Source: an optimization exercise on an open RTL-to-GDS flow (aim: small area). Production flows keep margins and buffers that such runs may drop. In this exercise RTL edits were held to simulation tests only and were not proved equivalent to the original. Not every run is shown, and edits may drop behaviour that the tests do not exercise.

run_1/flops_by_reg.png
Drawn at 2 px/um. Other sequential cells in the stronger gray, the rest of the logic in the fainter gray.
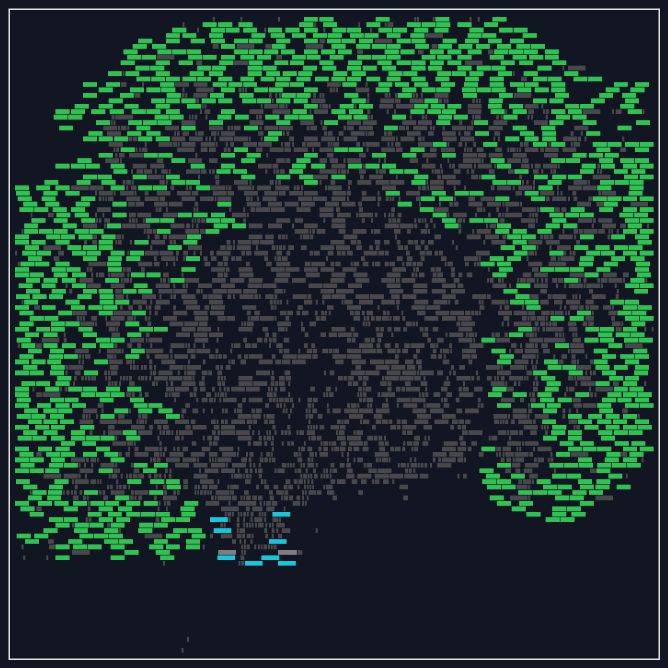
run_1/congestion.png
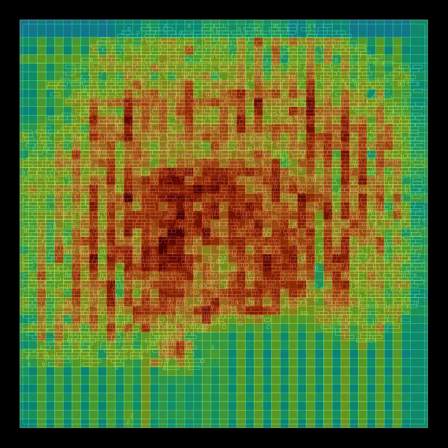
run_1/metal_density.png
Drawn at 1 px/um. 32 x 32 tiles, from dark blue (low) to red (high), scaled to the fullest tile. Values are wire area over tile area, all layers added.
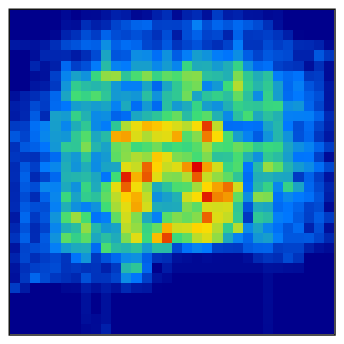
run_1/layer_met1.png
Drawn at 2 px/um. Cells faint in the background.
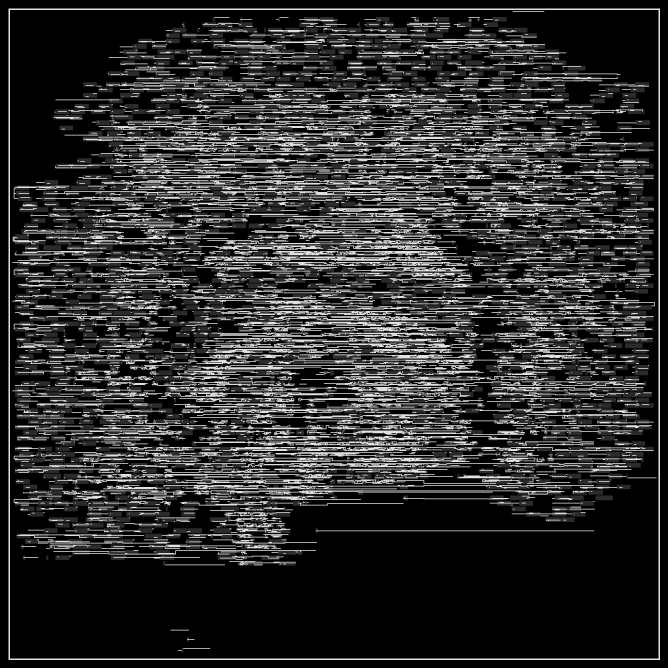
$ cat config.mk
export PLATFORM = sky130hd
export DESIGN_NAME = FFT
export DESIGN_NICKNAME = FFT
export VERILOG_FILES = /design/flow/design.v
export SDC_FILE = /design/flow/constraint.sdc
export NUM_CORES = 4
export LEC_CHECK = 0
export ABC_AREA = 1
export CAP_MARGIN = 10
export CORE_MARGIN = 2
export CORE_UTILIZATION = 40
export CTS_BUF_LIST = sky130_fd_sc_hd__clkbuf_16
export CTS_CLUSTER_DIAMETER = 100
export CTS_CLUSTER_SIZE = 30
export SLEW_MARGIN = 10
$ cat flow/synth_wrap.tcl
# The standard flow's synthesis script (synth_recipe.tcl, which sources ORFS's synth.tcl) with one change:
# the final ABC technology mapping runs flow/area.abc, an area-oriented mapping script (amap), in place of
# ORFS's abc_area.script. Everything else (passes, flattening, renaming, registers) is unchanged.
proc abc {args} {
  set i [lsearch $args -script]
  if {$i >= 0} { set args [lreplace $args $i [expr {$i + 1}] -script $::env(AREA_ABC_SCRIPT)] }
  yosys abc {*}$args
}
source $::env(FLOW_SYNTH_TCL)
$ cat flow/area.abc
strash
dch -f
amap
topo
dnsize -c
$ cat standard.sh
#!/bin/bash
# synth_recipe.tcl (not shown) runs the flow's synth.tcl, then flattens the netlist and writes it again
# the make line also repeats each setting of config.mk as NAME=value (left out here)
make -C /OpenROAD-flow-scripts/flow DESIGN_CONFIG=/design/flow/config.mk WORK_HOME=/design/flow/orfs CLKGATE_MAP_FILE= SYNTH_SCRIPT=/design/flow/synth_recipe.tcl "${@:-finish}"
$ cat flow/run.sh
#!/bin/bash
# The standard layout (standard.sh), with these changes:
# - synthesis: Yosys's early ABC pass (in synth's "fine" step) is skipped (SYNTH_ARGS=-noabc), so
#   the full adders written in the RTL reach extract_fa in their own polarity; the final ABC
#   mapping uses flow/area.abc (area-oriented amap mapping) through flow/synth_wrap.tcl, which otherwise
#   runs synth_recipe.tcl unchanged, so the registers and their names are the standard ones.
# - every port still gets its own buffer, but the smallest one (buf_1).
set -euo pipefail
here=$(pwd)
bash standard.sh SYNTH_ARGS=-noabc \
  "BUFFER_PORTS_ARGS=-buffer_cell sky130_fd_sc_hd__buf_1" \
  SYNTH_SCRIPT="$here/flow/synth_wrap.tcl" \
  FLOW_SYNTH_TCL="$here/synth_recipe.tcl" \
  AREA_ABC_SCRIPT="$here/flow/area.abc" \
  finish > flow_make.log 2>&1
$ cat design.v
module FFT(
input clk,
input rst_n,
input in_valid,
input signed [11:0] din_r,
input signed [11:0] din_i,
output out_valid,
output signed [15:0] dout_r,
output signed [15:0] dout_i
);
reg [31:0] R [0:31];       
reg [7:0]  t;              
reg        ov;             
reg        osel;           
wire run = in_valid | (t != 8'd0);
wire [7:0] tn = t + 8'd1;
always @(posedge clk or negedge rst_n) begin
	if (!rst_n) begin
		t    <= 8'd0;
		ov   <= 1'b0;
		osel <= 1'b0;
	end else begin
		if (run && t != 8'd160) t <= tn;
		ov   <= (t >= 8'd106 && t < 8'd122) || (t >= 8'd139 && t < 8'd155);
		osel <= (t < 8'd122) ? t[0] : !t[0];
	end
end
assign out_valid = ov;
assign dout_r = osel ? R[27][31:16] : R[10][31:16];
assign dout_i = osel ? R[27][15:0]  : R[10][15:0];
function [15:0] radd(input [15:0] a, input [15:0] b, input ci);
	integer j;
	reg c;
	begin
		c = ci;
		for (j = 0; j < 16; j = j + 1) begin
			radd[j] = a[j] ^ b[j] ^ c;
			c = (a[j] & b[j]) | (a[j] & c) | (b[j] & c);
		end
	end
endfunction
function [31:0] cadd(input [31:0] a, input [31:0] b);
	cadd = {radd(a[31:16], b[31:16], 1'b0), radd(a[15:0], b[15:0], 1'b0)};
endfunction
function [31:0] csub(input [31:0] a, input [31:0] b);
	csub = {radd(a[31:16], ~b[31:16], 1'b1), radd(a[15:0], ~b[15:0], 1'b1)};
endfunction
function [15:0] nadd(input [15:0] a, input [15:0] b, input ci, input [4:0] w);
	integer j;
	reg c;
	begin
		c = ci;
		for (j = 0; j < 16; j = j + 1) begin
			if (j < w) begin
				nadd[j] = a[j] ^ b[j] ^ c;
				c = (a[j] & b[j]) | (a[j] & c) | (b[j] & c);
			end else
				nadd[j] = nadd[w - 1];
		end
	end
endfunction
function [31:0] nsum(input [31:0] a, input [31:0] b, input [4:0] w);
	nsum = {nadd(a[31:16], b[31:16], 1'b0, w), nadd(a[15:0], b[15:0], 1'b0, w)};
endfunction
function [31:0] ndif(input [31:0] a, input [31:0] b, input [4:0] w);
	ndif = {nadd(a[31:16], ~b[31:16], 1'b1, w), nadd(a[15:0], ~b[15:0], 1'b1, w)};
endfunction
wire [31:0] din = {{4{din_r[11]}}, din_r, {4{din_i[11]}}, din_i};
wire w_s1  = (t < 8'd32);
wire w2    = (t >= 8'd24) && (t < 8'd56);
wire w3    = (t >= 8'd52) && (t < 8'd84);
wire w4    = (t >= 8'd56) && (t < 8'd88);
wire w5    = (t >= 8'd58) && (t < 8'd90);
wire wB    = (t >= 8'd90) && (t < 8'd122);
wire [3:0] u90 = t[3:0] + 4'd6;     
wire s1_in = (t < 8'd16);
wire s1_bf = w_s1 && t[4];
wire bf2  = w2 && !t[3];
wire bf3  = w3 && !t[2];
wire bf4  = w4 && t[1];
wire w84  = w5 && (t[1:0] == 2'd1);
wire bf5  = w5 && t[0];
wire exB  = wB && u90[1] && !u90[3];
wire [31:0] d1 = ndif(R[15], din, 5'd13);
wire [31:0] d2 = ndif(R[31], R[23], 5'd15);
wire [31:0] d3 = csub(R[23], R[19]);
wire m1 = w_s1;
wire m2 = !m1 && (t < 8'd56);
wire m3 = !m1 && !m2;
wire [31:0] mz = ({32{m1}} & d1) | ({32{m2}} & d2) | ({32{m3}} & d3);
wire [3:0]  mk = m1 ? t[3:0] : (m2 ? {t[2:0], 1'b0} : {t[1:0], 2'b00});
wire [31:0] mo;
Twiddle TW(.k(mk), .z(mz), .o(mo));
wire [31:0] c1 = nsum(R[15], din, 5'd13);
wire [31:0] c2 = nsum(R[31], R[23], 5'd15);
wire [31:0] c3 = cadd(R[23], R[19]);
wire [31:0] fw3 = bf3 ? c3 : R[23];
wire [31:0] d4 = csub(R[25], fw3);
wire [31:0] c4 = cadd(R[25], fw3);
wire p4 = !bf4 && !w84;
wire [31:0] fw4 = ({32{bf4}} & c4) | ({32{w84}} & {R[25][15:0], radd(~R[25][31:16], 16'd0, 1'b1)}) | ({32{p4}} & R[25]);
wire [31:0] d5 = csub(R[26], fw4);
wire [31:0] c5 = cadd(R[26], fw4);
wire s0_mo = s1_bf;
wire s0_c2 = !s1_in && !s1_bf && bf2;
wire s0_p  = !s1_in && !s1_bf && !bf2;
wire s20_p = !bf3 && !exB;
wire s24_d = !bf2 && bf4;
wire s24_p = !bf2 && !bf4;
wire s26_p = !bf5 && !exB;
integer i;
always @(posedge clk) begin
	for (i = 1; i < 32; i = i + 1) R[i] <= R[i-1];
	R[0]  <= ({32{s1_in}} & din) | ({32{s0_mo}} & mo) | ({32{s0_c2}} & c2) | ({32{s0_p}} & R[31]);
	R[16] <= s1_bf ? c1 : R[15];
	R[20] <= ({32{bf3}} & mo) | ({32{exB}} & R[25]) | ({32{s20_p}} & R[19]);
	R[24] <= ({32{bf2}} & mo) | ({32{s24_d}} & d4) | ({32{s24_p}} & fw3);
	R[26] <= ({32{bf5}} & d5) | ({32{exB}} & R[19]) | ({32{s26_p}} & fw4);
	R[27] <= bf5 ? c5 : R[26];
end
endmodule
module Twiddle(
	input  [3:0]  k,
	input  [31:0] z,
	output [31:0] o
);
wire [15:0] a = z[31:16];
wire [15:0] b = z[15:0];
wire [15:0] na = ~a;
wire [15:0] nb = ~b;
wire s1_000 = |{(k==4'd1),(k==4'd5),(k==4'd9),(k==4'd10),(k==4'd12),(k==4'd13),(k==4'd14)};
wire s2_000 = |{(k==4'd2),(k==4'd3),(k==4'd4),(k==4'd15)};
wire ng_000 = |{(k==4'd2),(k==4'd5),(k==4'd9),(k==4'd10)};
wire p1_000 = |{(k==4'd1),(k==4'd12),(k==4'd13),(k==4'd14)};
wire n1_000 = |{(k==4'd5),(k==4'd9),(k==4'd10)};
wire p2_000 = |{(k==4'd3),(k==4'd4),(k==4'd15)};
wire n2_000 = |{(k==4'd2)};
wire s1_001 = |{(k==4'd1),(k==4'd12),(k==4'd13)};
wire s2_001 = |{(k==4'd2),(k==4'd3),(k==4'd4),(k==4'd5),(k==4'd7),(k==4'd9),(k==4'd11),(k==4'd14)};
wire ng_001 = |{(k==4'd1),(k==4'd2),(k==4'd11)};
wire p1_001 = |{(k==4'd12),(k==4'd13)};
wire n1_001 = |{(k==4'd1)};
wire p2_001 = |{(k==4'd3),(k==4'd4),(k==4'd5),(k==4'd7),(k==4'd9),(k==4'd14)};
wire n2_001 = |{(k==4'd2),(k==4'd11)};
wire s1_002 = |{(k==4'd4),(k==4'd6),(k==4'd7),(k==4'd10),(k==4'd13)};
wire s2_002 = |{(k==4'd3),(k==4'd9),(k==4'd12)};
wire ng_002 = |{(k==4'd6),(k==4'd9)};
wire p1_002 = |{(k==4'd4),(k==4'd7),(k==4'd10),(k==4'd13)};
wire n1_002 = |{(k==4'd6)};
wire p2_002 = |{(k==4'd3),(k==4'd12)};
wire n2_002 = |{(k==4'd9)};
wire s1_003 = |{(k==4'd3),(k==4'd4),(k==4'd5),(k==4'd6),(k==4'd10),(k==4'd11)};
wire s2_003 = |{(k==4'd0),(k==4'd1),(k==4'd2),(k==4'd12),(k==4'd13),(k==4'd14),(k==4'd15)};
wire ng_003 = |{(k==4'd10),(k==4'd11),(k==4'd12),(k==4'd13),(k==4'd14),(k==4'd15)};
wire p1_003 = |{(k==4'd3),(k==4'd4),(k==4'd5),(k==4'd6)};
wire n1_003 = |{(k==4'd10),(k==4'd11)};
wire p2_003 = |{(k==4'd0),(k==4'd1),(k==4'd2)};
wire n2_003 = |{(k==4'd12),(k==4'd13),(k==4'd14),(k==4'd15)};
wire s1_010 = |{(k==4'd1),(k==4'd2),(k==4'd4),(k==4'd5),(k==4'd6),(k==4'd10),(k==4'd11),(k==4'd12),(k==4'd14),(k==4'd15)};
wire s2_010 = |{(k==4'd7),(k==4'd9)};
wire ng_010 = |{(k==4'd4),(k==4'd5),(k==4'd6),(k==4'd7),(k==4'd9),(k==4'd10),(k==4'd11),(k==4'd12)};
wire p1_010 = |{(k==4'd1),(k==4'd2),(k==4'd14),(k==4'd15)};
wire n1_010 = |{(k==4'd4),(k==4'd5),(k==4'd6),(k==4'd10),(k==4'd11),(k==4'd12)};
wire p2_010 = 1'b0;
wire n2_010 = |{(k==4'd7),(k==4'd9)};
wire s1_011 = |{(k==4'd4),(k==4'd5),(k==4'd11),(k==4'd12)};
wire s2_011 = |{(k==4'd1),(k==4'd3),(k==4'd6),(k==4'd10),(k==4'd13),(k==4'd15)};
wire ng_011 = |{(k==4'd4),(k==4'd5),(k==4'd6),(k==4'd10),(k==4'd11),(k==4'd12)};
wire p1_011 = 1'b0;
wire n1_011 = |{(k==4'd4),(k==4'd5),(k==4'd11),(k==4'd12)};
wire p2_011 = |{(k==4'd1),(k==4'd3),(k==4'd13),(k==4'd15)};
wire n2_011 = |{(k==4'd6),(k==4'd10)};
wire s1_012 = |{(k==4'd1),(k==4'd2),(k==4'd5),(k==4'd11),(k==4'd14),(k==4'd15)};
wire s2_012 = |{(k==4'd4),(k==4'd12)};
wire ng_012 = |{(k==4'd2),(k==4'd5),(k==4'd11),(k==4'd14)};
wire p1_012 = |{(k==4'd1),(k==4'd15)};
wire n1_012 = |{(k==4'd2),(k==4'd5),(k==4'd11),(k==4'd14)};
wire p2_012 = |{(k==4'd4),(k==4'd12)};
wire n2_012 = 1'b0;
wire s1_013 = |{(k==4'd2),(k==4'd3),(k==4'd4),(k==4'd12),(k==4'd13),(k==4'd14)};
wire s2_013 = |{(k==4'd5),(k==4'd6),(k==4'd7),(k==4'd8),(k==4'd9),(k==4'd10),(k==4'd11)};
wire ng_013 = 1'b0;
wire p1_013 = |{(k==4'd2),(k==4'd3),(k==4'd4),(k==4'd12),(k==4'd13),(k==4'd14)};
wire n1_013 = 1'b0;
wire p2_013 = |{(k==4'd5),(k==4'd6),(k==4'd7),(k==4'd8),(k==4'd9),(k==4'd10),(k==4'd11)};
wire n2_013 = 1'b0;
wire s1_100 = |{(k==4'd1),(k==4'd2),(k==4'd4),(k==4'd5),(k==4'd6),(k==4'd10),(k==4'd11),(k==4'd12),(k==4'd14),(k==4'd15)};
wire s2_100 = |{(k==4'd7),(k==4'd9)};
wire ng_100 = |{(k==4'd1),(k==4'd2),(k==4'd14),(k==4'd15)};
wire p1_100 = |{(k==4'd4),(k==4'd5),(k==4'd6),(k==4'd10),(k==4'd11),(k==4'd12)};
wire n1_100 = |{(k==4'd1),(k==4'd2),(k==4'd14),(k==4'd15)};
wire p2_100 = |{(k==4'd7),(k==4'd9)};
wire n2_100 = 1'b0;
wire s1_101 = |{(k==4'd4),(k==4'd5),(k==4'd11),(k==4'd12)};
wire s2_101 = |{(k==4'd1),(k==4'd3),(k==4'd6),(k==4'd10),(k==4'd13),(k==4'd15)};
wire ng_101 = |{(k==4'd3),(k==4'd13)};
wire p1_101 = |{(k==4'd4),(k==4'd5),(k==4'd11),(k==4'd12)};
wire n1_101 = 1'b0;
wire p2_101 = |{(k==4'd1),(k==4'd6),(k==4'd10),(k==4'd15)};
wire n2_101 = |{(k==4'd3),(k==4'd13)};
wire s1_102 = |{(k==4'd2),(k==4'd5),(k==4'd11),(k==4'd14)};
wire s2_102 = |{(k==4'd1),(k==4'd4),(k==4'd12),(k==4'd15)};
wire ng_102 = |{(k==4'd1),(k==4'd15)};
wire p1_102 = |{(k==4'd2),(k==4'd5),(k==4'd11),(k==4'd14)};
wire n1_102 = 1'b0;
wire p2_102 = |{(k==4'd4),(k==4'd12)};
wire n2_102 = |{(k==4'd1),(k==4'd15)};
wire s1_103 = |{(k==4'd2),(k==4'd3),(k==4'd13),(k==4'd14)};
wire s2_103 = |{(k==4'd4),(k==4'd5),(k==4'd6),(k==4'd7),(k==4'd8),(k==4'd9),(k==4'd10),(k==4'd11),(k==4'd12)};
wire ng_103 = |{(k==4'd2),(k==4'd3),(k==4'd4),(k==4'd5),(k==4'd6),(k==4'd7),(k==4'd8),(k==4'd9),(k==4'd10),(k==4'd11),(k==4'd12),(k==4'd13),(k==4'd14)};
wire p1_103 = 1'b0;
wire n1_103 = |{(k==4'd2),(k==4'd3),(k==4'd13),(k==4'd14)};
wire p2_103 = 1'b0;
wire n2_103 = |{(k==4'd4),(k==4'd5),(k==4'd6),(k==4'd7),(k==4'd8),(k==4'd9),(k==4'd10),(k==4'd11),(k==4'd12)};
wire s1_110 = |{(k==4'd1),(k==4'd5),(k==4'd9),(k==4'd10),(k==4'd12),(k==4'd13),(k==4'd14)};
wire s2_110 = |{(k==4'd2),(k==4'd3),(k==4'd4),(k==4'd15)};
wire ng_110 = |{(k==4'd2),(k==4'd5),(k==4'd9),(k==4'd10)};
wire p1_110 = |{(k==4'd1),(k==4'd12),(k==4'd13),(k==4'd14)};
wire n1_110 = |{(k==4'd5),(k==4'd9),(k==4'd10)};
wire p2_110 = |{(k==4'd3),(k==4'd4),(k==4'd15)};
wire n2_110 = |{(k==4'd2)};
wire s1_111 = |{(k==4'd1),(k==4'd12),(k==4'd13)};
wire s2_111 = |{(k==4'd2),(k==4'd3),(k==4'd4),(k==4'd5),(k==4'd7),(k==4'd9),(k==4'd11),(k==4'd14)};
wire ng_111 = |{(k==4'd1),(k==4'd2),(k==4'd11)};
wire p1_111 = |{(k==4'd12),(k==4'd13)};
wire n1_111 = |{(k==4'd1)};
wire p2_111 = |{(k==4'd3),(k==4'd4),(k==4'd5),(k==4'd7),(k==4'd9),(k==4'd14)};
wire n2_111 = |{(k==4'd2),(k==4'd11)};
wire s1_112 = |{(k==4'd4),(k==4'd6),(k==4'd7),(k==4'd10),(k==4'd13)};
wire s2_112 = |{(k==4'd3),(k==4'd9),(k==4'd12)};
wire ng_112 = |{(k==4'd6),(k==4'd9)};
wire p1_112 = |{(k==4'd4),(k==4'd7),(k==4'd10),(k==4'd13)};
wire n1_112 = |{(k==4'd6)};
wire p2_112 = |{(k==4'd3),(k==4'd12)};
wire n2_112 = |{(k==4'd9)};
wire s1_113 = |{(k==4'd3),(k==4'd4),(k==4'd5),(k==4'd6),(k==4'd10),(k==4'd11)};
wire s2_113 = |{(k==4'd0),(k==4'd1),(k==4'd2),(k==4'd12),(k==4'd13),(k==4'd14),(k==4'd15)};
wire ng_113 = |{(k==4'd10),(k==4'd11),(k==4'd12),(k==4'd13),(k==4'd14),(k==4'd15)};
wire p1_113 = |{(k==4'd3),(k==4'd4),(k==4'd5),(k==4'd6)};
wire n1_113 = |{(k==4'd10),(k==4'd11)};
wire p2_113 = |{(k==4'd0),(k==4'd1),(k==4'd2)};
wire n2_113 = |{(k==4'd12),(k==4'd13),(k==4'd14),(k==4'd15)};
wire n1 = (p1_000&a[0])|(n1_000&na[0])|n2_000;
wire n2 = (p1_000&a[1])|(n1_000&na[1])|(p2_000&a[0])|(n2_000&na[0]);
wire n3 = (p1_000&a[2])|(n1_000&na[2])|(p2_000&a[1])|(n2_000&na[1]);
wire n4 = (p1_000&a[3])|(n1_000&na[3])|(p2_000&a[2])|(n2_000&na[2]);
wire n5 = (p1_000&a[4])|(n1_000&na[4])|(p2_000&a[3])|(n2_000&na[3]);
wire n6 = (p1_000&a[5])|(n1_000&na[5])|(p2_000&a[4])|(n2_000&na[4]);
wire n7 = (p1_000&a[6])|(n1_000&na[6])|(p2_000&a[5])|(n2_000&na[5]);
wire n8 = (p1_000&a[7])|(n1_000&na[7])|(p2_000&a[6])|(n2_000&na[6]);
wire n9 = (p1_000&a[8])|(n1_000&na[8])|(p2_000&a[7])|(n2_000&na[7]);
wire n10 = (p1_000&a[9])|(n1_000&na[9])|(p2_000&a[8])|(n2_000&na[8]);
wire n11 = (p1_000&a[10])|(n1_000&na[10])|(p2_000&a[9])|(n2_000&na[9]);
wire n12 = (p1_000&a[11])|(n1_000&na[11])|(p2_000&a[10])|(n2_000&na[10]);
wire n13 = (p1_000&a[12])|(n1_000&na[12])|(p2_000&a[11])|(n2_000&na[11]);
wire n14 = (p1_000&a[13])|(n1_000&na[13])|(p2_000&a[12])|(n2_000&na[12]);
wire n15 = (p1_000&a[14])|(n1_000&na[14])|(p2_000&a[13])|(n2_000&na[13]);
wire n16 = (p1_000&a[15])|(n1_000&na[15])|(p2_000&a[14])|(n2_000&na[14]);
wire n17 = (p1_000&a[15])|(n1_000&na[15])|(p2_000&a[15])|(n2_000&na[15]);
wire n18 = ~((p1_000&a[15])|(n1_000&na[15])|(p2_000&a[15])|(n2_000&na[15]));
wire n19 = (p1_001&a[0])|(n1_001&na[0])|n2_001;
wire n20 = (p1_001&a[1])|(n1_001&na[1])|(p2_001&a[0])|(n2_001&na[0]);
wire n21 = (p1_001&a[2])|(n1_001&na[2])|(p2_001&a[1])|(n2_001&na[1]);
wire n22 = (p1_001&a[3])|(n1_001&na[3])|(p2_001&a[2])|(n2_001&na[2]);
wire n23 = (p1_001&a[4])|(n1_001&na[4])|(p2_001&a[3])|(n2_001&na[3]);
wire n24 = (p1_001&a[5])|(n1_001&na[5])|(p2_001&a[4])|(n2_001&na[4]);
wire n25 = (p1_001&a[6])|(n1_001&na[6])|(p2_001&a[5])|(n2_001&na[5]);
wire n26 = (p1_001&a[7])|(n1_001&na[7])|(p2_001&a[6])|(n2_001&na[6]);
wire n27 = (p1_001&a[8])|(n1_001&na[8])|(p2_001&a[7])|(n2_001&na[7]);
wire n28 = (p1_001&a[9])|(n1_001&na[9])|(p2_001&a[8])|(n2_001&na[8]);
wire n29 = (p1_001&a[10])|(n1_001&na[10])|(p2_001&a[9])|(n2_001&na[9]);
wire n30 = (p1_001&a[11])|(n1_001&na[11])|(p2_001&a[10])|(n2_001&na[10]);
wire n31 = (p1_001&a[12])|(n1_001&na[12])|(p2_001&a[11])|(n2_001&na[11]);
wire n32 = (p1_001&a[13])|(n1_001&na[13])|(p2_001&a[12])|(n2_001&na[12]);
wire n33 = (p1_001&a[14])|(n1_001&na[14])|(p2_001&a[13])|(n2_001&na[13]);
wire n34 = (p1_001&a[15])|(n1_001&na[15])|(p2_001&a[14])|(n2_001&na[14]);
wire n35 = (p1_001&a[15])|(n1_001&na[15])|(p2_001&a[15])|(n2_001&na[15]);
wire n36 = ~((p1_001&a[15])|(n1_001&na[15])|(p2_001&a[15])|(n2_001&na[15]));
wire n37 = (p1_002&a[0])|(n1_002&na[0])|n2_002;
wire n38 = (p1_002&a[1])|(n1_002&na[1])|(p2_002&a[0])|(n2_002&na[0]);
wire n39 = (p1_002&a[2])|(n1_002&na[2])|(p2_002&a[1])|(n2_002&na[1]);
wire n40 = (p1_002&a[3])|(n1_002&na[3])|(p2_002&a[2])|(n2_002&na[2]);
wire n41 = (p1_002&a[4])|(n1_002&na[4])|(p2_002&a[3])|(n2_002&na[3]);
wire n42 = (p1_002&a[5])|(n1_002&na[5])|(p2_002&a[4])|(n2_002&na[4]);
wire n43 = (p1_002&a[6])|(n1_002&na[6])|(p2_002&a[5])|(n2_002&na[5]);
wire n44 = (p1_002&a[7])|(n1_002&na[7])|(p2_002&a[6])|(n2_002&na[6]);
wire n45 = (p1_002&a[8])|(n1_002&na[8])|(p2_002&a[7])|(n2_002&na[7]);
wire n46 = (p1_002&a[9])|(n1_002&na[9])|(p2_002&a[8])|(n2_002&na[8]);
wire n47 = (p1_002&a[10])|(n1_002&na[10])|(p2_002&a[9])|(n2_002&na[9]);
wire n48 = (p1_002&a[11])|(n1_002&na[11])|(p2_002&a[10])|(n2_002&na[10]);
wire n49 = (p1_002&a[12])|(n1_002&na[12])|(p2_002&a[11])|(n2_002&na[11]);
wire n50 = (p1_002&a[13])|(n1_002&na[13])|(p2_002&a[12])|(n2_002&na[12]);
wire n51 = (p1_002&a[14])|(n1_002&na[14])|(p2_002&a[13])|(n2_002&na[13]);
wire n52 = (p1_002&a[15])|(n1_002&na[15])|(p2_002&a[14])|(n2_002&na[14]);
wire n53 = (p1_002&a[15])|(n1_002&na[15])|(p2_002&a[15])|(n2_002&na[15]);
wire n54 = ~((p1_002&a[15])|(n1_002&na[15])|(p2_002&a[15])|(n2_002&na[15]));
wire n55 = (p1_003&a[0])|(n1_003&na[0])|n2_003;
wire n56 = (p1_003&a[1])|(n1_003&na[1])|(p2_003&a[0])|(n2_003&na[0]);
wire n57 = (p1_003&a[2])|(n1_003&na[2])|(p2_003&a[1])|(n2_003&na[1]);
wire n58 = (p1_003&a[3])|(n1_003&na[3])|(p2_003&a[2])|(n2_003&na[2]);
wire n59 = (p1_003&a[4])|(n1_003&na[4])|(p2_003&a[3])|(n2_003&na[3]);
wire n60 = (p1_003&a[5])|(n1_003&na[5])|(p2_003&a[4])|(n2_003&na[4]);
wire n61 = (p1_003&a[6])|(n1_003&na[6])|(p2_003&a[5])|(n2_003&na[5]);
wire n62 = (p1_003&a[7])|(n1_003&na[7])|(p2_003&a[6])|(n2_003&na[6]);
wire n63 = (p1_003&a[8])|(n1_003&na[8])|(p2_003&a[7])|(n2_003&na[7]);
wire n64 = (p1_003&a[9])|(n1_003&na[9])|(p2_003&a[8])|(n2_003&na[8]);
wire n65 = (p1_003&a[10])|(n1_003&na[10])|(p2_003&a[9])|(n2_003&na[9]);
wire n66 = (p1_003&a[11])|(n1_003&na[11])|(p2_003&a[10])|(n2_003&na[10]);
wire n67 = (p1_003&a[12])|(n1_003&na[12])|(p2_003&a[11])|(n2_003&na[11]);
wire n68 = (p1_003&a[13])|(n1_003&na[13])|(p2_003&a[12])|(n2_003&na[12]);
wire n69 = (p1_003&a[14])|(n1_003&na[14])|(p2_003&a[13])|(n2_003&na[13]);
wire n70 = (p1_003&a[15])|(n1_003&na[15])|(p2_003&a[14])|(n2_003&na[14]);
wire n71 = (p1_003&a[15])|(n1_003&na[15])|(p2_003&a[15])|(n2_003&na[15]);
wire n72 = (p1_010&b[0])|(n1_010&nb[0])|n2_010;
wire n73 = (p1_010&b[1])|(n1_010&nb[1])|(p2_010&b[0])|(n2_010&nb[0]);
wire n74 = (p1_010&b[2])|(n1_010&nb[2])|(p2_010&b[1])|(n2_010&nb[1]);
wire n75 = (p1_010&b[3])|(n1_010&nb[3])|(p2_010&b[2])|(n2_010&nb[2]);
wire n76 = (p1_010&b[4])|(n1_010&nb[4])|(p2_010&b[3])|(n2_010&nb[3]);
wire n77 = (p1_010&b[5])|(n1_010&nb[5])|(p2_010&b[4])|(n2_010&nb[4]);
wire n78 = (p1_010&b[6])|(n1_010&nb[6])|(p2_010&b[5])|(n2_010&nb[5]);
wire n79 = (p1_010&b[7])|(n1_010&nb[7])|(p2_010&b[6])|(n2_010&nb[6]);
wire n80 = (p1_010&b[8])|(n1_010&nb[8])|(p2_010&b[7])|(n2_010&nb[7]);
wire n81 = (p1_010&b[9])|(n1_010&nb[9])|(p2_010&b[8])|(n2_010&nb[8]);
wire n82 = (p1_010&b[10])|(n1_010&nb[10])|(p2_010&b[9])|(n2_010&nb[9]);
wire n83 = (p1_010&b[11])|(n1_010&nb[11])|(p2_010&b[10])|(n2_010&nb[10]);
wire n84 = (p1_010&b[12])|(n1_010&nb[12])|(p2_010&b[11])|(n2_010&nb[11]);
wire n85 = (p1_010&b[13])|(n1_010&nb[13])|(p2_010&b[12])|(n2_010&nb[12]);
wire n86 = (p1_010&b[14])|(n1_010&nb[14])|(p2_010&b[13])|(n2_010&nb[13]);
wire n87 = (p1_010&b[15])|(n1_010&nb[15])|(p2_010&b[14])|(n2_010&nb[14]);
wire n88 = (p1_010&b[15])|(n1_010&nb[15])|(p2_010&b[15])|(n2_010&nb[15]);
wire n89 = ~((p1_010&b[15])|(n1_010&nb[15])|(p2_010&b[15])|(n2_010&nb[15]));
wire n90 = (p1_011&b[0])|(n1_011&nb[0])|n2_011;
wire n91 = (p1_011&b[1])|(n1_011&nb[1])|(p2_011&b[0])|(n2_011&nb[0]);
wire n92 = (p1_011&b[2])|(n1_011&nb[2])|(p2_011&b[1])|(n2_011&nb[1]);
wire n93 = (p1_011&b[3])|(n1_011&nb[3])|(p2_011&b[2])|(n2_011&nb[2]);
wire n94 = (p1_011&b[4])|(n1_011&nb[4])|(p2_011&b[3])|(n2_011&nb[3]);
wire n95 = (p1_011&b[5])|(n1_011&nb[5])|(p2_011&b[4])|(n2_011&nb[4]);
wire n96 = (p1_011&b[6])|(n1_011&nb[6])|(p2_011&b[5])|(n2_011&nb[5]);
wire n97 = (p1_011&b[7])|(n1_011&nb[7])|(p2_011&b[6])|(n2_011&nb[6]);
wire n98 = (p1_011&b[8])|(n1_011&nb[8])|(p2_011&b[7])|(n2_011&nb[7]);
wire n99 = (p1_011&b[9])|(n1_011&nb[9])|(p2_011&b[8])|(n2_011&nb[8]);
wire n100 = (p1_011&b[10])|(n1_011&nb[10])|(p2_011&b[9])|(n2_011&nb[9]);
wire n101 = (p1_011&b[11])|(n1_011&nb[11])|(p2_011&b[10])|(n2_011&nb[10]);
wire n102 = (p1_011&b[12])|(n1_011&nb[12])|(p2_011&b[11])|(n2_011&nb[11]);
wire n103 = (p1_011&b[13])|(n1_011&nb[13])|(p2_011&b[12])|(n2_011&nb[12]);
wire n104 = (p1_011&b[14])|(n1_011&nb[14])|(p2_011&b[13])|(n2_011&nb[13]);
wire n105 = (p1_011&b[15])|(n1_011&nb[15])|(p2_011&b[14])|(n2_011&nb[14]);
wire n106 = (p1_011&b[15])|(n1_011&nb[15])|(p2_011&b[15])|(n2_011&nb[15]);
wire n107 = ~((p1_011&b[15])|(n1_011&nb[15])|(p2_011&b[15])|(n2_011&nb[15]));
wire n108 = (p1_012&b[0])|(n1_012&nb[0])|n2_012;
wire n109 = (p1_012&b[1])|(n1_012&nb[1])|(p2_012&b[0])|(n2_012&nb[0]);
wire n110 = (p1_012&b[2])|(n1_012&nb[2])|(p2_012&b[1])|(n2_012&nb[1]);
wire n111 = (p1_012&b[3])|(n1_012&nb[3])|(p2_012&b[2])|(n2_012&nb[2]);
wire n112 = (p1_012&b[4])|(n1_012&nb[4])|(p2_012&b[3])|(n2_012&nb[3]);
wire n113 = (p1_012&b[5])|(n1_012&nb[5])|(p2_012&b[4])|(n2_012&nb[4]);
wire n114 = (p1_012&b[6])|(n1_012&nb[6])|(p2_012&b[5])|(n2_012&nb[5]);
wire n115 = (p1_012&b[7])|(n1_012&nb[7])|(p2_012&b[6])|(n2_012&nb[6]);
wire n116 = (p1_012&b[8])|(n1_012&nb[8])|(p2_012&b[7])|(n2_012&nb[7]);
wire n117 = (p1_012&b[9])|(n1_012&nb[9])|(p2_012&b[8])|(n2_012&nb[8]);
wire n118 = (p1_012&b[10])|(n1_012&nb[10])|(p2_012&b[9])|(n2_012&nb[9]);
wire n119 = (p1_012&b[11])|(n1_012&nb[11])|(p2_012&b[10])|(n2_012&nb[10]);
wire n120 = (p1_012&b[12])|(n1_012&nb[12])|(p2_012&b[11])|(n2_012&nb[11]);
wire n121 = (p1_012&b[13])|(n1_012&nb[13])|(p2_012&b[12])|(n2_012&nb[12]);
wire n122 = (p1_012&b[14])|(n1_012&nb[14])|(p2_012&b[13])|(n2_012&nb[13]);
wire n123 = (p1_012&b[15])|(n1_012&nb[15])|(p2_012&b[14])|(n2_012&nb[14]);
wire n124 = (p1_012&b[15])|(n1_012&nb[15])|(p2_012&b[15])|(n2_012&nb[15]);
wire n125 = ~((p1_012&b[15])|(n1_012&nb[15])|(p2_012&b[15])|(n2_012&nb[15]));
wire n126 = (p1_013&b[0])|(n1_013&nb[0])|n2_013;
wire n127 = (p1_013&b[1])|(n1_013&nb[1])|(p2_013&b[0])|(n2_013&nb[0]);
wire n128 = (p1_013&b[2])|(n1_013&nb[2])|(p2_013&b[1])|(n2_013&nb[1]);
wire n129 = (p1_013&b[3])|(n1_013&nb[3])|(p2_013&b[2])|(n2_013&nb[2]);
wire n130 = (p1_013&b[4])|(n1_013&nb[4])|(p2_013&b[3])|(n2_013&nb[3]);
wire n131 = (p1_013&b[5])|(n1_013&nb[5])|(p2_013&b[4])|(n2_013&nb[4]);
wire n132 = (p1_013&b[6])|(n1_013&nb[6])|(p2_013&b[5])|(n2_013&nb[5]);
wire n133 = (p1_013&b[7])|(n1_013&nb[7])|(p2_013&b[6])|(n2_013&nb[6]);
wire n134 = (p1_013&b[8])|(n1_013&nb[8])|(p2_013&b[7])|(n2_013&nb[7]);
wire n135 = (p1_013&b[9])|(n1_013&nb[9])|(p2_013&b[8])|(n2_013&nb[8]);
wire n136 = (p1_013&b[10])|(n1_013&nb[10])|(p2_013&b[9])|(n2_013&nb[9]);
wire n137 = (p1_013&b[11])|(n1_013&nb[11])|(p2_013&b[10])|(n2_013&nb[10]);
wire n138 = (p1_013&b[12])|(n1_013&nb[12])|(p2_013&b[11])|(n2_013&nb[11]);
wire n139 = (p1_013&b[13])|(n1_013&nb[13])|(p2_013&b[12])|(n2_013&nb[12]);
wire n140 = (p1_013&b[14])|(n1_013&nb[14])|(p2_013&b[13])|(n2_013&nb[13]);
wire n141 = (p1_013&b[15])|(n1_013&nb[15])|(p2_013&b[14])|(n2_013&nb[14]);
wire n142 = (p1_013&b[15])|(n1_013&nb[15])|(p2_013&b[15])|(n2_013&nb[15]);
wire n143 = ng_013^n126;
wire n144 = ng_013&n126;
wire n145 = ng_012^n108^n92;
wire n146 = (ng_012&n108)|(ng_012&n92)|(n108&n92);
wire n147 = n109^n93;
wire n148 = n109&n93;
wire n149 = n110^n94^n78;
wire n150 = (n110&n94)|(n110&n78)|(n94&n78);
wire n151 = ng_003^n55^n39;
wire n152 = (ng_003&n55)|(ng_003&n39)|(n55&n39);
wire n153 = n127^n111^n95;
wire n154 = (n127&n111)|(n127&n95)|(n111&n95);
wire n155 = n79^n56^n40;
wire n156 = (n79&n56)|(n79&n40)|(n56&n40);
wire n157 = n24^n8;
wire n158 = n24&n8;
wire n159 = n128^n112^n96;
wire n160 = (n128&n112)|(n128&n96)|(n112&n96);
wire n161 = n80^n57^n41;
wire n162 = (n80&n57)|(n80&n41)|(n57&n41);
wire n163 = n25^n9;
wire n164 = n25&n9;
wire n165 = n129^n113^n97;
wire n166 = (n129&n113)|(n129&n97)|(n113&n97);
wire n167 = n81^n58^n42;
wire n168 = (n81&n58)|(n81&n42)|(n58&n42);
wire n169 = n26^n10;
wire n170 = n26&n10;
wire n171 = n130^n114^n98;
wire n172 = (n130&n114)|(n130&n98)|(n114&n98);
wire n173 = n82^n59^n43;
wire n174 = (n82&n59)|(n82&n43)|(n59&n43);
wire n175 = n27^n11;
wire n176 = n27&n11;
wire n177 = n131^n115^n99;
wire n178 = (n131&n115)|(n131&n99)|(n115&n99);
wire n179 = n83^n60^n44;
wire n180 = (n83&n60)|(n83&n44)|(n60&n44);
wire n181 = n28^n12;
wire n182 = n28&n12;
wire n183 = n132^n116^n100;
wire n184 = (n132&n116)|(n132&n100)|(n116&n100);
wire n185 = n84^n61^n45;
wire n186 = (n84&n61)|(n84&n45)|(n61&n45);
wire n187 = n29^n13;
wire n188 = n29&n13;
wire n189 = n133^n117^n101;
wire n190 = (n133&n117)|(n133&n101)|(n117&n101);
wire n191 = n85^n62^n46;
wire n192 = (n85&n62)|(n85&n46)|(n62&n46);
wire n193 = n30^n14;
wire n194 = n30&n14;
wire n195 = n134^n118^n102;
wire n196 = (n134&n118)|(n134&n102)|(n118&n102);
wire n197 = n86^n63^n47;
wire n198 = (n86&n63)|(n86&n47)|(n63&n47);
wire n199 = n31^n15;
wire n200 = n31&n15;
wire n201 = n135^n119^n103;
wire n202 = (n135&n119)|(n135&n103)|(n119&n103);
wire n203 = n87^n64^n48;
wire n204 = (n87&n64)|(n87&n48)|(n64&n48);
wire n205 = n32^n16;
wire n206 = n32&n16;
wire n207 = n136^n120^n104;
wire n208 = (n136&n120)|(n136&n104)|(n120&n104);
wire n209 = n88^n65^n49;
wire n210 = (n88&n65)|(n88&n49)|(n65&n49);
wire n211 = n33^n17;
wire n212 = n33&n17;
wire n213 = n137^n121^n105;
wire n214 = (n137&n121)|(n137&n105)|(n121&n105);
wire n215 = n89^n66^n50;
wire n216 = (n89&n66)|(n89&n50)|(n66&n50);
wire n217 = n34^n18;
wire n218 = n34&n18;
wire n219 = 1'b1^n138^n122;
wire n220 = (1'b1&n138)|(1'b1&n122)|(n138&n122);
wire n221 = n106^n67^n51;
wire n222 = (n106&n67)|(n106&n51)|(n67&n51);
wire n223 = 1'b1^n139^n123;
wire n224 = (1'b1&n139)|(1'b1&n123)|(n139&n123);
wire n225 = n107^n68;
wire n226 = n107&n68;
wire n227 = ng_011^n90^n74;
wire n228 = (ng_011&n90)|(ng_011&n74)|(n90&n74);
wire n229 = n91^n75;
wire n230 = n91&n75;
wire n231 = n76^ng_002^n37;
wire n232 = (n76&ng_002)|(n76&n37)|(ng_002&n37);
wire n233 = n21^n5;
wire n234 = n21&n5;
wire n235 = n77^n38^n22;
wire n236 = (n77&n38)|(n77&n22)|(n38&n22);
wire n237 = n6^n147^n146;
wire n238 = (n6&n147)|(n6&n146)|(n147&n146);
wire n239 = n23^n7^n143;
wire n240 = (n23&n7)|(n23&n143)|(n7&n143);
wire n241 = n151^n149^n148;
wire n242 = (n151&n149)|(n151&n148)|(n149&n148);
wire n243 = n144^n157^n155;
wire n244 = (n144&n157)|(n144&n155)|(n157&n155);
wire n245 = n153^n152^n150;
wire n246 = (n153&n152)|(n153&n150)|(n152&n150);
wire n247 = n163^n161^n159;
wire n248 = (n163&n161)|(n163&n159)|(n161&n159);
wire n249 = n158^n156^n154;
wire n250 = (n158&n156)|(n158&n154)|(n156&n154);
wire n251 = n169^n167^n165;
wire n252 = (n169&n167)|(n169&n165)|(n167&n165);
wire n253 = n164^n162^n160;
wire n254 = (n164&n162)|(n164&n160)|(n162&n160);
wire n255 = n175^n173^n171;
wire n256 = (n175&n173)|(n175&n171)|(n173&n171);
wire n257 = n170^n168^n166;
wire n258 = (n170&n168)|(n170&n166)|(n168&n166);
wire n259 = n181^n179^n177;
wire n260 = (n181&n179)|(n181&n177)|(n179&n177);
wire n261 = n176^n174^n172;
wire n262 = (n176&n174)|(n176&n172)|(n174&n172);
wire n263 = n187^n185^n183;
wire n264 = (n187&n185)|(n187&n183)|(n185&n183);
wire n265 = n182^n180^n178;
wire n266 = (n182&n180)|(n182&n178)|(n180&n178);
wire n267 = n193^n191^n189;
wire n268 = (n193&n191)|(n193&n189)|(n191&n189);
wire n269 = n188^n186^n184;
wire n270 = (n188&n186)|(n188&n184)|(n186&n184);
wire n271 = n199^n197^n195;
wire n272 = (n199&n197)|(n199&n195)|(n197&n195);
wire n273 = n194^n192^n190;
wire n274 = (n194&n192)|(n194&n190)|(n192&n190);
wire n275 = n205^n203^n201;
wire n276 = (n205&n203)|(n205&n201)|(n203&n201);
wire n277 = n200^n198^n196;
wire n278 = (n200&n198)|(n200&n196)|(n198&n196);
wire n279 = n211^n209^n207;
wire n280 = (n211&n209)|(n211&n207)|(n209&n207);
wire n281 = n206^n204^n202;
wire n282 = (n206&n204)|(n206&n202)|(n204&n202);
wire n283 = n217^n215^n213;
wire n284 = (n217&n215)|(n217&n213)|(n215&n213);
wire n285 = n212^n210^n208;
wire n286 = (n212&n210)|(n212&n208)|(n210&n208);
wire n287 = n35^n221^n219;
wire n288 = (n35&n221)|(n35&n219)|(n221&n219);
wire n289 = n218^n216^n214;
wire n290 = (n218&n216)|(n218&n214)|(n216&n214);
wire n291 = n52^n36^n225;
wire n292 = (n52&n36)|(n52&n225)|(n36&n225);
wire n293 = n223^n222^n220;
wire n294 = (n223&n222)|(n223&n220)|(n222&n220);
wire n295 = n140^n124^n69;
wire n296 = (n140&n124)|(n140&n69)|(n124&n69);
wire n297 = n53^n226^n224;
wire n298 = (n53&n226)|(n53&n224)|(n226&n224);
wire n299 = 1'b1^n141^n125;
wire n300 = (1'b1&n141)|(1'b1&n125)|(n141&n125);
wire n301 = n70^n54;
wire n302 = n70&n54;
wire n303 = ng_010^n72;
wire n304 = ng_010&n72;
wire n305 = ng_001^n19;
wire n306 = ng_001&n19;
wire n307 = n20^n4^n229;
wire n308 = (n20&n4)|(n20&n229)|(n4&n229);
wire n309 = n145^n233^n231;
wire n310 = (n145&n233)|(n145&n231)|(n233&n231);
wire n311 = n237^n235^n234;
wire n312 = (n237&n235)|(n237&n234)|(n235&n234);
wire n313 = n241^n239^n238;
wire n314 = (n241&n239)|(n241&n238)|(n239&n238);
wire n315 = n245^n243^n242;
wire n316 = (n245&n243)|(n245&n242)|(n243&n242);
wire n317 = n249^n247^n246;
wire n318 = (n249&n247)|(n249&n246)|(n247&n246);
wire n319 = n253^n251^n250;
wire n320 = (n253&n251)|(n253&n250)|(n251&n250);
wire n321 = n257^n255^n254;
wire n322 = (n257&n255)|(n257&n254)|(n255&n254);
wire n323 = n261^n259^n258;
wire n324 = (n261&n259)|(n261&n258)|(n259&n258);
wire n325 = n265^n263^n262;
wire n326 = (n265&n263)|(n265&n262)|(n263&n262);
wire n327 = n269^n267^n266;
wire n328 = (n269&n267)|(n269&n266)|(n267&n266);
wire n329 = n273^n271^n270;
wire n330 = (n273&n271)|(n273&n270)|(n271&n270);
wire n331 = n277^n275^n274;
wire n332 = (n277&n275)|(n277&n274)|(n275&n274);
wire n333 = n281^n279^n278;
wire n334 = (n281&n279)|(n281&n278)|(n279&n278);
wire n335 = n285^n283^n282;
wire n336 = (n285&n283)|(n285&n282)|(n283&n282);
wire n337 = n289^n287^n286;
wire n338 = (n289&n287)|(n289&n286)|(n287&n286);
wire n339 = n293^n291^n290;
wire n340 = (n293&n291)|(n293&n290)|(n291&n290);
wire n341 = n297^n295^n294;
wire n342 = (n297&n295)|(n297&n294)|(n295&n294);
wire n343 = n301^n299^n298;
wire n344 = (n301&n299)|(n301&n298)|(n299&n298);
wire n345 = n142^n71^n302;
wire n346 = (n142&n71)|(n142&n302)|(n71&n302);
wire n347 = ng_000^n1;
wire n348 = ng_000&n1;
wire n349 = n73^n2^n304;
wire n350 = (n73&n2)|(n73&n304)|(n2&n304);
wire n351 = n3^n227^n305;
wire n352 = (n3&n227)|(n3&n305)|(n227&n305);
wire n353 = n228^n307^n306;
wire n354 = (n228&n307)|(n228&n306)|(n307&n306);
wire n355 = n230^n309^n308;
wire n356 = (n230&n309)|(n230&n308)|(n309&n308);
wire n357 = n232^n311^n310;
wire n358 = (n232&n311)|(n232&n310)|(n311&n310);
wire n359 = n236^n313^n312;
wire n360 = (n236&n313)|(n236&n312)|(n313&n312);
wire n361 = n240^n315^n314;
wire n362 = (n240&n315)|(n240&n314)|(n315&n314);
wire n363 = n244^n317^n316;
wire n364 = (n244&n317)|(n244&n316)|(n317&n316);
wire n365 = n248^n319^n318;
wire n366 = (n248&n319)|(n248&n318)|(n319&n318);
wire n367 = n252^n321^n320;
wire n368 = (n252&n321)|(n252&n320)|(n321&n320);
wire n369 = n256^n323^n322;
wire n370 = (n256&n323)|(n256&n322)|(n323&n322);
wire n371 = n260^n325^n324;
wire n372 = (n260&n325)|(n260&n324)|(n325&n324);
wire n373 = n264^n327^n326;
wire n374 = (n264&n327)|(n264&n326)|(n327&n326);
wire n375 = n268^n329^n328;
wire n376 = (n268&n329)|(n268&n328)|(n329&n328);
wire n377 = n272^n331^n330;
wire n378 = (n272&n331)|(n272&n330)|(n331&n330);
wire n379 = n276^n333^n332;
wire n380 = (n276&n333)|(n276&n332)|(n333&n332);
wire n381 = n280^n335^n334;
wire n382 = (n280&n335)|(n280&n334)|(n335&n334);
wire n383 = n284^n337^n336;
wire n384 = (n284&n337)|(n284&n336)|(n337&n336);
wire n385 = n288^n339^n338;
wire n386 = (n288&n339)|(n288&n338)|(n339&n338);
wire n387 = n292^n341^n340;
wire n388 = (n292&n341)|(n292&n340)|(n341&n340);
wire n389 = n296^n343^n342;
wire n390 = (n296&n343)|(n296&n342)|(n343&n342);
wire n391 = n300^n345^n344;
wire n392 = (n300&n345)|(n300&n344)|(n345&n344);
wire n393 = n347^n303;
wire n394 = n347&n303;
wire n395 = n348^n349^n394;
wire n396 = (n348&n349)|(n348&n394)|(n349&n394);
wire n397 = n350^n351^n396;
wire n398 = (n350&n351)|(n350&n396)|(n351&n396);
wire n399 = n352^n353^n398;
wire n400 = (n352&n353)|(n352&n398)|(n353&n398);
wire n401 = n354^n355^n400;
wire n402 = (n354&n355)|(n354&n400)|(n355&n400);
wire n403 = n356^n357^n402;
wire n404 = (n356&n357)|(n356&n402)|(n357&n402);
wire n405 = n358^n359^n404;
wire n406 = (n358&n359)|(n358&n404)|(n359&n404);
wire n407 = n360^n361^n406;
wire n408 = (n360&n361)|(n360&n406)|(n361&n406);
wire n409 = n362^n363^n408;
wire n410 = (n362&n363)|(n362&n408)|(n363&n408);
wire n411 = n364^n365^n410;
wire n412 = (n364&n365)|(n364&n410)|(n365&n410);
wire n413 = n366^n367^n412;
wire n414 = (n366&n367)|(n366&n412)|(n367&n412);
wire n415 = n368^n369^n414;
wire n416 = (n368&n369)|(n368&n414)|(n369&n414);
wire n417 = n370^n371^n416;
wire n418 = (n370&n371)|(n370&n416)|(n371&n416);
wire n419 = n372^n373^n418;
wire n420 = (n372&n373)|(n372&n418)|(n373&n418);
wire n421 = n374^n375^n420;
wire n422 = (n374&n375)|(n374&n420)|(n375&n420);
wire n423 = n376^n377^n422;
wire n424 = (n376&n377)|(n376&n422)|(n377&n422);
wire n425 = n378^n379^n424;
wire n426 = (n378&n379)|(n378&n424)|(n379&n424);
wire n427 = n380^n381^n426;
wire n428 = (n380&n381)|(n380&n426)|(n381&n426);
wire n429 = n382^n383^n428;
wire n430 = (n382&n383)|(n382&n428)|(n383&n428);
wire n431 = n384^n385^n430;
wire n432 = (n384&n385)|(n384&n430)|(n385&n430);
wire n433 = n386^n387^n432;
wire n434 = (n386&n387)|(n386&n432)|(n387&n432);
wire n435 = n388^n389^n434;
wire n436 = (n388&n389)|(n388&n434)|(n389&n434);
wire n437 = n390^n391^n436;
wire n438 = (n390&n391)|(n390&n436)|(n391&n436);
wire n439 = (p1_100&a[0])|(n1_100&na[0])|n2_100;
wire n440 = (p1_100&a[1])|(n1_100&na[1])|(p2_100&a[0])|(n2_100&na[0]);
wire n441 = (p1_100&a[2])|(n1_100&na[2])|(p2_100&a[1])|(n2_100&na[1]);
wire n442 = (p1_100&a[3])|(n1_100&na[3])|(p2_100&a[2])|(n2_100&na[2]);
wire n443 = (p1_100&a[4])|(n1_100&na[4])|(p2_100&a[3])|(n2_100&na[3]);
wire n444 = (p1_100&a[5])|(n1_100&na[5])|(p2_100&a[4])|(n2_100&na[4]);
wire n445 = (p1_100&a[6])|(n1_100&na[6])|(p2_100&a[5])|(n2_100&na[5]);
wire n446 = (p1_100&a[7])|(n1_100&na[7])|(p2_100&a[6])|(n2_100&na[6]);
wire n447 = (p1_100&a[8])|(n1_100&na[8])|(p2_100&a[7])|(n2_100&na[7]);
wire n448 = (p1_100&a[9])|(n1_100&na[9])|(p2_100&a[8])|(n2_100&na[8]);
wire n449 = (p1_100&a[10])|(n1_100&na[10])|(p2_100&a[9])|(n2_100&na[9]);
wire n450 = (p1_100&a[11])|(n1_100&na[11])|(p2_100&a[10])|(n2_100&na[10]);
wire n451 = (p1_100&a[12])|(n1_100&na[12])|(p2_100&a[11])|(n2_100&na[11]);
wire n452 = (p1_100&a[13])|(n1_100&na[13])|(p2_100&a[12])|(n2_100&na[12]);
wire n453 = (p1_100&a[14])|(n1_100&na[14])|(p2_100&a[13])|(n2_100&na[13]);
wire n454 = (p1_100&a[15])|(n1_100&na[15])|(p2_100&a[14])|(n2_100&na[14]);
wire n455 = (p1_100&a[15])|(n1_100&na[15])|(p2_100&a[15])|(n2_100&na[15]);
wire n456 = ~((p1_100&a[15])|(n1_100&na[15])|(p2_100&a[15])|(n2_100&na[15]));
wire n457 = (p1_101&a[0])|(n1_101&na[0])|n2_101;
wire n458 = (p1_101&a[1])|(n1_101&na[1])|(p2_101&a[0])|(n2_101&na[0]);
wire n459 = (p1_101&a[2])|(n1_101&na[2])|(p2_101&a[1])|(n2_101&na[1]);
wire n460 = (p1_101&a[3])|(n1_101&na[3])|(p2_101&a[2])|(n2_101&na[2]);
wire n461 = (p1_101&a[4])|(n1_101&na[4])|(p2_101&a[3])|(n2_101&na[3]);
wire n462 = (p1_101&a[5])|(n1_101&na[5])|(p2_101&a[4])|(n2_101&na[4]);
wire n463 = (p1_101&a[6])|(n1_101&na[6])|(p2_101&a[5])|(n2_101&na[5]);
wire n464 = (p1_101&a[7])|(n1_101&na[7])|(p2_101&a[6])|(n2_101&na[6]);
wire n465 = (p1_101&a[8])|(n1_101&na[8])|(p2_101&a[7])|(n2_101&na[7]);
wire n466 = (p1_101&a[9])|(n1_101&na[9])|(p2_101&a[8])|(n2_101&na[8]);
wire n467 = (p1_101&a[10])|(n1_101&na[10])|(p2_101&a[9])|(n2_101&na[9]);
wire n468 = (p1_101&a[11])|(n1_101&na[11])|(p2_101&a[10])|(n2_101&na[10]);
wire n469 = (p1_101&a[12])|(n1_101&na[12])|(p2_101&a[11])|(n2_101&na[11]);
wire n470 = (p1_101&a[13])|(n1_101&na[13])|(p2_101&a[12])|(n2_101&na[12]);
wire n471 = (p1_101&a[14])|(n1_101&na[14])|(p2_101&a[13])|(n2_101&na[13]);
wire n472 = (p1_101&a[15])|(n1_101&na[15])|(p2_101&a[14])|(n2_101&na[14]);
wire n473 = (p1_101&a[15])|(n1_101&na[15])|(p2_101&a[15])|(n2_101&na[15]);
wire n474 = ~((p1_101&a[15])|(n1_101&na[15])|(p2_101&a[15])|(n2_101&na[15]));
wire n475 = (p1_102&a[0])|(n1_102&na[0])|n2_102;
wire n476 = (p1_102&a[1])|(n1_102&na[1])|(p2_102&a[0])|(n2_102&na[0]);
wire n477 = (p1_102&a[2])|(n1_102&na[2])|(p2_102&a[1])|(n2_102&na[1]);
wire n478 = (p1_102&a[3])|(n1_102&na[3])|(p2_102&a[2])|(n2_102&na[2]);
wire n479 = (p1_102&a[4])|(n1_102&na[4])|(p2_102&a[3])|(n2_102&na[3]);
wire n480 = (p1_102&a[5])|(n1_102&na[5])|(p2_102&a[4])|(n2_102&na[4]);
wire n481 = (p1_102&a[6])|(n1_102&na[6])|(p2_102&a[5])|(n2_102&na[5]);
wire n482 = (p1_102&a[7])|(n1_102&na[7])|(p2_102&a[6])|(n2_102&na[6]);
wire n483 = (p1_102&a[8])|(n1_102&na[8])|(p2_102&a[7])|(n2_102&na[7]);
wire n484 = (p1_102&a[9])|(n1_102&na[9])|(p2_102&a[8])|(n2_102&na[8]);
wire n485 = (p1_102&a[10])|(n1_102&na[10])|(p2_102&a[9])|(n2_102&na[9]);
wire n486 = (p1_102&a[11])|(n1_102&na[11])|(p2_102&a[10])|(n2_102&na[10]);
wire n487 = (p1_102&a[12])|(n1_102&na[12])|(p2_102&a[11])|(n2_102&na[11]);
wire n488 = (p1_102&a[13])|(n1_102&na[13])|(p2_102&a[12])|(n2_102&na[12]);
wire n489 = (p1_102&a[14])|(n1_102&na[14])|(p2_102&a[13])|(n2_102&na[13]);
wire n490 = (p1_102&a[15])|(n1_102&na[15])|(p2_102&a[14])|(n2_102&na[14]);
wire n491 = (p1_102&a[15])|(n1_102&na[15])|(p2_102&a[15])|(n2_102&na[15]);
wire n492 = ~((p1_102&a[15])|(n1_102&na[15])|(p2_102&a[15])|(n2_102&na[15]));
wire n493 = (p1_103&a[0])|(n1_103&na[0])|n2_103;
wire n494 = (p1_103&a[1])|(n1_103&na[1])|(p2_103&a[0])|(n2_103&na[0]);
wire n495 = (p1_103&a[2])|(n1_103&na[2])|(p2_103&a[1])|(n2_103&na[1]);
wire n496 = (p1_103&a[3])|(n1_103&na[3])|(p2_103&a[2])|(n2_103&na[2]);
wire n497 = (p1_103&a[4])|(n1_103&na[4])|(p2_103&a[3])|(n2_103&na[3]);
wire n498 = (p1_103&a[5])|(n1_103&na[5])|(p2_103&a[4])|(n2_103&na[4]);
wire n499 = (p1_103&a[6])|(n1_103&na[6])|(p2_103&a[5])|(n2_103&na[5]);
wire n500 = (p1_103&a[7])|(n1_103&na[7])|(p2_103&a[6])|(n2_103&na[6]);
wire n501 = (p1_103&a[8])|(n1_103&na[8])|(p2_103&a[7])|(n2_103&na[7]);
wire n502 = (p1_103&a[9])|(n1_103&na[9])|(p2_103&a[8])|(n2_103&na[8]);
wire n503 = (p1_103&a[10])|(n1_103&na[10])|(p2_103&a[9])|(n2_103&na[9]);
wire n504 = (p1_103&a[11])|(n1_103&na[11])|(p2_103&a[10])|(n2_103&na[10]);
wire n505 = (p1_103&a[12])|(n1_103&na[12])|(p2_103&a[11])|(n2_103&na[11]);
wire n506 = (p1_103&a[13])|(n1_103&na[13])|(p2_103&a[12])|(n2_103&na[12]);
wire n507 = (p1_103&a[14])|(n1_103&na[14])|(p2_103&a[13])|(n2_103&na[13]);
wire n508 = (p1_103&a[15])|(n1_103&na[15])|(p2_103&a[14])|(n2_103&na[14]);
wire n509 = (p1_103&a[15])|(n1_103&na[15])|(p2_103&a[15])|(n2_103&na[15]);
wire n510 = (p1_110&b[0])|(n1_110&nb[0])|n2_110;
wire n511 = (p1_110&b[1])|(n1_110&nb[1])|(p2_110&b[0])|(n2_110&nb[0]);
wire n512 = (p1_110&b[2])|(n1_110&nb[2])|(p2_110&b[1])|(n2_110&nb[1]);
wire n513 = (p1_110&b[3])|(n1_110&nb[3])|(p2_110&b[2])|(n2_110&nb[2]);
wire n514 = (p1_110&b[4])|(n1_110&nb[4])|(p2_110&b[3])|(n2_110&nb[3]);
wire n515 = (p1_110&b[5])|(n1_110&nb[5])|(p2_110&b[4])|(n2_110&nb[4]);
wire n516 = (p1_110&b[6])|(n1_110&nb[6])|(p2_110&b[5])|(n2_110&nb[5]);
wire n517 = (p1_110&b[7])|(n1_110&nb[7])|(p2_110&b[6])|(n2_110&nb[6]);
wire n518 = (p1_110&b[8])|(n1_110&nb[8])|(p2_110&b[7])|(n2_110&nb[7]);
wire n519 = (p1_110&b[9])|(n1_110&nb[9])|(p2_110&b[8])|(n2_110&nb[8]);
wire n520 = (p1_110&b[10])|(n1_110&nb[10])|(p2_110&b[9])|(n2_110&nb[9]);
wire n521 = (p1_110&b[11])|(n1_110&nb[11])|(p2_110&b[10])|(n2_110&nb[10]);
wire n522 = (p1_110&b[12])|(n1_110&nb[12])|(p2_110&b[11])|(n2_110&nb[11]);
wire n523 = (p1_110&b[13])|(n1_110&nb[13])|(p2_110&b[12])|(n2_110&nb[12]);
wire n524 = (p1_110&b[14])|(n1_110&nb[14])|(p2_110&b[13])|(n2_110&nb[13]);
wire n525 = (p1_110&b[15])|(n1_110&nb[15])|(p2_110&b[14])|(n2_110&nb[14]);
wire n526 = (p1_110&b[15])|(n1_110&nb[15])|(p2_110&b[15])|(n2_110&nb[15]);
wire n527 = ~((p1_110&b[15])|(n1_110&nb[15])|(p2_110&b[15])|(n2_110&nb[15]));
wire n528 = (p1_111&b[0])|(n1_111&nb[0])|n2_111;
wire n529 = (p1_111&b[1])|(n1_111&nb[1])|(p2_111&b[0])|(n2_111&nb[0]);
wire n530 = (p1_111&b[2])|(n1_111&nb[2])|(p2_111&b[1])|(n2_111&nb[1]);
wire n531 = (p1_111&b[3])|(n1_111&nb[3])|(p2_111&b[2])|(n2_111&nb[2]);
wire n532 = (p1_111&b[4])|(n1_111&nb[4])|(p2_111&b[3])|(n2_111&nb[3]);
wire n533 = (p1_111&b[5])|(n1_111&nb[5])|(p2_111&b[4])|(n2_111&nb[4]);
wire n534 = (p1_111&b[6])|(n1_111&nb[6])|(p2_111&b[5])|(n2_111&nb[5]);
wire n535 = (p1_111&b[7])|(n1_111&nb[7])|(p2_111&b[6])|(n2_111&nb[6]);
wire n536 = (p1_111&b[8])|(n1_111&nb[8])|(p2_111&b[7])|(n2_111&nb[7]);
wire n537 = (p1_111&b[9])|(n1_111&nb[9])|(p2_111&b[8])|(n2_111&nb[8]);
wire n538 = (p1_111&b[10])|(n1_111&nb[10])|(p2_111&b[9])|(n2_111&nb[9]);
wire n539 = (p1_111&b[11])|(n1_111&nb[11])|(p2_111&b[10])|(n2_111&nb[10]);
wire n540 = (p1_111&b[12])|(n1_111&nb[12])|(p2_111&b[11])|(n2_111&nb[11]);
wire n541 = (p1_111&b[13])|(n1_111&nb[13])|(p2_111&b[12])|(n2_111&nb[12]);
wire n542 = (p1_111&b[14])|(n1_111&nb[14])|(p2_111&b[13])|(n2_111&nb[13]);
wire n543 = (p1_111&b[15])|(n1_111&nb[15])|(p2_111&b[14])|(n2_111&nb[14]);
wire n544 = (p1_111&b[15])|(n1_111&nb[15])|(p2_111&b[15])|(n2_111&nb[15]);
wire n545 = ~((p1_111&b[15])|(n1_111&nb[15])|(p2_111&b[15])|(n2_111&nb[15]));
wire n546 = (p1_112&b[0])|(n1_112&nb[0])|n2_112;
wire n547 = (p1_112&b[1])|(n1_112&nb[1])|(p2_112&b[0])|(n2_112&nb[0]);
wire n548 = (p1_112&b[2])|(n1_112&nb[2])|(p2_112&b[1])|(n2_112&nb[1]);
wire n549 = (p1_112&b[3])|(n1_112&nb[3])|(p2_112&b[2])|(n2_112&nb[2]);
wire n550 = (p1_112&b[4])|(n1_112&nb[4])|(p2_112&b[3])|(n2_112&nb[3]);
wire n551 = (p1_112&b[5])|(n1_112&nb[5])|(p2_112&b[4])|(n2_112&nb[4]);
wire n552 = (p1_112&b[6])|(n1_112&nb[6])|(p2_112&b[5])|(n2_112&nb[5]);
wire n553 = (p1_112&b[7])|(n1_112&nb[7])|(p2_112&b[6])|(n2_112&nb[6]);
wire n554 = (p1_112&b[8])|(n1_112&nb[8])|(p2_112&b[7])|(n2_112&nb[7]);
wire n555 = (p1_112&b[9])|(n1_112&nb[9])|(p2_112&b[8])|(n2_112&nb[8]);
wire n556 = (p1_112&b[10])|(n1_112&nb[10])|(p2_112&b[9])|(n2_112&nb[9]);
wire n557 = (p1_112&b[11])|(n1_112&nb[11])|(p2_112&b[10])|(n2_112&nb[10]);
wire n558 = (p1_112&b[12])|(n1_112&nb[12])|(p2_112&b[11])|(n2_112&nb[11]);
wire n559 = (p1_112&b[13])|(n1_112&nb[13])|(p2_112&b[12])|(n2_112&nb[12]);
wire n560 = (p1_112&b[14])|(n1_112&nb[14])|(p2_112&b[13])|(n2_112&nb[13]);
wire n561 = (p1_112&b[15])|(n1_112&nb[15])|(p2_112&b[14])|(n2_112&nb[14]);
wire n562 = (p1_112&b[15])|(n1_112&nb[15])|(p2_112&b[15])|(n2_112&nb[15]);
wire n563 = ~((p1_112&b[15])|(n1_112&nb[15])|(p2_112&b[15])|(n2_112&nb[15]));
wire n564 = (p1_113&b[0])|(n1_113&nb[0])|n2_113;
wire n565 = (p1_113&b[1])|(n1_113&nb[1])|(p2_113&b[0])|(n2_113&nb[0]);
wire n566 = (p1_113&b[2])|(n1_113&nb[2])|(p2_113&b[1])|(n2_113&nb[1]);
wire n567 = (p1_113&b[3])|(n1_113&nb[3])|(p2_113&b[2])|(n2_113&nb[2]);
wire n568 = (p1_113&b[4])|(n1_113&nb[4])|(p2_113&b[3])|(n2_113&nb[3]);
wire n569 = (p1_113&b[5])|(n1_113&nb[5])|(p2_113&b[4])|(n2_113&nb[4]);
wire n570 = (p1_113&b[6])|(n1_113&nb[6])|(p2_113&b[5])|(n2_113&nb[5]);
wire n571 = (p1_113&b[7])|(n1_113&nb[7])|(p2_113&b[6])|(n2_113&nb[6]);
wire n572 = (p1_113&b[8])|(n1_113&nb[8])|(p2_113&b[7])|(n2_113&nb[7]);
wire n573 = (p1_113&b[9])|(n1_113&nb[9])|(p2_113&b[8])|(n2_113&nb[8]);
wire n574 = (p1_113&b[10])|(n1_113&nb[10])|(p2_113&b[9])|(n2_113&nb[9]);
wire n575 = (p1_113&b[11])|(n1_113&nb[11])|(p2_113&b[10])|(n2_113&nb[10]);
wire n576 = (p1_113&b[12])|(n1_113&nb[12])|(p2_113&b[11])|(n2_113&nb[11]);
wire n577 = (p1_113&b[13])|(n1_113&nb[13])|(p2_113&b[12])|(n2_113&nb[12]);
wire n578 = (p1_113&b[14])|(n1_113&nb[14])|(p2_113&b[13])|(n2_113&nb[13]);
wire n579 = (p1_113&b[15])|(n1_113&nb[15])|(p2_113&b[14])|(n2_113&nb[14]);
wire n580 = (p1_113&b[15])|(n1_113&nb[15])|(p2_113&b[15])|(n2_113&nb[15]);
wire n581 = ng_113^n564;
wire n582 = ng_113&n564;
wire n583 = ng_112^n546^n530;
wire n584 = (ng_112&n546)|(ng_112&n530)|(n546&n530);
wire n585 = n547^n531;
wire n586 = n547&n531;
wire n587 = n548^n532^n516;
wire n588 = (n548&n532)|(n548&n516)|(n532&n516);
wire n589 = ng_103^n493^n477;
wire n590 = (ng_103&n493)|(ng_103&n477)|(n493&n477);
wire n591 = n565^n549^n533;
wire n592 = (n565&n549)|(n565&n533)|(n549&n533);
wire n593 = n517^n494^n478;
wire n594 = (n517&n494)|(n517&n478)|(n494&n478);
wire n595 = n462^n446;
wire n596 = n462&n446;
wire n597 = n566^n550^n534;
wire n598 = (n566&n550)|(n566&n534)|(n550&n534);
wire n599 = n518^n495^n479;
wire n600 = (n518&n495)|(n518&n479)|(n495&n479);
wire n601 = n463^n447;
wire n602 = n463&n447;
wire n603 = n567^n551^n535;
wire n604 = (n567&n551)|(n567&n535)|(n551&n535);
wire n605 = n519^n496^n480;
wire n606 = (n519&n496)|(n519&n480)|(n496&n480);
wire n607 = n464^n448;
wire n608 = n464&n448;
wire n609 = n568^n552^n536;
wire n610 = (n568&n552)|(n568&n536)|(n552&n536);
wire n611 = n520^n497^n481;
wire n612 = (n520&n497)|(n520&n481)|(n497&n481);
wire n613 = n465^n449;
wire n614 = n465&n449;
wire n615 = n569^n553^n537;
wire n616 = (n569&n553)|(n569&n537)|(n553&n537);
wire n617 = n521^n498^n482;
wire n618 = (n521&n498)|(n521&n482)|(n498&n482);
wire n619 = n466^n450;
wire n620 = n466&n450;
wire n621 = n570^n554^n538;
wire n622 = (n570&n554)|(n570&n538)|(n554&n538);
wire n623 = n522^n499^n483;
wire n624 = (n522&n499)|(n522&n483)|(n499&n483);
wire n625 = n467^n451;
wire n626 = n467&n451;
wire n627 = n571^n555^n539;
wire n628 = (n571&n555)|(n571&n539)|(n555&n539);
wire n629 = n523^n500^n484;
wire n630 = (n523&n500)|(n523&n484)|(n500&n484);
wire n631 = n468^n452;
wire n632 = n468&n452;
wire n633 = n572^n556^n540;
wire n634 = (n572&n556)|(n572&n540)|(n556&n540);
wire n635 = n524^n501^n485;
wire n636 = (n524&n501)|(n524&n485)|(n501&n485);
wire n637 = n469^n453;
wire n638 = n469&n453;
wire n639 = n573^n557^n541;
wire n640 = (n573&n557)|(n573&n541)|(n557&n541);
wire n641 = n525^n502^n486;
wire n642 = (n525&n502)|(n525&n486)|(n502&n486);
wire n643 = n470^n454;
wire n644 = n470&n454;
wire n645 = n574^n558^n542;
wire n646 = (n574&n558)|(n574&n542)|(n558&n542);
wire n647 = n526^n503^n487;
wire n648 = (n526&n503)|(n526&n487)|(n503&n487);
wire n649 = n471^n455;
wire n650 = n471&n455;
wire n651 = n575^n559^n543;
wire n652 = (n575&n559)|(n575&n543)|(n559&n543);
wire n653 = n527^n504^n488;
wire n654 = (n527&n504)|(n527&n488)|(n504&n488);
wire n655 = n472^n456;
wire n656 = n472&n456;
wire n657 = 1'b1^n576^n560;
wire n658 = (1'b1&n576)|(1'b1&n560)|(n576&n560);
wire n659 = n544^n505^n489;
wire n660 = (n544&n505)|(n544&n489)|(n505&n489);
wire n661 = 1'b1^n577^n561;
wire n662 = (1'b1&n577)|(1'b1&n561)|(n577&n561);
wire n663 = n545^n506;
wire n664 = n545&n506;
wire n665 = ng_111^n528^n512;
wire n666 = (ng_111&n528)|(ng_111&n512)|(n528&n512);
wire n667 = n529^n513;
wire n668 = n529&n513;
wire n669 = n514^ng_102^n475;
wire n670 = (n514&ng_102)|(n514&n475)|(ng_102&n475);
wire n671 = n459^n443;
wire n672 = n459&n443;
wire n673 = n515^n476^n460;
wire n674 = (n515&n476)|(n515&n460)|(n476&n460);
wire n675 = n444^n585^n584;
wire n676 = (n444&n585)|(n444&n584)|(n585&n584);
wire n677 = n461^n445^n581;
wire n678 = (n461&n445)|(n461&n581)|(n445&n581);
wire n679 = n589^n587^n586;
wire n680 = (n589&n587)|(n589&n586)|(n587&n586);
wire n681 = n582^n595^n593;
wire n682 = (n582&n595)|(n582&n593)|(n595&n593);
wire n683 = n591^n590^n588;
wire n684 = (n591&n590)|(n591&n588)|(n590&n588);
wire n685 = n601^n599^n597;
wire n686 = (n601&n599)|(n601&n597)|(n599&n597);
wire n687 = n596^n594^n592;
wire n688 = (n596&n594)|(n596&n592)|(n594&n592);
wire n689 = n607^n605^n603;
wire n690 = (n607&n605)|(n607&n603)|(n605&n603);
wire n691 = n602^n600^n598;
wire n692 = (n602&n600)|(n602&n598)|(n600&n598);
wire n693 = n613^n611^n609;
wire n694 = (n613&n611)|(n613&n609)|(n611&n609);
wire n695 = n608^n606^n604;
wire n696 = (n608&n606)|(n608&n604)|(n606&n604);
wire n697 = n619^n617^n615;
wire n698 = (n619&n617)|(n619&n615)|(n617&n615);
wire n699 = n614^n612^n610;
wire n700 = (n614&n612)|(n614&n610)|(n612&n610);
wire n701 = n625^n623^n621;
wire n702 = (n625&n623)|(n625&n621)|(n623&n621);
wire n703 = n620^n618^n616;
wire n704 = (n620&n618)|(n620&n616)|(n618&n616);
wire n705 = n631^n629^n627;
wire n706 = (n631&n629)|(n631&n627)|(n629&n627);
wire n707 = n626^n624^n622;
wire n708 = (n626&n624)|(n626&n622)|(n624&n622);
wire n709 = n637^n635^n633;
wire n710 = (n637&n635)|(n637&n633)|(n635&n633);
wire n711 = n632^n630^n628;
wire n712 = (n632&n630)|(n632&n628)|(n630&n628);
wire n713 = n643^n641^n639;
wire n714 = (n643&n641)|(n643&n639)|(n641&n639);
wire n715 = n638^n636^n634;
wire n716 = (n638&n636)|(n638&n634)|(n636&n634);
wire n717 = n649^n647^n645;
wire n718 = (n649&n647)|(n649&n645)|(n647&n645);
wire n719 = n644^n642^n640;
wire n720 = (n644&n642)|(n644&n640)|(n642&n640);
wire n721 = n655^n653^n651;
wire n722 = (n655&n653)|(n655&n651)|(n653&n651);
wire n723 = n650^n648^n646;
wire n724 = (n650&n648)|(n650&n646)|(n648&n646);
wire n725 = n473^n659^n657;
wire n726 = (n473&n659)|(n473&n657)|(n659&n657);
wire n727 = n656^n654^n652;
wire n728 = (n656&n654)|(n656&n652)|(n654&n652);
wire n729 = n490^n474^n663;
wire n730 = (n490&n474)|(n490&n663)|(n474&n663);
wire n731 = n661^n660^n658;
wire n732 = (n661&n660)|(n661&n658)|(n660&n658);
wire n733 = n578^n562^n507;
wire n734 = (n578&n562)|(n578&n507)|(n562&n507);
wire n735 = n491^n664^n662;
wire n736 = (n491&n664)|(n491&n662)|(n664&n662);
wire n737 = 1'b1^n579^n563;
wire n738 = (1'b1&n579)|(1'b1&n563)|(n579&n563);
wire n739 = n508^n492;
wire n740 = n508&n492;
wire n741 = ng_110^n510;
wire n742 = ng_110&n510;
wire n743 = ng_101^n457;
wire n744 = ng_101&n457;
wire n745 = n458^n442^n667;
wire n746 = (n458&n442)|(n458&n667)|(n442&n667);
wire n747 = n583^n671^n669;
wire n748 = (n583&n671)|(n583&n669)|(n671&n669);
wire n749 = n675^n673^n672;
wire n750 = (n675&n673)|(n675&n672)|(n673&n672);
wire n751 = n679^n677^n676;
wire n752 = (n679&n677)|(n679&n676)|(n677&n676);
wire n753 = n683^n681^n680;
wire n754 = (n683&n681)|(n683&n680)|(n681&n680);
wire n755 = n687^n685^n684;
wire n756 = (n687&n685)|(n687&n684)|(n685&n684);
wire n757 = n691^n689^n688;
wire n758 = (n691&n689)|(n691&n688)|(n689&n688);
wire n759 = n695^n693^n692;
wire n760 = (n695&n693)|(n695&n692)|(n693&n692);
wire n761 = n699^n697^n696;
wire n762 = (n699&n697)|(n699&n696)|(n697&n696);
wire n763 = n703^n701^n700;
wire n764 = (n703&n701)|(n703&n700)|(n701&n700);
wire n765 = n707^n705^n704;
wire n766 = (n707&n705)|(n707&n704)|(n705&n704);
wire n767 = n711^n709^n708;
wire n768 = (n711&n709)|(n711&n708)|(n709&n708);
wire n769 = n715^n713^n712;
wire n770 = (n715&n713)|(n715&n712)|(n713&n712);
wire n771 = n719^n717^n716;
wire n772 = (n719&n717)|(n719&n716)|(n717&n716);
wire n773 = n723^n721^n720;
wire n774 = (n723&n721)|(n723&n720)|(n721&n720);
wire n775 = n727^n725^n724;
wire n776 = (n727&n725)|(n727&n724)|(n725&n724);
wire n777 = n731^n729^n728;
wire n778 = (n731&n729)|(n731&n728)|(n729&n728);
wire n779 = n735^n733^n732;
wire n780 = (n735&n733)|(n735&n732)|(n733&n732);
wire n781 = n739^n737^n736;
wire n782 = (n739&n737)|(n739&n736)|(n737&n736);
wire n783 = n580^n509^n740;
wire n784 = (n580&n509)|(n580&n740)|(n509&n740);
wire n785 = ng_100^n439;
wire n786 = ng_100&n439;
wire n787 = n511^n440^n742;
wire n788 = (n511&n440)|(n511&n742)|(n440&n742);
wire n789 = n441^n665^n743;
wire n790 = (n441&n665)|(n441&n743)|(n665&n743);
wire n791 = n666^n745^n744;
wire n792 = (n666&n745)|(n666&n744)|(n745&n744);
wire n793 = n668^n747^n746;
wire n794 = (n668&n747)|(n668&n746)|(n747&n746);
wire n795 = n670^n749^n748;
wire n796 = (n670&n749)|(n670&n748)|(n749&n748);
wire n797 = n674^n751^n750;
wire n798 = (n674&n751)|(n674&n750)|(n751&n750);
wire n799 = n678^n753^n752;
wire n800 = (n678&n753)|(n678&n752)|(n753&n752);
wire n801 = n682^n755^n754;
wire n802 = (n682&n755)|(n682&n754)|(n755&n754);
wire n803 = n686^n757^n756;
wire n804 = (n686&n757)|(n686&n756)|(n757&n756);
wire n805 = n690^n759^n758;
wire n806 = (n690&n759)|(n690&n758)|(n759&n758);
wire n807 = n694^n761^n760;
wire n808 = (n694&n761)|(n694&n760)|(n761&n760);
wire n809 = n698^n763^n762;
wire n810 = (n698&n763)|(n698&n762)|(n763&n762);
wire n811 = n702^n765^n764;
wire n812 = (n702&n765)|(n702&n764)|(n765&n764);
wire n813 = n706^n767^n766;
wire n814 = (n706&n767)|(n706&n766)|(n767&n766);
wire n815 = n710^n769^n768;
wire n816 = (n710&n769)|(n710&n768)|(n769&n768);
wire n817 = n714^n771^n770;
wire n818 = (n714&n771)|(n714&n770)|(n771&n770);
wire n819 = n718^n773^n772;
wire n820 = (n718&n773)|(n718&n772)|(n773&n772);
wire n821 = n722^n775^n774;
wire n822 = (n722&n775)|(n722&n774)|(n775&n774);
wire n823 = n726^n777^n776;
wire n824 = (n726&n777)|(n726&n776)|(n777&n776);
wire n825 = n730^n779^n778;
wire n826 = (n730&n779)|(n730&n778)|(n779&n778);
wire n827 = n734^n781^n780;
wire n828 = (n734&n781)|(n734&n780)|(n781&n780);
wire n829 = n738^n783^n782;
wire n830 = (n738&n783)|(n738&n782)|(n783&n782);
wire n831 = n785^n741;
wire n832 = n785&n741;
wire n833 = n786^n787^n832;
wire n834 = (n786&n787)|(n786&n832)|(n787&n832);
wire n835 = n788^n789^n834;
wire n836 = (n788&n789)|(n788&n834)|(n789&n834);
wire n837 = n790^n791^n836;
wire n838 = (n790&n791)|(n790&n836)|(n791&n836);
wire n839 = n792^n793^n838;
wire n840 = (n792&n793)|(n792&n838)|(n793&n838);
wire n841 = n794^n795^n840;
wire n842 = (n794&n795)|(n794&n840)|(n795&n840);
wire n843 = n796^n797^n842;
wire n844 = (n796&n797)|(n796&n842)|(n797&n842);
wire n845 = n798^n799^n844;
wire n846 = (n798&n799)|(n798&n844)|(n799&n844);
wire n847 = n800^n801^n846;
wire n848 = (n800&n801)|(n800&n846)|(n801&n846);
wire n849 = n802^n803^n848;
wire n850 = (n802&n803)|(n802&n848)|(n803&n848);
wire n851 = n804^n805^n850;
wire n852 = (n804&n805)|(n804&n850)|(n805&n850);
wire n853 = n806^n807^n852;
wire n854 = (n806&n807)|(n806&n852)|(n807&n852);
wire n855 = n808^n809^n854;
wire n856 = (n808&n809)|(n808&n854)|(n809&n854);
wire n857 = n810^n811^n856;
wire n858 = (n810&n811)|(n810&n856)|(n811&n856);
wire n859 = n812^n813^n858;
wire n860 = (n812&n813)|(n812&n858)|(n813&n858);
wire n861 = n814^n815^n860;
wire n862 = (n814&n815)|(n814&n860)|(n815&n860);
wire n863 = n816^n817^n862;
wire n864 = (n816&n817)|(n816&n862)|(n817&n862);
wire n865 = n818^n819^n864;
wire n866 = (n818&n819)|(n818&n864)|(n819&n864);
wire n867 = n820^n821^n866;
wire n868 = (n820&n821)|(n820&n866)|(n821&n866);
wire n869 = n822^n823^n868;
wire n870 = (n822&n823)|(n822&n868)|(n823&n868);
wire n871 = n824^n825^n870;
wire n872 = (n824&n825)|(n824&n870)|(n825&n870);
wire n873 = n826^n827^n872;
wire n874 = (n826&n827)|(n826&n872)|(n827&n872);
wire n875 = n828^n829^n874;
wire n876 = (n828&n829)|(n828&n874)|(n829&n874);
assign o = {n437,n435,n433,n431,n429,n427,n425,n423,n421,n419,n417,n415,n413,n411,n409,n407, n875,n873,n871,n869,n867,n865,n863,n861,n859,n857,n855,n853,n851,n849,n847,n845};
endmodule
$ cat constraint.sdc
create_clock -name core_clock -period 36.0 [get_ports {clk}]
set_input_delay 7.2000 -clock core_clock [delete_from_list [all_inputs] [get_ports {clk}]]
set_output_delay 7.2000 -clock core_clock [all_outputs]
set_load 0.01 [all_outputs]
==> flow_summary.toml, run 1 <==
[flow_run]
maxCapViolCount = 0

[sta]
fmax_ghz = 0.0455
tightestPinTransition_ns = 1.21
fin_skew_ns = 0.0291
hold_viol_final = 0
timing_max_transition_violations_final = 0
finalCritPeriodShare = 0.610
finalWorstSetupSlack_ns = 14.04
setup-tns-final_ns = 0
rsz0062_at_grt = "false"
max_slew_margin = 0.189
min_period_ns = 21.96
finalSetupViolations = 0
whs_ns = 0.325

[placed_design]
dp_hpwl_um = 84400
dp_worst_setup_slack_ns = 13.40
io_buffers = 59
gp_congestion = 0.997
placed_area_um2 = 43700
dp_cells = 4801

[cts]
cts_setup_buffers = 0
clkLatencyLatePin_ns = 0.63
cts_buffers = 41
postCtsHoldBufs = 0
clkTransAtPathRegs_ns = 0.11
cts_resized = 0
clock_sinks = 1034
root_buffer = "clkbuf_16"
cts_tree = "yes"
clockBufferDepth = 3
cts_max_level = 2

[yosys]
syn_nets = 3909
synthCells = 3295
yosysWarnings = 2
ys_seq_area_frac = 0.506
syn_avg_cell_area_um2 = 12.4
yosys_register_bits = 1034
ys.flop_type = "dfxtp_1"
ys_types = 33
async_reset_ff_frac = 0.00967
syn_area_um2 = 41000
synth_edf_count = 0

[status]
outcome = "finished clean"

[worst_setup_path]
crit_path_end_kind = "register"
critical_path_class = "in2reg"
cp_slowest_cell = "nor2_1"
cp_top_family = "adder cells"
r2r_cells = 44
crit_buf_inv = 2
cp_max_fo = 16
slowest_delay_ns = 0.82
cp.required_ns = 36.47
arrival_ns = 22.43
crit_cells = 39
cp_common_cell = "fa_1"
startpoint_type = "input pin"

[floorplan]
dieArea_um2 = 105000
pin_count = 60
core_um2 = 102000
row_count = 117
initial_utilization = 0.403
fp.dieW_um = 324
die_h_um = 324

[routing]
drtIter0Drc = 3047
drtPass1Iterations = 7
via_per_inst = 5.64
ant_nets = 0
avgRoutedWirePerCell_um = 24.4
drc = 0

[finish]
finalNetCount = 4090
fin_area_um2 = 44800
final_common_cell = "dfxtp_1"
area_growth_syn_to_layout_pct = 9.21
final_cells = 4849
layout-drive-gt1-share = 0.0457
final_cell_mix = "dfxtp_1 (1024), fa_1 (493), clkinv_1 (377)"
insertedDiodeCount = 0

[worst_hold_path]
whs_path_depth = 0
hold_class = "reg2reg"

[global_route]
antenna_found_initial = 6
overflow = 0
grt_max_degree = 66
grt_pass1_vias = 27600
grt_usage = 0.230
grt_pass1_wl_um = 179000
Notes on flops_by_reg.png above:
name in the netlist	color	sequential cells	where
`R`	green	1024	widely spread
`t`	cyan	8	bottom center

Notes on congestion.png above:
post-layout util: 0.440
met1 usage: 0.299

Notes on metal_density.png above:
densest ninth of the die	center
fullest tile	0.78
mean over tiles	0.19
final wirelength: 118000 um
vias: 27300

Notes on layer_met1.png above:
longest straight run	139 um
nets with wire on the layer	3830
share of all routed wire	40%

run 1: cell families after synthesis:
family | synth area share
adder cells (fa/ha/maj) | 0.269
AND/OR/NAND/NOR | 0.0392
buffers and inverters | 0.0351
flip-flops | 0.506
XOR/XNOR | 0.000214
AO/OA/AOI/OAI | 0.150
run 1: flip-flops by register name, indices dropped and copies added, names as in the netlist:
register,count
osel,1
ov,1
t,8
R,1024
run 1: path summary, 6_finish.rpt:
path                                         from                end  slack [ns]
worst min register to register  R[18][23]$_DFF_P_  R[19][23]$_DFF_P_        0.32
worst max-delay path                     din_i[0]  R[24][15]$_DFF_P_       14.04
max in group asynchronous                   rst_n     osel$_DFF_PN0_       29.04
worst min-delay path            R[18][23]$_DFF_P_  R[19][23]$_DFF_P_        0.32
min in group asynchronous                   rst_n       ov$_DFF_PN0_        6.55
worst max register to register   t[7]$_DFFE_PN0P_  R[24][15]$_DFF_P_       19.17
run 1: synthesized netlist by cell type (all sizes together) (8+ instances only):
cell type,count,area [um2]
ha,94,1180
a221oi,15,131
clkinv,380,1430
o21ai,156,781
a222oi,88,881
or3,8,50.1
o22a,37,324
nor2,254,953
dfxtp,1024,20500
nor3,11,55.1
o221ai,197,1730
a21oi,116,581
dfrtp,10,250
fa,493,9870
o22ai,215,1350
nand2,130,488
a22oi,27,203
run 1: final cells by class:
type	count	area [um2]
flip-flops and latches	1034	20800
multi-input cells	1877	18900
inverters	380	1430
fillers	9424	57000
well taps	1368	1710
clock inverters	7	88.8
repair buffers	142	845
clock buffers	41	1030
run 1: routing by layer:
layer | global-route usage | part of all wire | vias to the layer above
met5 | 0 | 0.00087 | -
met4 | 0.103 | 0.051 | 14
met3 | 0.0591 | 0.099 | 340
met2 | 0.361 | 0.45 | 1446
met1 | 0.299 | 0.40 | 13600
li1 | - | - | 12000
run 1: worst reg2reg max path, delay by kind of cell (launching register included):
| kind | cells | cell delay, ns |
|---|---|---|
| compound gates | 9 | 1.94 |
| simple gates | 11 | 3.43 |
| fa+ha+maj | 18 | 8.48 |
| buf+inv | 6 | 2.35 |
| flops | 1 | 0.47 |
==> run 1 -> run 2 <==
--- a/design.v
+++ b/design.v
@@ -98,9 +98,9 @@
 wire [31:0] d4 = csub(R[25], fw3);
 wire [31:0] c4 = cadd(R[25], fw3);
 wire p4 = !bf4 && !w84;
-wire [31:0] fw4 = ({32{bf4}} & c4) | ({32{w84}} & {R[25][15:0], radd(~R[25][31:16], 16'd0, 1'b1)}) | ({32{p4}} & R[25]);
-wire [31:0] d5 = csub(R[26], fw4);
-wire [31:0] c5 = cadd(R[26], fw4);
+wire [31:0] fw4 = ({32{bf4}} & c4) | ({32{w84}} & {R[25][15:0], ~R[25][31:16]}) | ({32{p4}} & R[25]);
+wire [31:0] d5 = {radd(R[26][31:16], ~fw4[31:16], 1'b1), radd(R[26][15:0], ~fw4[15:0], !w84)};
+wire [31:0] c5 = {radd(R[26][31:16], fw4[31:16], 1'b0), radd(R[26][15:0], fw4[15:0], w84)};
 wire s0_mo = s1_bf;
 wire s0_c2 = !s1_in && !s1_bf && bf2;
 wire s0_p  = !s1_in && !s1_bf && !bf2;
==> flow_summary.toml, run 2 <==
[placed_design]
dp_hpwl_um = 81600
dp_worst_setup_slack_ns = 13.93
dp_cells = 4769
io_buffers = 59

[floorplan]
pin_count = 60
fp.dieW_um = 324
row_count = 117
dieArea_um2 = 105000
die_h_um = 324

[sta]
rsz0062_at_grt = "false"
max_slew_margin = 0.177
hold_viol_final = 0
fmax_ghz = 0.0467
fin_skew_ns = 0.0256
setup-tns-final_ns = 0
finalSetupViolations = 0
min_period_ns = 21.42
tightestPinTransition_ns = 1.23

[yosys]
synth_edf_count = 0
synth_most_common_cell = "dfxtp_1"
ys.flop_type = "dfxtp_1"
syn_area_um2 = 40900
ys_seq_area_frac = 0.508
synthCells = 3264
async_reset_ff_frac = 0.00967
yosysWarnings = 2
synth.top_cells.by_count = "dfxtp_1 (1024), fa_1 (496), clkinv_1 (383)"
synth_top_area_frac = 0.502

[worst_hold_path]
whs_path_depth = 0

[routing]
wirelength_um = 114000
via_per_inst = 5.60
drc = 0
avgRoutedWirePerCell_um = 23.6
drtIter0Drc = 3262
drtPass1Iterations = 11
num_vias = 27000
ant_nets = 0

[worst_setup_path]
cp.required_ns = 36.48
cp_common_cell = "fa_1"
r2r_cells = 41
crit_path_end = "R[20][31]$_DFF_P_"
r2r-start = "t[7]$_DFFE_PN0P_"
crit_path_end_kind = "register"
rr_endpoint = "R[20][31]$_DFF_P_"
cp_slowest_cell = "nor2_1"
critical_path_class = "in2reg"
startpoint = "din_i[0]"
arrival_ns = 21.91
cp_max_fo = 15
r2r_slack_ns = 18.49

[finish]
finalNetCount = 4044
fin_area_um2 = 44600
top_regs = "R (1024), t (8)"
area_growth_syn_to_layout_pct = 9.25
largest_register_ffs = 1024
largest-register = "R"
layout-drive-gt1-share = 0.0447
final_common_cell = "dfxtp_1"
regArea_um2 = 20800

[flow_run]
maxCapViolCount = 0

[global_route]
overflow = 0
antenna_found_initial = 7

[cts]
cts_max_level = 2
postCtsHoldBufs = 0
clkLatencyLatePin_ns = 0.62
clock_sinks = 1034
cts_setup_buffers = 0
clockBufferDepth = 3
cts_tree = "yes"

[status]
outcome = "finished clean"
[run 2: worst min-delay path by stage]
stage	slack, ns	endpoint	from
2_1_floorplan	0.31	R[10][0]$_DFF_P_	R[9][0]$_DFF_P_
3_3_place_gp	0.31	R[22][21]$_DFF_P_	R[21][21]$_DFF_P_
3_5_place_dp	0.31	R[12][19]$_DFF_P_	R[11][19]$_DFF_P_
4_1_cts	0.32	R[13][28]$_DFF_P_	R[12][28]$_DFF_P_
5_1_grt	0.33	R[23][15]$_DFF_P_	R[22][15]$_DFF_P_
6_report	0.32	R[23][15]$_DFF_P_	R[22][15]$_DFF_P_
[run 2: cells by family after synthesis]
group | share of synthesized area
DFF | 0.508
AOI/OAI and AO/OA | 0.153
adders and majority gates | 0.267
buffers and inverters | 0.0355
and+or+nand+nor | 0.0363
xor gates and xnor gates | 0.00107
[run 2: metal layers]
metal / up-vias / GRT usage / share of wire
li1: 11900 / - / -
met1: 13300 / 0.295 / 0.41
met2: 1497 / 0.346 / 0.45
met3: 300 / 0.0504 / 0.10
met4: 4 / 0.0830 / 0.043
met5: - / 0 / 0.00024
[run 2: final cells by class]
| type | instances | share of cell area |
|---|---|---|
| Multi-Input combinational cell | 1843 | 0.421 |
| Antenna cell | 4 | 0.000224 |
| Inverter | 383 | 0.0322 |
| Timing Repair Buffer | 141 | 0.0187 |
| Clock inverter | 6 | 0.00196 |
| Clock buffer | 41 | 0.0230 |
| Tap cell | 1368 | 0.0383 |
| Sequential cell | 1034 | 0.465 |
[run 2: worst max-delay path: cells and delay by family]
kind                     cells  cell delay, ns
AND/OR/NAND/NOR              1            0.84
buffers and inverters        2            0.82
AO/OA/AOI/OAI                5            1.03
adder cells (fa/ha/maj)     27           12.00
run_2/layer_met1.png
Drawn at 2 px/um. Cells faint in the background.
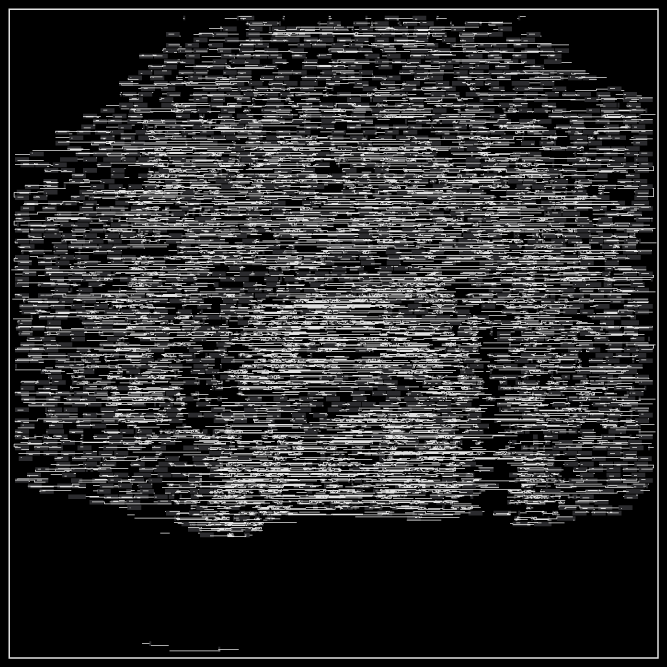
wire length on this layer	46.2 mm
longest straight run	114 um
nets with wire on the layer	3818

run_2/congestion.png
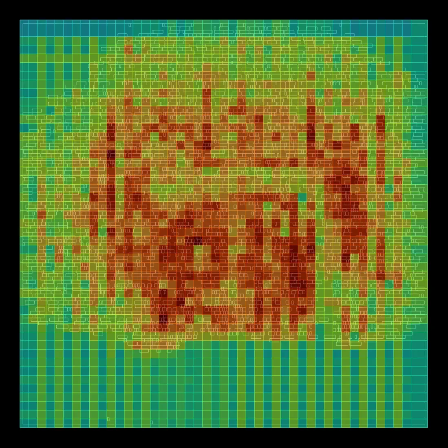
post-layout util: 0.439
most used routing layer in global routing: met2

run_2/wires.png
Drawn at 2 px/um.
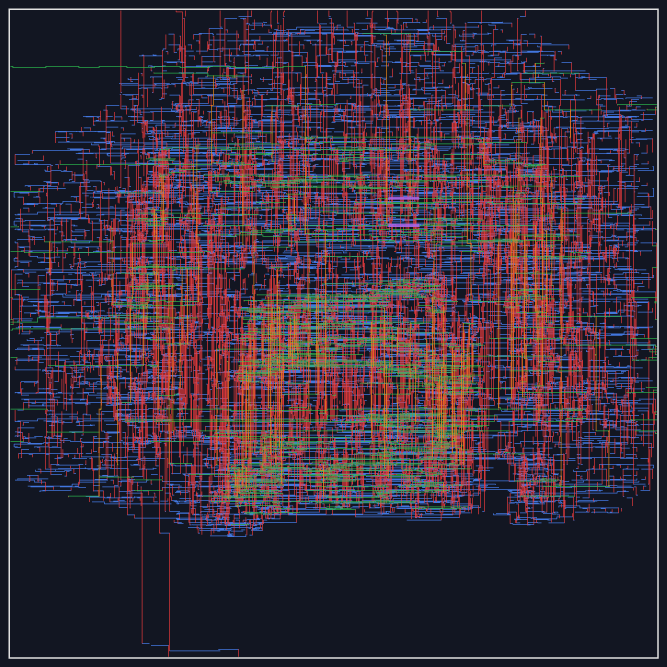
layer	color	wire length
metal 3	green	11600 um
metal 4	orange	4930 um
metal 2	red	51.2 mm
metal 1	blue	46.2 mm
metal 5	purple	27.6 um

run_2/metal_density.png
Drawn at 1 px/um. 32 x 32 tiles, from dark blue (low) to red (high), scaled to the fullest tile. Values are wire area over tile area, all layers added.
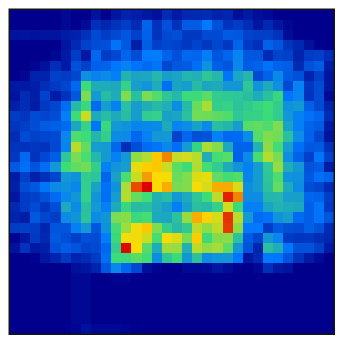

==> run 2 -> run 3 <==
--- a/design.v
+++ b/design.v
@@ -81,20 +81,17 @@
 wire w84  = w5 && (t[1:0] == 2'd1);
 wire bf5  = w5 && t[0];
 wire exB  = wB && u90[1] && !u90[3];
-wire [31:0] d1 = ndif(R[15], din, 5'd13);
-wire [31:0] d2 = ndif(R[31], R[23], 5'd15);
-wire [31:0] d3 = csub(R[23], R[19]);
 wire m1 = w_s1;
 wire m2 = !m1 && (t < 8'd56);
 wire m3 = !m1 && !m2;
-wire [31:0] mz = ({32{m1}} & d1) | ({32{m2}} & d2) | ({32{m3}} & d3);
+wire [31:0] mx = ({32{m1}} & R[15]) | ({32{m2}} & R[31]) | ({32{m3}} & R[23]);
+wire [31:0] my = ({32{m1}} & din)   | ({32{m2}} & R[23]) | ({32{m3}} & R[19]);
+wire [31:0] mz = csub(mx, my);
 wire [3:0]  mk = m1 ? t[3:0] : (m2 ? {t[2:0], 1'b0} : {t[1:0], 2'b00});
 wire [31:0] mo;
 Twiddle TW(.k(mk), .z(mz), .o(mo));
-wire [31:0] c1 = nsum(R[15], din, 5'd13);
-wire [31:0] c2 = nsum(R[31], R[23], 5'd15);
-wire [31:0] c3 = cadd(R[23], R[19]);
-wire [31:0] fw3 = bf3 ? c3 : R[23];
+wire [31:0] ms = cadd(mx, my);
+wire [31:0] fw3 = bf3 ? ms : R[23];
 wire [31:0] d4 = csub(R[25], fw3);
 wire [31:0] c4 = cadd(R[25], fw3);
 wire p4 = !bf4 && !w84;
@@ -111,8 +108,8 @@
 integer i;
 always @(posedge clk) begin
 	for (i = 1; i < 32; i = i + 1) R[i] <= R[i-1];
-	R[0]  <= ({32{s1_in}} & din) | ({32{s0_mo}} & mo) | ({32{s0_c2}} & c2) | ({32{s0_p}} & R[31]);
-	R[16] <= s1_bf ? c1 : R[15];
+	R[0]  <= ({32{s1_in}} & din) | ({32{s0_mo}} & mo) | ({32{s0_c2}} & ms) | ({32{s0_p}} & R[31]);
+	R[16] <= s1_bf ? ms : R[15];
 	R[20] <= ({32{bf3}} & mo) | ({32{exB}} & R[25]) | ({32{s20_p}} & R[19]);
 	R[24] <= ({32{bf2}} & mo) | ({32{s24_d}} & d4) | ({32{s24_p}} & fw3);
 	R[26] <= ({32{bf5}} & d5) | ({32{exB}} & R[19]) | ({32{s26_p}} & fw4);
run_3/metal_density.png
Drawn at 1 px/um. 32 x 32 tiles, from dark blue (low) to red (high), scaled to the fullest tile. Values are wire area over tile area, all layers added.
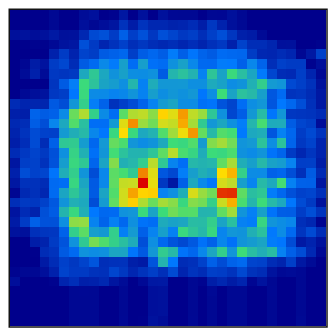
tiles over half the peak	9.0%
mean over tiles	0.19
densest ninth of the die	center
nearly empty tiles	22%
fullest tile	0.88

run_3/congestion.png
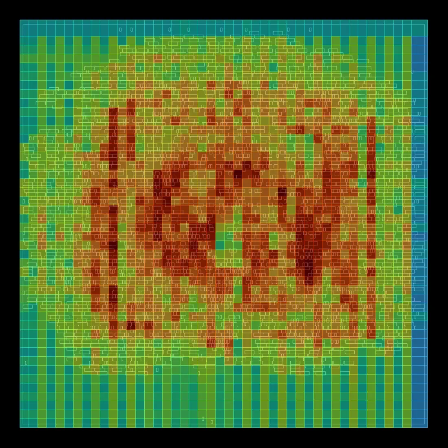
post-layout util: 0.442
average wire per standard cell: 24.4 um
met1 usage: 0.307

==> flow_summary.toml, run 3 <==
[status]
outcome = "finished clean"

[worst_setup_path]
crit_path_end_kind = "register"
r2r-start = "t[7]$_DFFE_PN0P_"
cp.required_ns = 36.54
cp_top_family = "adder cells"
cp_common_cell = "fa_1"
rr_endpoint = "R[0][15]$_DFF_P_"

[floorplan]
dieArea_um2 = 100000
die_h_um = 316
pin_count = 60
row_count = 114
fp.dieW_um = 316

[routing]
via_per_inst = 5.84
drtPass1Iterations = 10
drtIter0Drc = 3438
ant_nets = 0

[cts]
cts_max_level = 2
postCtsHoldBufs = 0
cts_setup_buffers = 0
clkLatencyLatePin_ns = 0.65

[yosys]
ys.flop_type = "dfxtp_1"
synth_top_area_frac = 0.526
synth_most_common_cell = "dfxtp_1"
synthCells = 3058
synth.top_cells.by_count = "dfxtp_1 (1024), fa_1 (400), clkinv_1 (354)"
syn_area_um2 = 39000
synth_edf_count = 0

[placed_design]
io_buffers = 59

[finish]
area_growth_syn_to_layout_pct = 9.41
top_regs = "R (1024), t (8)"
layout-drive-gt1-share = 0.0464
final_common_cell = "dfxtp_1"
finalNetCount = 3716
largest-register = "R"

[worst_hold_path]
min_to = "R[15][28]$_DFF_P_"
whs_path_depth = 0

[sta]
fmax_ghz = 0.0450
fin_skew_ns = 0.0290
rsz0062_at_grt = "false"
run_3/wires.png
Drawn at 2 px/um.
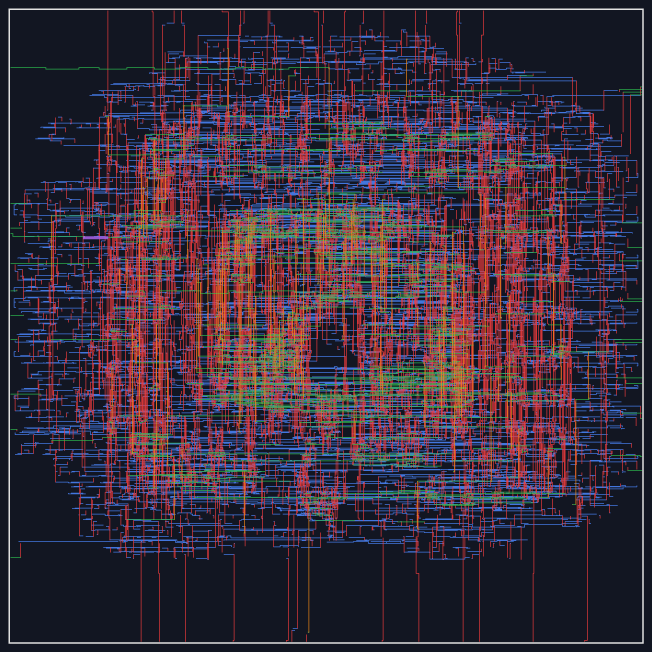
layer	color	wire length
metal 2	red	48.4 mm
metal 5	purple	11.0 um
metal 3	green	10400 um
metal 4	orange	4340 um
metal 1	blue	47.0 mm

[run 3: cell count changes in the layout (fill, tap and decap cells not counted), moves of 28 or more]
cell / change
clkinv_1: -30
a22oi_1: +67
a222oi_1: +47
o22ai_1: -61
o21ai_0: -91
nor2_1: -100
o221ai_1: +47
fa_1: -96
a21oi_1: -31
nand2_1: +28
[run 3: area by class of cell]
type,count,area (um2)
fill,8932,53900
sequential,1034,20800
multi-input combinational,1670,17100
tap,1276,1600
inverter,354,1330
clock buffer,43,1080
timing repair buffer,123,714
clock inverter,8,124
[run 3: worst max path at each step]
stage                       end  depth (start not counted)        startpoint
3_3_place_gp   R[0][15]$_DFF_P_                         42          din_i[0]
5_1_grt        R[0][15]$_DFF_P_                         42          din_i[0]
4_1_cts        R[0][15]$_DFF_P_                         42          din_i[0]
3_5_place_dp   R[0][15]$_DFF_P_                         42          din_i[0]
2_1_floorplan  R[0][15]$_DFF_P_                         45  t[5]$_DFFE_PN0P_
6_report       R[0][15]$_DFF_P_                         42          din_i[0]
[run 3: kinds of logic (layout without fill, tap and decap cells)]
group,count (synthesis),in the layout,synth area share
AO/OA/AOI/OAI,876,876,0.173
flip-flops,1034,1034,0.532
buffers and inverters,354,528,0.0341
adder cells (fa/ha/maj),465,465,0.226
AND/OR/NAND/NOR,325,325,0.0331
XOR/XNOR,4,4,0.000899
[run 3: stage by stage]
step / setup slack (ns) / cell area [um2] / instances
finish: 13.76 / 42600 / 4508
global route: 13.00 / 42600 / 4508
CTS: 13.75 / 42600 / 4508
detailed placement: 13.04 / 41400 / 4457
global placement: 13.21 / 41400 / 4457
floorplan: 13.33 / 39000 / 3058
[run 3: routing by layer]
layer	up-vias	GRT usage	wire length (um)
li1	11500	-	-
met1	13100	0.307	47000
met2	1431	0.339	48400
met3	316	0.0480	10400
met4	2	0.0814	4340
met5	-	0	11
run_3/flops_by_reg.png
Drawn at 2 px/um. Other sequential cells in the stronger gray, the rest of the logic in the fainter gray.
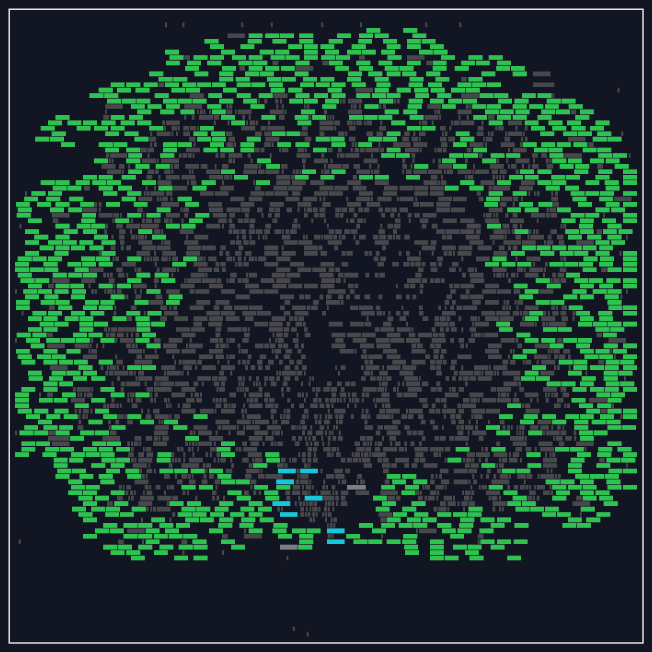

==> run 3 -> run 4 <==
--- a/design.v
+++ b/design.v
@@ -21,13 +21,13 @@
 		osel <= 1'b0;
 	end else begin
 		if (run && t != 8'd160) t <= tn;
-		ov   <= (t >= 8'd106 && t < 8'd122) || (t >= 8'd139 && t < 8'd155);
-		osel <= (t < 8'd122) ? t[0] : !t[0];
+		ov   <= (t >= 8'd110 && t < 8'd126) || (t >= 8'd143 && t < 8'd159);
+		osel <= (t < 8'd126) ? t[0] : !t[0];
 	end
 end
 assign out_valid = ov;
-assign dout_r = osel ? R[27][31:16] : R[10][31:16];
-assign dout_i = osel ? R[27][15:0]  : R[10][15:0];
+assign dout_r = osel ? R[31][31:16] : R[14][31:16];
+assign dout_i = osel ? R[31][15:0]  : R[14][15:0];
 function [15:0] radd(input [15:0] a, input [15:0] b, input ci);
 	integer j;
 	reg c;
@@ -68,52 +68,51 @@
 wire [31:0] din = {{4{din_r[11]}}, din_r, {4{din_i[11]}}, din_i};
 wire w_s1  = (t < 8'd32);
 wire w2    = (t >= 8'd24) && (t < 8'd56);
-wire w3    = (t >= 8'd52) && (t < 8'd84);
-wire w4    = (t >= 8'd56) && (t < 8'd88);
-wire w5    = (t >= 8'd58) && (t < 8'd90);
-wire wB    = (t >= 8'd90) && (t < 8'd122);
-wire [3:0] u90 = t[3:0] + 4'd6;     
+wire w3    = (t >= 8'd56) && (t < 8'd88);
+wire w4    = (t >= 8'd60) && (t < 8'd92);
+wire w5    = (t >= 8'd62) && (t < 8'd94);
+wire wB    = (t >= 8'd94) && (t < 8'd126);
+wire [3:0] u94 = t[3:0] + 4'd2;     
 wire s1_in = (t < 8'd16);
 wire s1_bf = w_s1 && t[4];
 wire bf2  = w2 && !t[3];
-wire bf3  = w3 && !t[2];
+wire bf3  = w3 && t[2];
 wire bf4  = w4 && t[1];
 wire w84  = w5 && (t[1:0] == 2'd1);
 wire bf5  = w5 && t[0];
-wire exB  = wB && u90[1] && !u90[3];
+wire exB  = wB && u94[1] && !u94[3];
 wire m1 = w_s1;
 wire m2 = !m1 && (t < 8'd56);
 wire m3 = !m1 && !m2;
-wire [31:0] mx = ({32{m1}} & R[15]) | ({32{m2}} & R[31]) | ({32{m3}} & R[23]);
-wire [31:0] my = ({32{m1}} & din)   | ({32{m2}} & R[23]) | ({32{m3}} & R[19]);
+wire [31:0] mx = ({32{s1_bf}} & R[15]) | ({32{m2}} & R[31]) | ({32{m3}} & R[27]);
+wire [31:0] my = m1 ? din : R[23];
 wire [31:0] mz = csub(mx, my);
 wire [3:0]  mk = m1 ? t[3:0] : (m2 ? {t[2:0], 1'b0} : {t[1:0], 2'b00});
 wire [31:0] mo;
 Twiddle TW(.k(mk), .z(mz), .o(mo));
 wire [31:0] ms = cadd(mx, my);
-wire [31:0] fw3 = bf3 ? ms : R[23];
-wire [31:0] d4 = csub(R[25], fw3);
-wire [31:0] c4 = cadd(R[25], fw3);
+wire [31:0] fw3 = bf3 ? ms : R[27];
+wire [31:0] d4 = csub(R[29], fw3);
+wire [31:0] c4 = cadd(R[29], fw3);
 wire p4 = !bf4 && !w84;
-wire [31:0] fw4 = ({32{bf4}} & c4) | ({32{w84}} & {R[25][15:0], ~R[25][31:16]}) | ({32{p4}} & R[25]);
-wire [31:0] d5 = {radd(R[26][31:16], ~fw4[31:16], 1'b1), radd(R[26][15:0], ~fw4[15:0], !w84)};
-wire [31:0] c5 = {radd(R[26][31:16], fw4[31:16], 1'b0), radd(R[26][15:0], fw4[15:0], w84)};
+wire [31:0] fw4 = ({32{bf4}} & c4) | ({32{w84}} & {R[29][15:0], ~R[29][31:16]}) | ({32{p4}} & R[29]);
+wire [31:0] d5 = {radd(R[30][31:16], ~fw4[31:16], 1'b1), radd(R[30][15:0], ~fw4[15:0], !w84)};
+wire [31:0] c5 = {radd(R[30][31:16], fw4[31:16], 1'b0), radd(R[30][15:0], fw4[15:0], w84)};
 wire s0_mo = s1_bf;
-wire s0_c2 = !s1_in && !s1_bf && bf2;
+wire s0_ms = s1_in || bf2;
 wire s0_p  = !s1_in && !s1_bf && !bf2;
-wire s20_p = !bf3 && !exB;
-wire s24_d = !bf2 && bf4;
-wire s24_p = !bf2 && !bf4;
-wire s26_p = !bf5 && !exB;
+wire s24_m = bf2 || bf3;
+wire s24_p = !s24_m && !exB;
+wire s30_p = !bf5 && !exB;
 integer i;
 always @(posedge clk) begin
 	for (i = 1; i < 32; i = i + 1) R[i] <= R[i-1];
-	R[0]  <= ({32{s1_in}} & din) | ({32{s0_mo}} & mo) | ({32{s0_c2}} & ms) | ({32{s0_p}} & R[31]);
+	R[0]  <= ({32{s0_mo}} & mo) | ({32{s0_ms}} & ms) | ({32{s0_p}} & R[31]);
 	R[16] <= s1_bf ? ms : R[15];
-	R[20] <= ({32{bf3}} & mo) | ({32{exB}} & R[25]) | ({32{s20_p}} & R[19]);
-	R[24] <= ({32{bf2}} & mo) | ({32{s24_d}} & d4) | ({32{s24_p}} & fw3);
-	R[26] <= ({32{bf5}} & d5) | ({32{exB}} & R[19]) | ({32{s26_p}} & fw4);
-	R[27] <= bf5 ? c5 : R[26];
+	R[24] <= ({32{s24_m}} & mo) | ({32{exB}} & R[29]) | ({32{s24_p}} & R[23]);
+	R[28] <= bf4 ? d4 : fw3;
+	R[30] <= ({32{bf5}} & d5) | ({32{exB}} & R[23]) | ({32{s30_p}} & fw4);
+	R[31] <= bf5 ? c5 : R[30];
 end
 endmodule
 module Twiddle(
run_4/flops_by_reg.png
Drawn at 2 px/um. Other sequential cells in the stronger gray, the rest of the logic in the fainter gray.
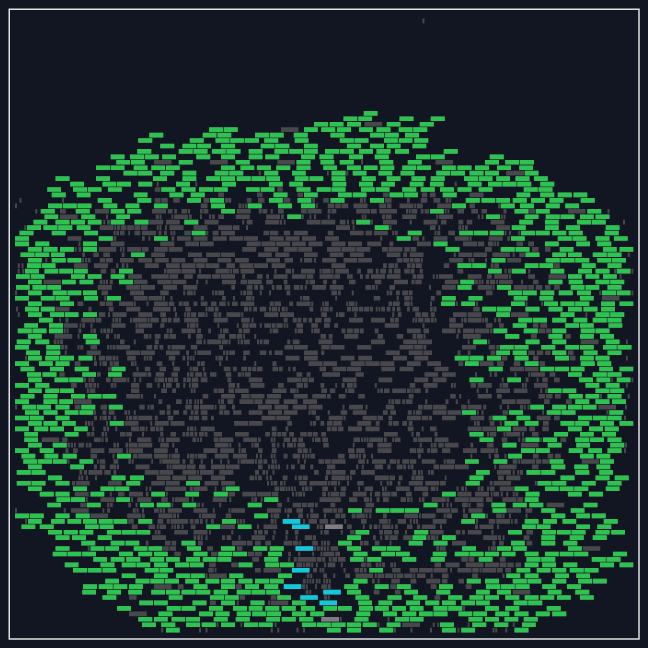
name in the netlist	color	sequential cells	where
`t`	cyan	8	bottom center
`R`	green	1024	widely spread

run_4/layer_met1.png
Drawn at 2 px/um. Cells faint in the background.
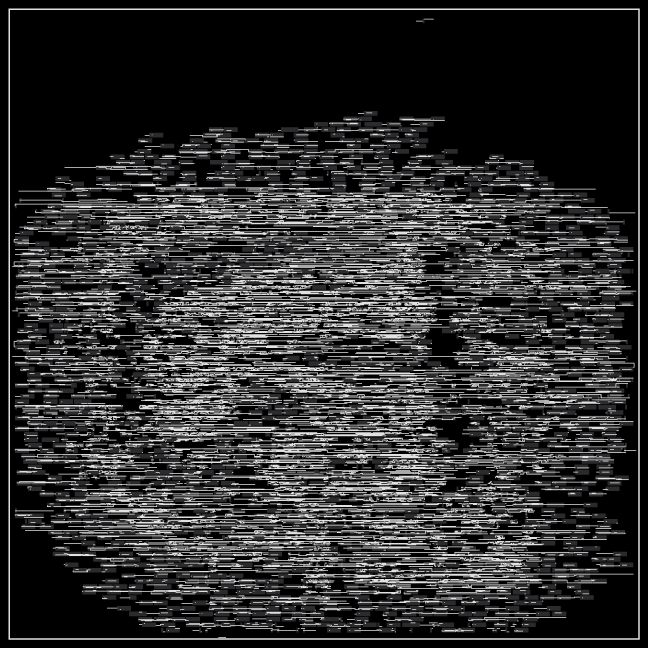
share of all routed wire	42%
main direction	horizontal
nets with wire on the layer	3408
wire length on this layer	45.8 mm
longest straight run	76.4 um

run_4/congestion.png
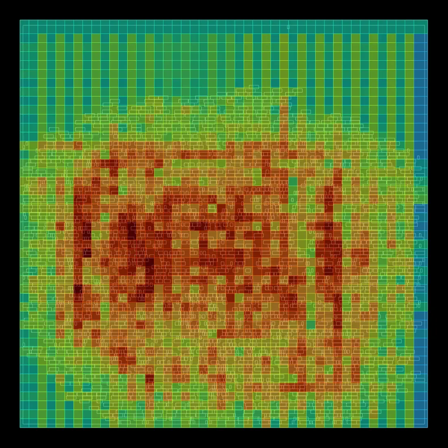
met1 usage: 0.311
average wire per standard cell: 24.4 um
met2 Track Usage GR: 0.327
met3 usage: 0.0481

==> flow_summary.toml, run 4 <==
[floorplan]
row_count = 113
initial_utilization = 0.404
die_h_um = 314
pin_count = 60
dieArea_um2 = 98700
core_um2 = 95200
fp.dieW_um = 314

[worst_setup_path]
cp.required_ns = 36.49
cp_max_fo = 15
cp_common_cell = "fa_1"
crit_path_end_kind = "register"

[placed_design]
io_buffers = 59
dp_hpwl_um = 77200
gp_congestion = 0.992
placed_area_um2 = 40900
dp_worst_setup_slack_ns = 13.81

[routing]
drtPass1Iterations = 11
via_per_inst = 5.78
drc = 0
drtIter0Drc = 4181
ant_nets = 0
num_vias = 25600

[finish]
postLayoutCoreUtil = 0.443
top_regs = "R (1024), t (8)"
layout-drive-gt1-share = 0.0442
final_common_cell = "dfxtp_1"
largest-register = "R"
largest_register_ffs = 1024
finalNetCount = 3650
area_growth_syn_to_layout_pct = 9.46
insertedDiodeCount = 0
fin_area_um2 = 42100

[cts]
clkLatencyLatePin_ns = 0.64
clock_sinks = 1034
cts_buffers = 43
cts_setup_buffers = 0
cts_resized = 0
clockBufferDepth = 3
cts_max_level = 2
postCtsHoldBufs = 0
root_buffer = "clkbuf_16"

[sta]
max_slew_margin = 0.270
fin_skew_ns = 0.0337
setup-tns-final_ns = 0
rsz0062_at_grt = "false"
whs_ns = 0.317
finalWorstSetupSlack_ns = 14.46
finalCritPeriodShare = 0.598
fmax_ghz = 0.0464
tightestPinTransition_ns = 1.09

[yosys]
netlist_top_cells_area = "dfxtp_1 (53%), fa_1 (21%), a222oi_1 (4.3%)"
ys_types = 30
ys.flop_type = "dfxtp_1"
synth_top_area_frac = 0.533
async_reset_ff_frac = 0.00967
syn_avg_cell_area_um2 = 12.9
synthCells = 2994
syn_area_um2 = 38500
syn_nets = 3486
yosysWarnings = 2
synth.top_cells.by_count = "dfxtp_1 (1024), fa_1 (400), clkinv_1 (315)"
synth_edf_count = 0
synth_most_common_cell = "dfxtp_1"

[global_route]
grt_max_degree = 49
grt_pass1_vias = 25600
grt_usage = 0.222

[status]
outcome = "finished clean"

[flow_run]
maxCapViolCount = 0
## run 4: logic make-up (layout without fill, tap and decap cells)
group                      Yosys count  after routing  share of synthesized area
adders and majority gates          465            465                      0.229
buffers and inverters              315            489                     0.0307
AOI/OAI and AO/OA                  869            869                      0.169
DFF                               1034           1034                      0.539
xor gates and xnor gates             4              4                   0.000910
and+or+nand+nor                    307            307                     0.0309
## run 4: critical path, delay by kind of cell
kind,cells,cell delay [ns]
adders and majority gates,27,12.53
AOI/OAI and AO/OA,7,1.37
buffers and inverters,2,0.57
xor gates and xnor gates,1,0.21
and+or+nand+nor,2,0.13
## run 4: final cells by class
cell class                 count  area, um2
timing repair buffer         119        672
clock buffer                  45       1130
fill                        8725      53000
tap                         1265       1580
sequential                  1034      20700
clock inverter                10        128
inverter                     315       1180
multi-input combinational   1645      16700
## run 4: final timing paths
path	startpoint	to	slack [ns]	depth (start not counted)
worst max-delay path	din_i[0]	R[24][31]$_DFF_P_	14.46	39
worst min-delay path	R[28][4]$_DFF_P_	R[29][4]$_DFF_P_	0.32	0
worst max register to register	t[6]$_DFFE_PN0P_	R[24][31]$_DFF_P_	18.97	44
worst min register to register	R[28][4]$_DFF_P_	R[29][4]$_DFF_P_	0.32	0
max in group asynchronous	rst_n	ov$_DFF_PN0_	29.10	1
min in group asynchronous	rst_n	t[6]$_DFFE_PN0P_	6.52	1
## run 4: per-stage QoR
| stage | std cells |
|---|---|
| 2_1_floorplan | 2994 |
| 3_3_place_gp | 4378 |
| 3_5_place_dp | 4378 |
| 4_1_cts | 4433 |
| 5_1_grt | 4433 |
| 6_report | 4433 |
## run 4: layer usage
metal / vias up / global-route usage / share of wire
met3: 310 / 0.0481 / 0.098
met2: 1463 / 0.327 / 0.42
met4: 2 / 0.103 / 0.056
met5: - / 0 / 0.00012
li1: 11200 / - / -
met1: 12700 / 0.311 / 0.42

==> port drivers added, routing unchanged <==
No port has a modelled driver above. Below, the same layouts with a new extraction and two added sets of constraints. Step 1: set_driving_cell puts a clkbuf_16 on clk and a buf_2 on each other input, an assumption about the parent block. Step 2 moves the port delays by t, midway between the first and last clock arrival at a register: inputs arrive t later, outputs are due t later. That takes back most of the time a late clock gives input paths. a / b / c = no drivers / after step 1 / after step 2; a / b = the first two.
run | t, ns | slack for setup (ns) | pins driven straight from the clock port
run 1 | 0.683 | 14.039 / 14.083 / 13.400 | 1
run 2 | 0.667 | 14.576 / 14.599 / 13.931 | 1
run 3 | 0.699 | 13.755 / 13.776 / 13.078 | 1
run 4 | 0.693 | 14.458 / 14.509 / 13.816 | 1
After both steps every run listed still meets setup and hold. For run 3, which loses most, drivers alone change the setup slack by +0.021 ns; drivers and shift together by -0.677 ns.
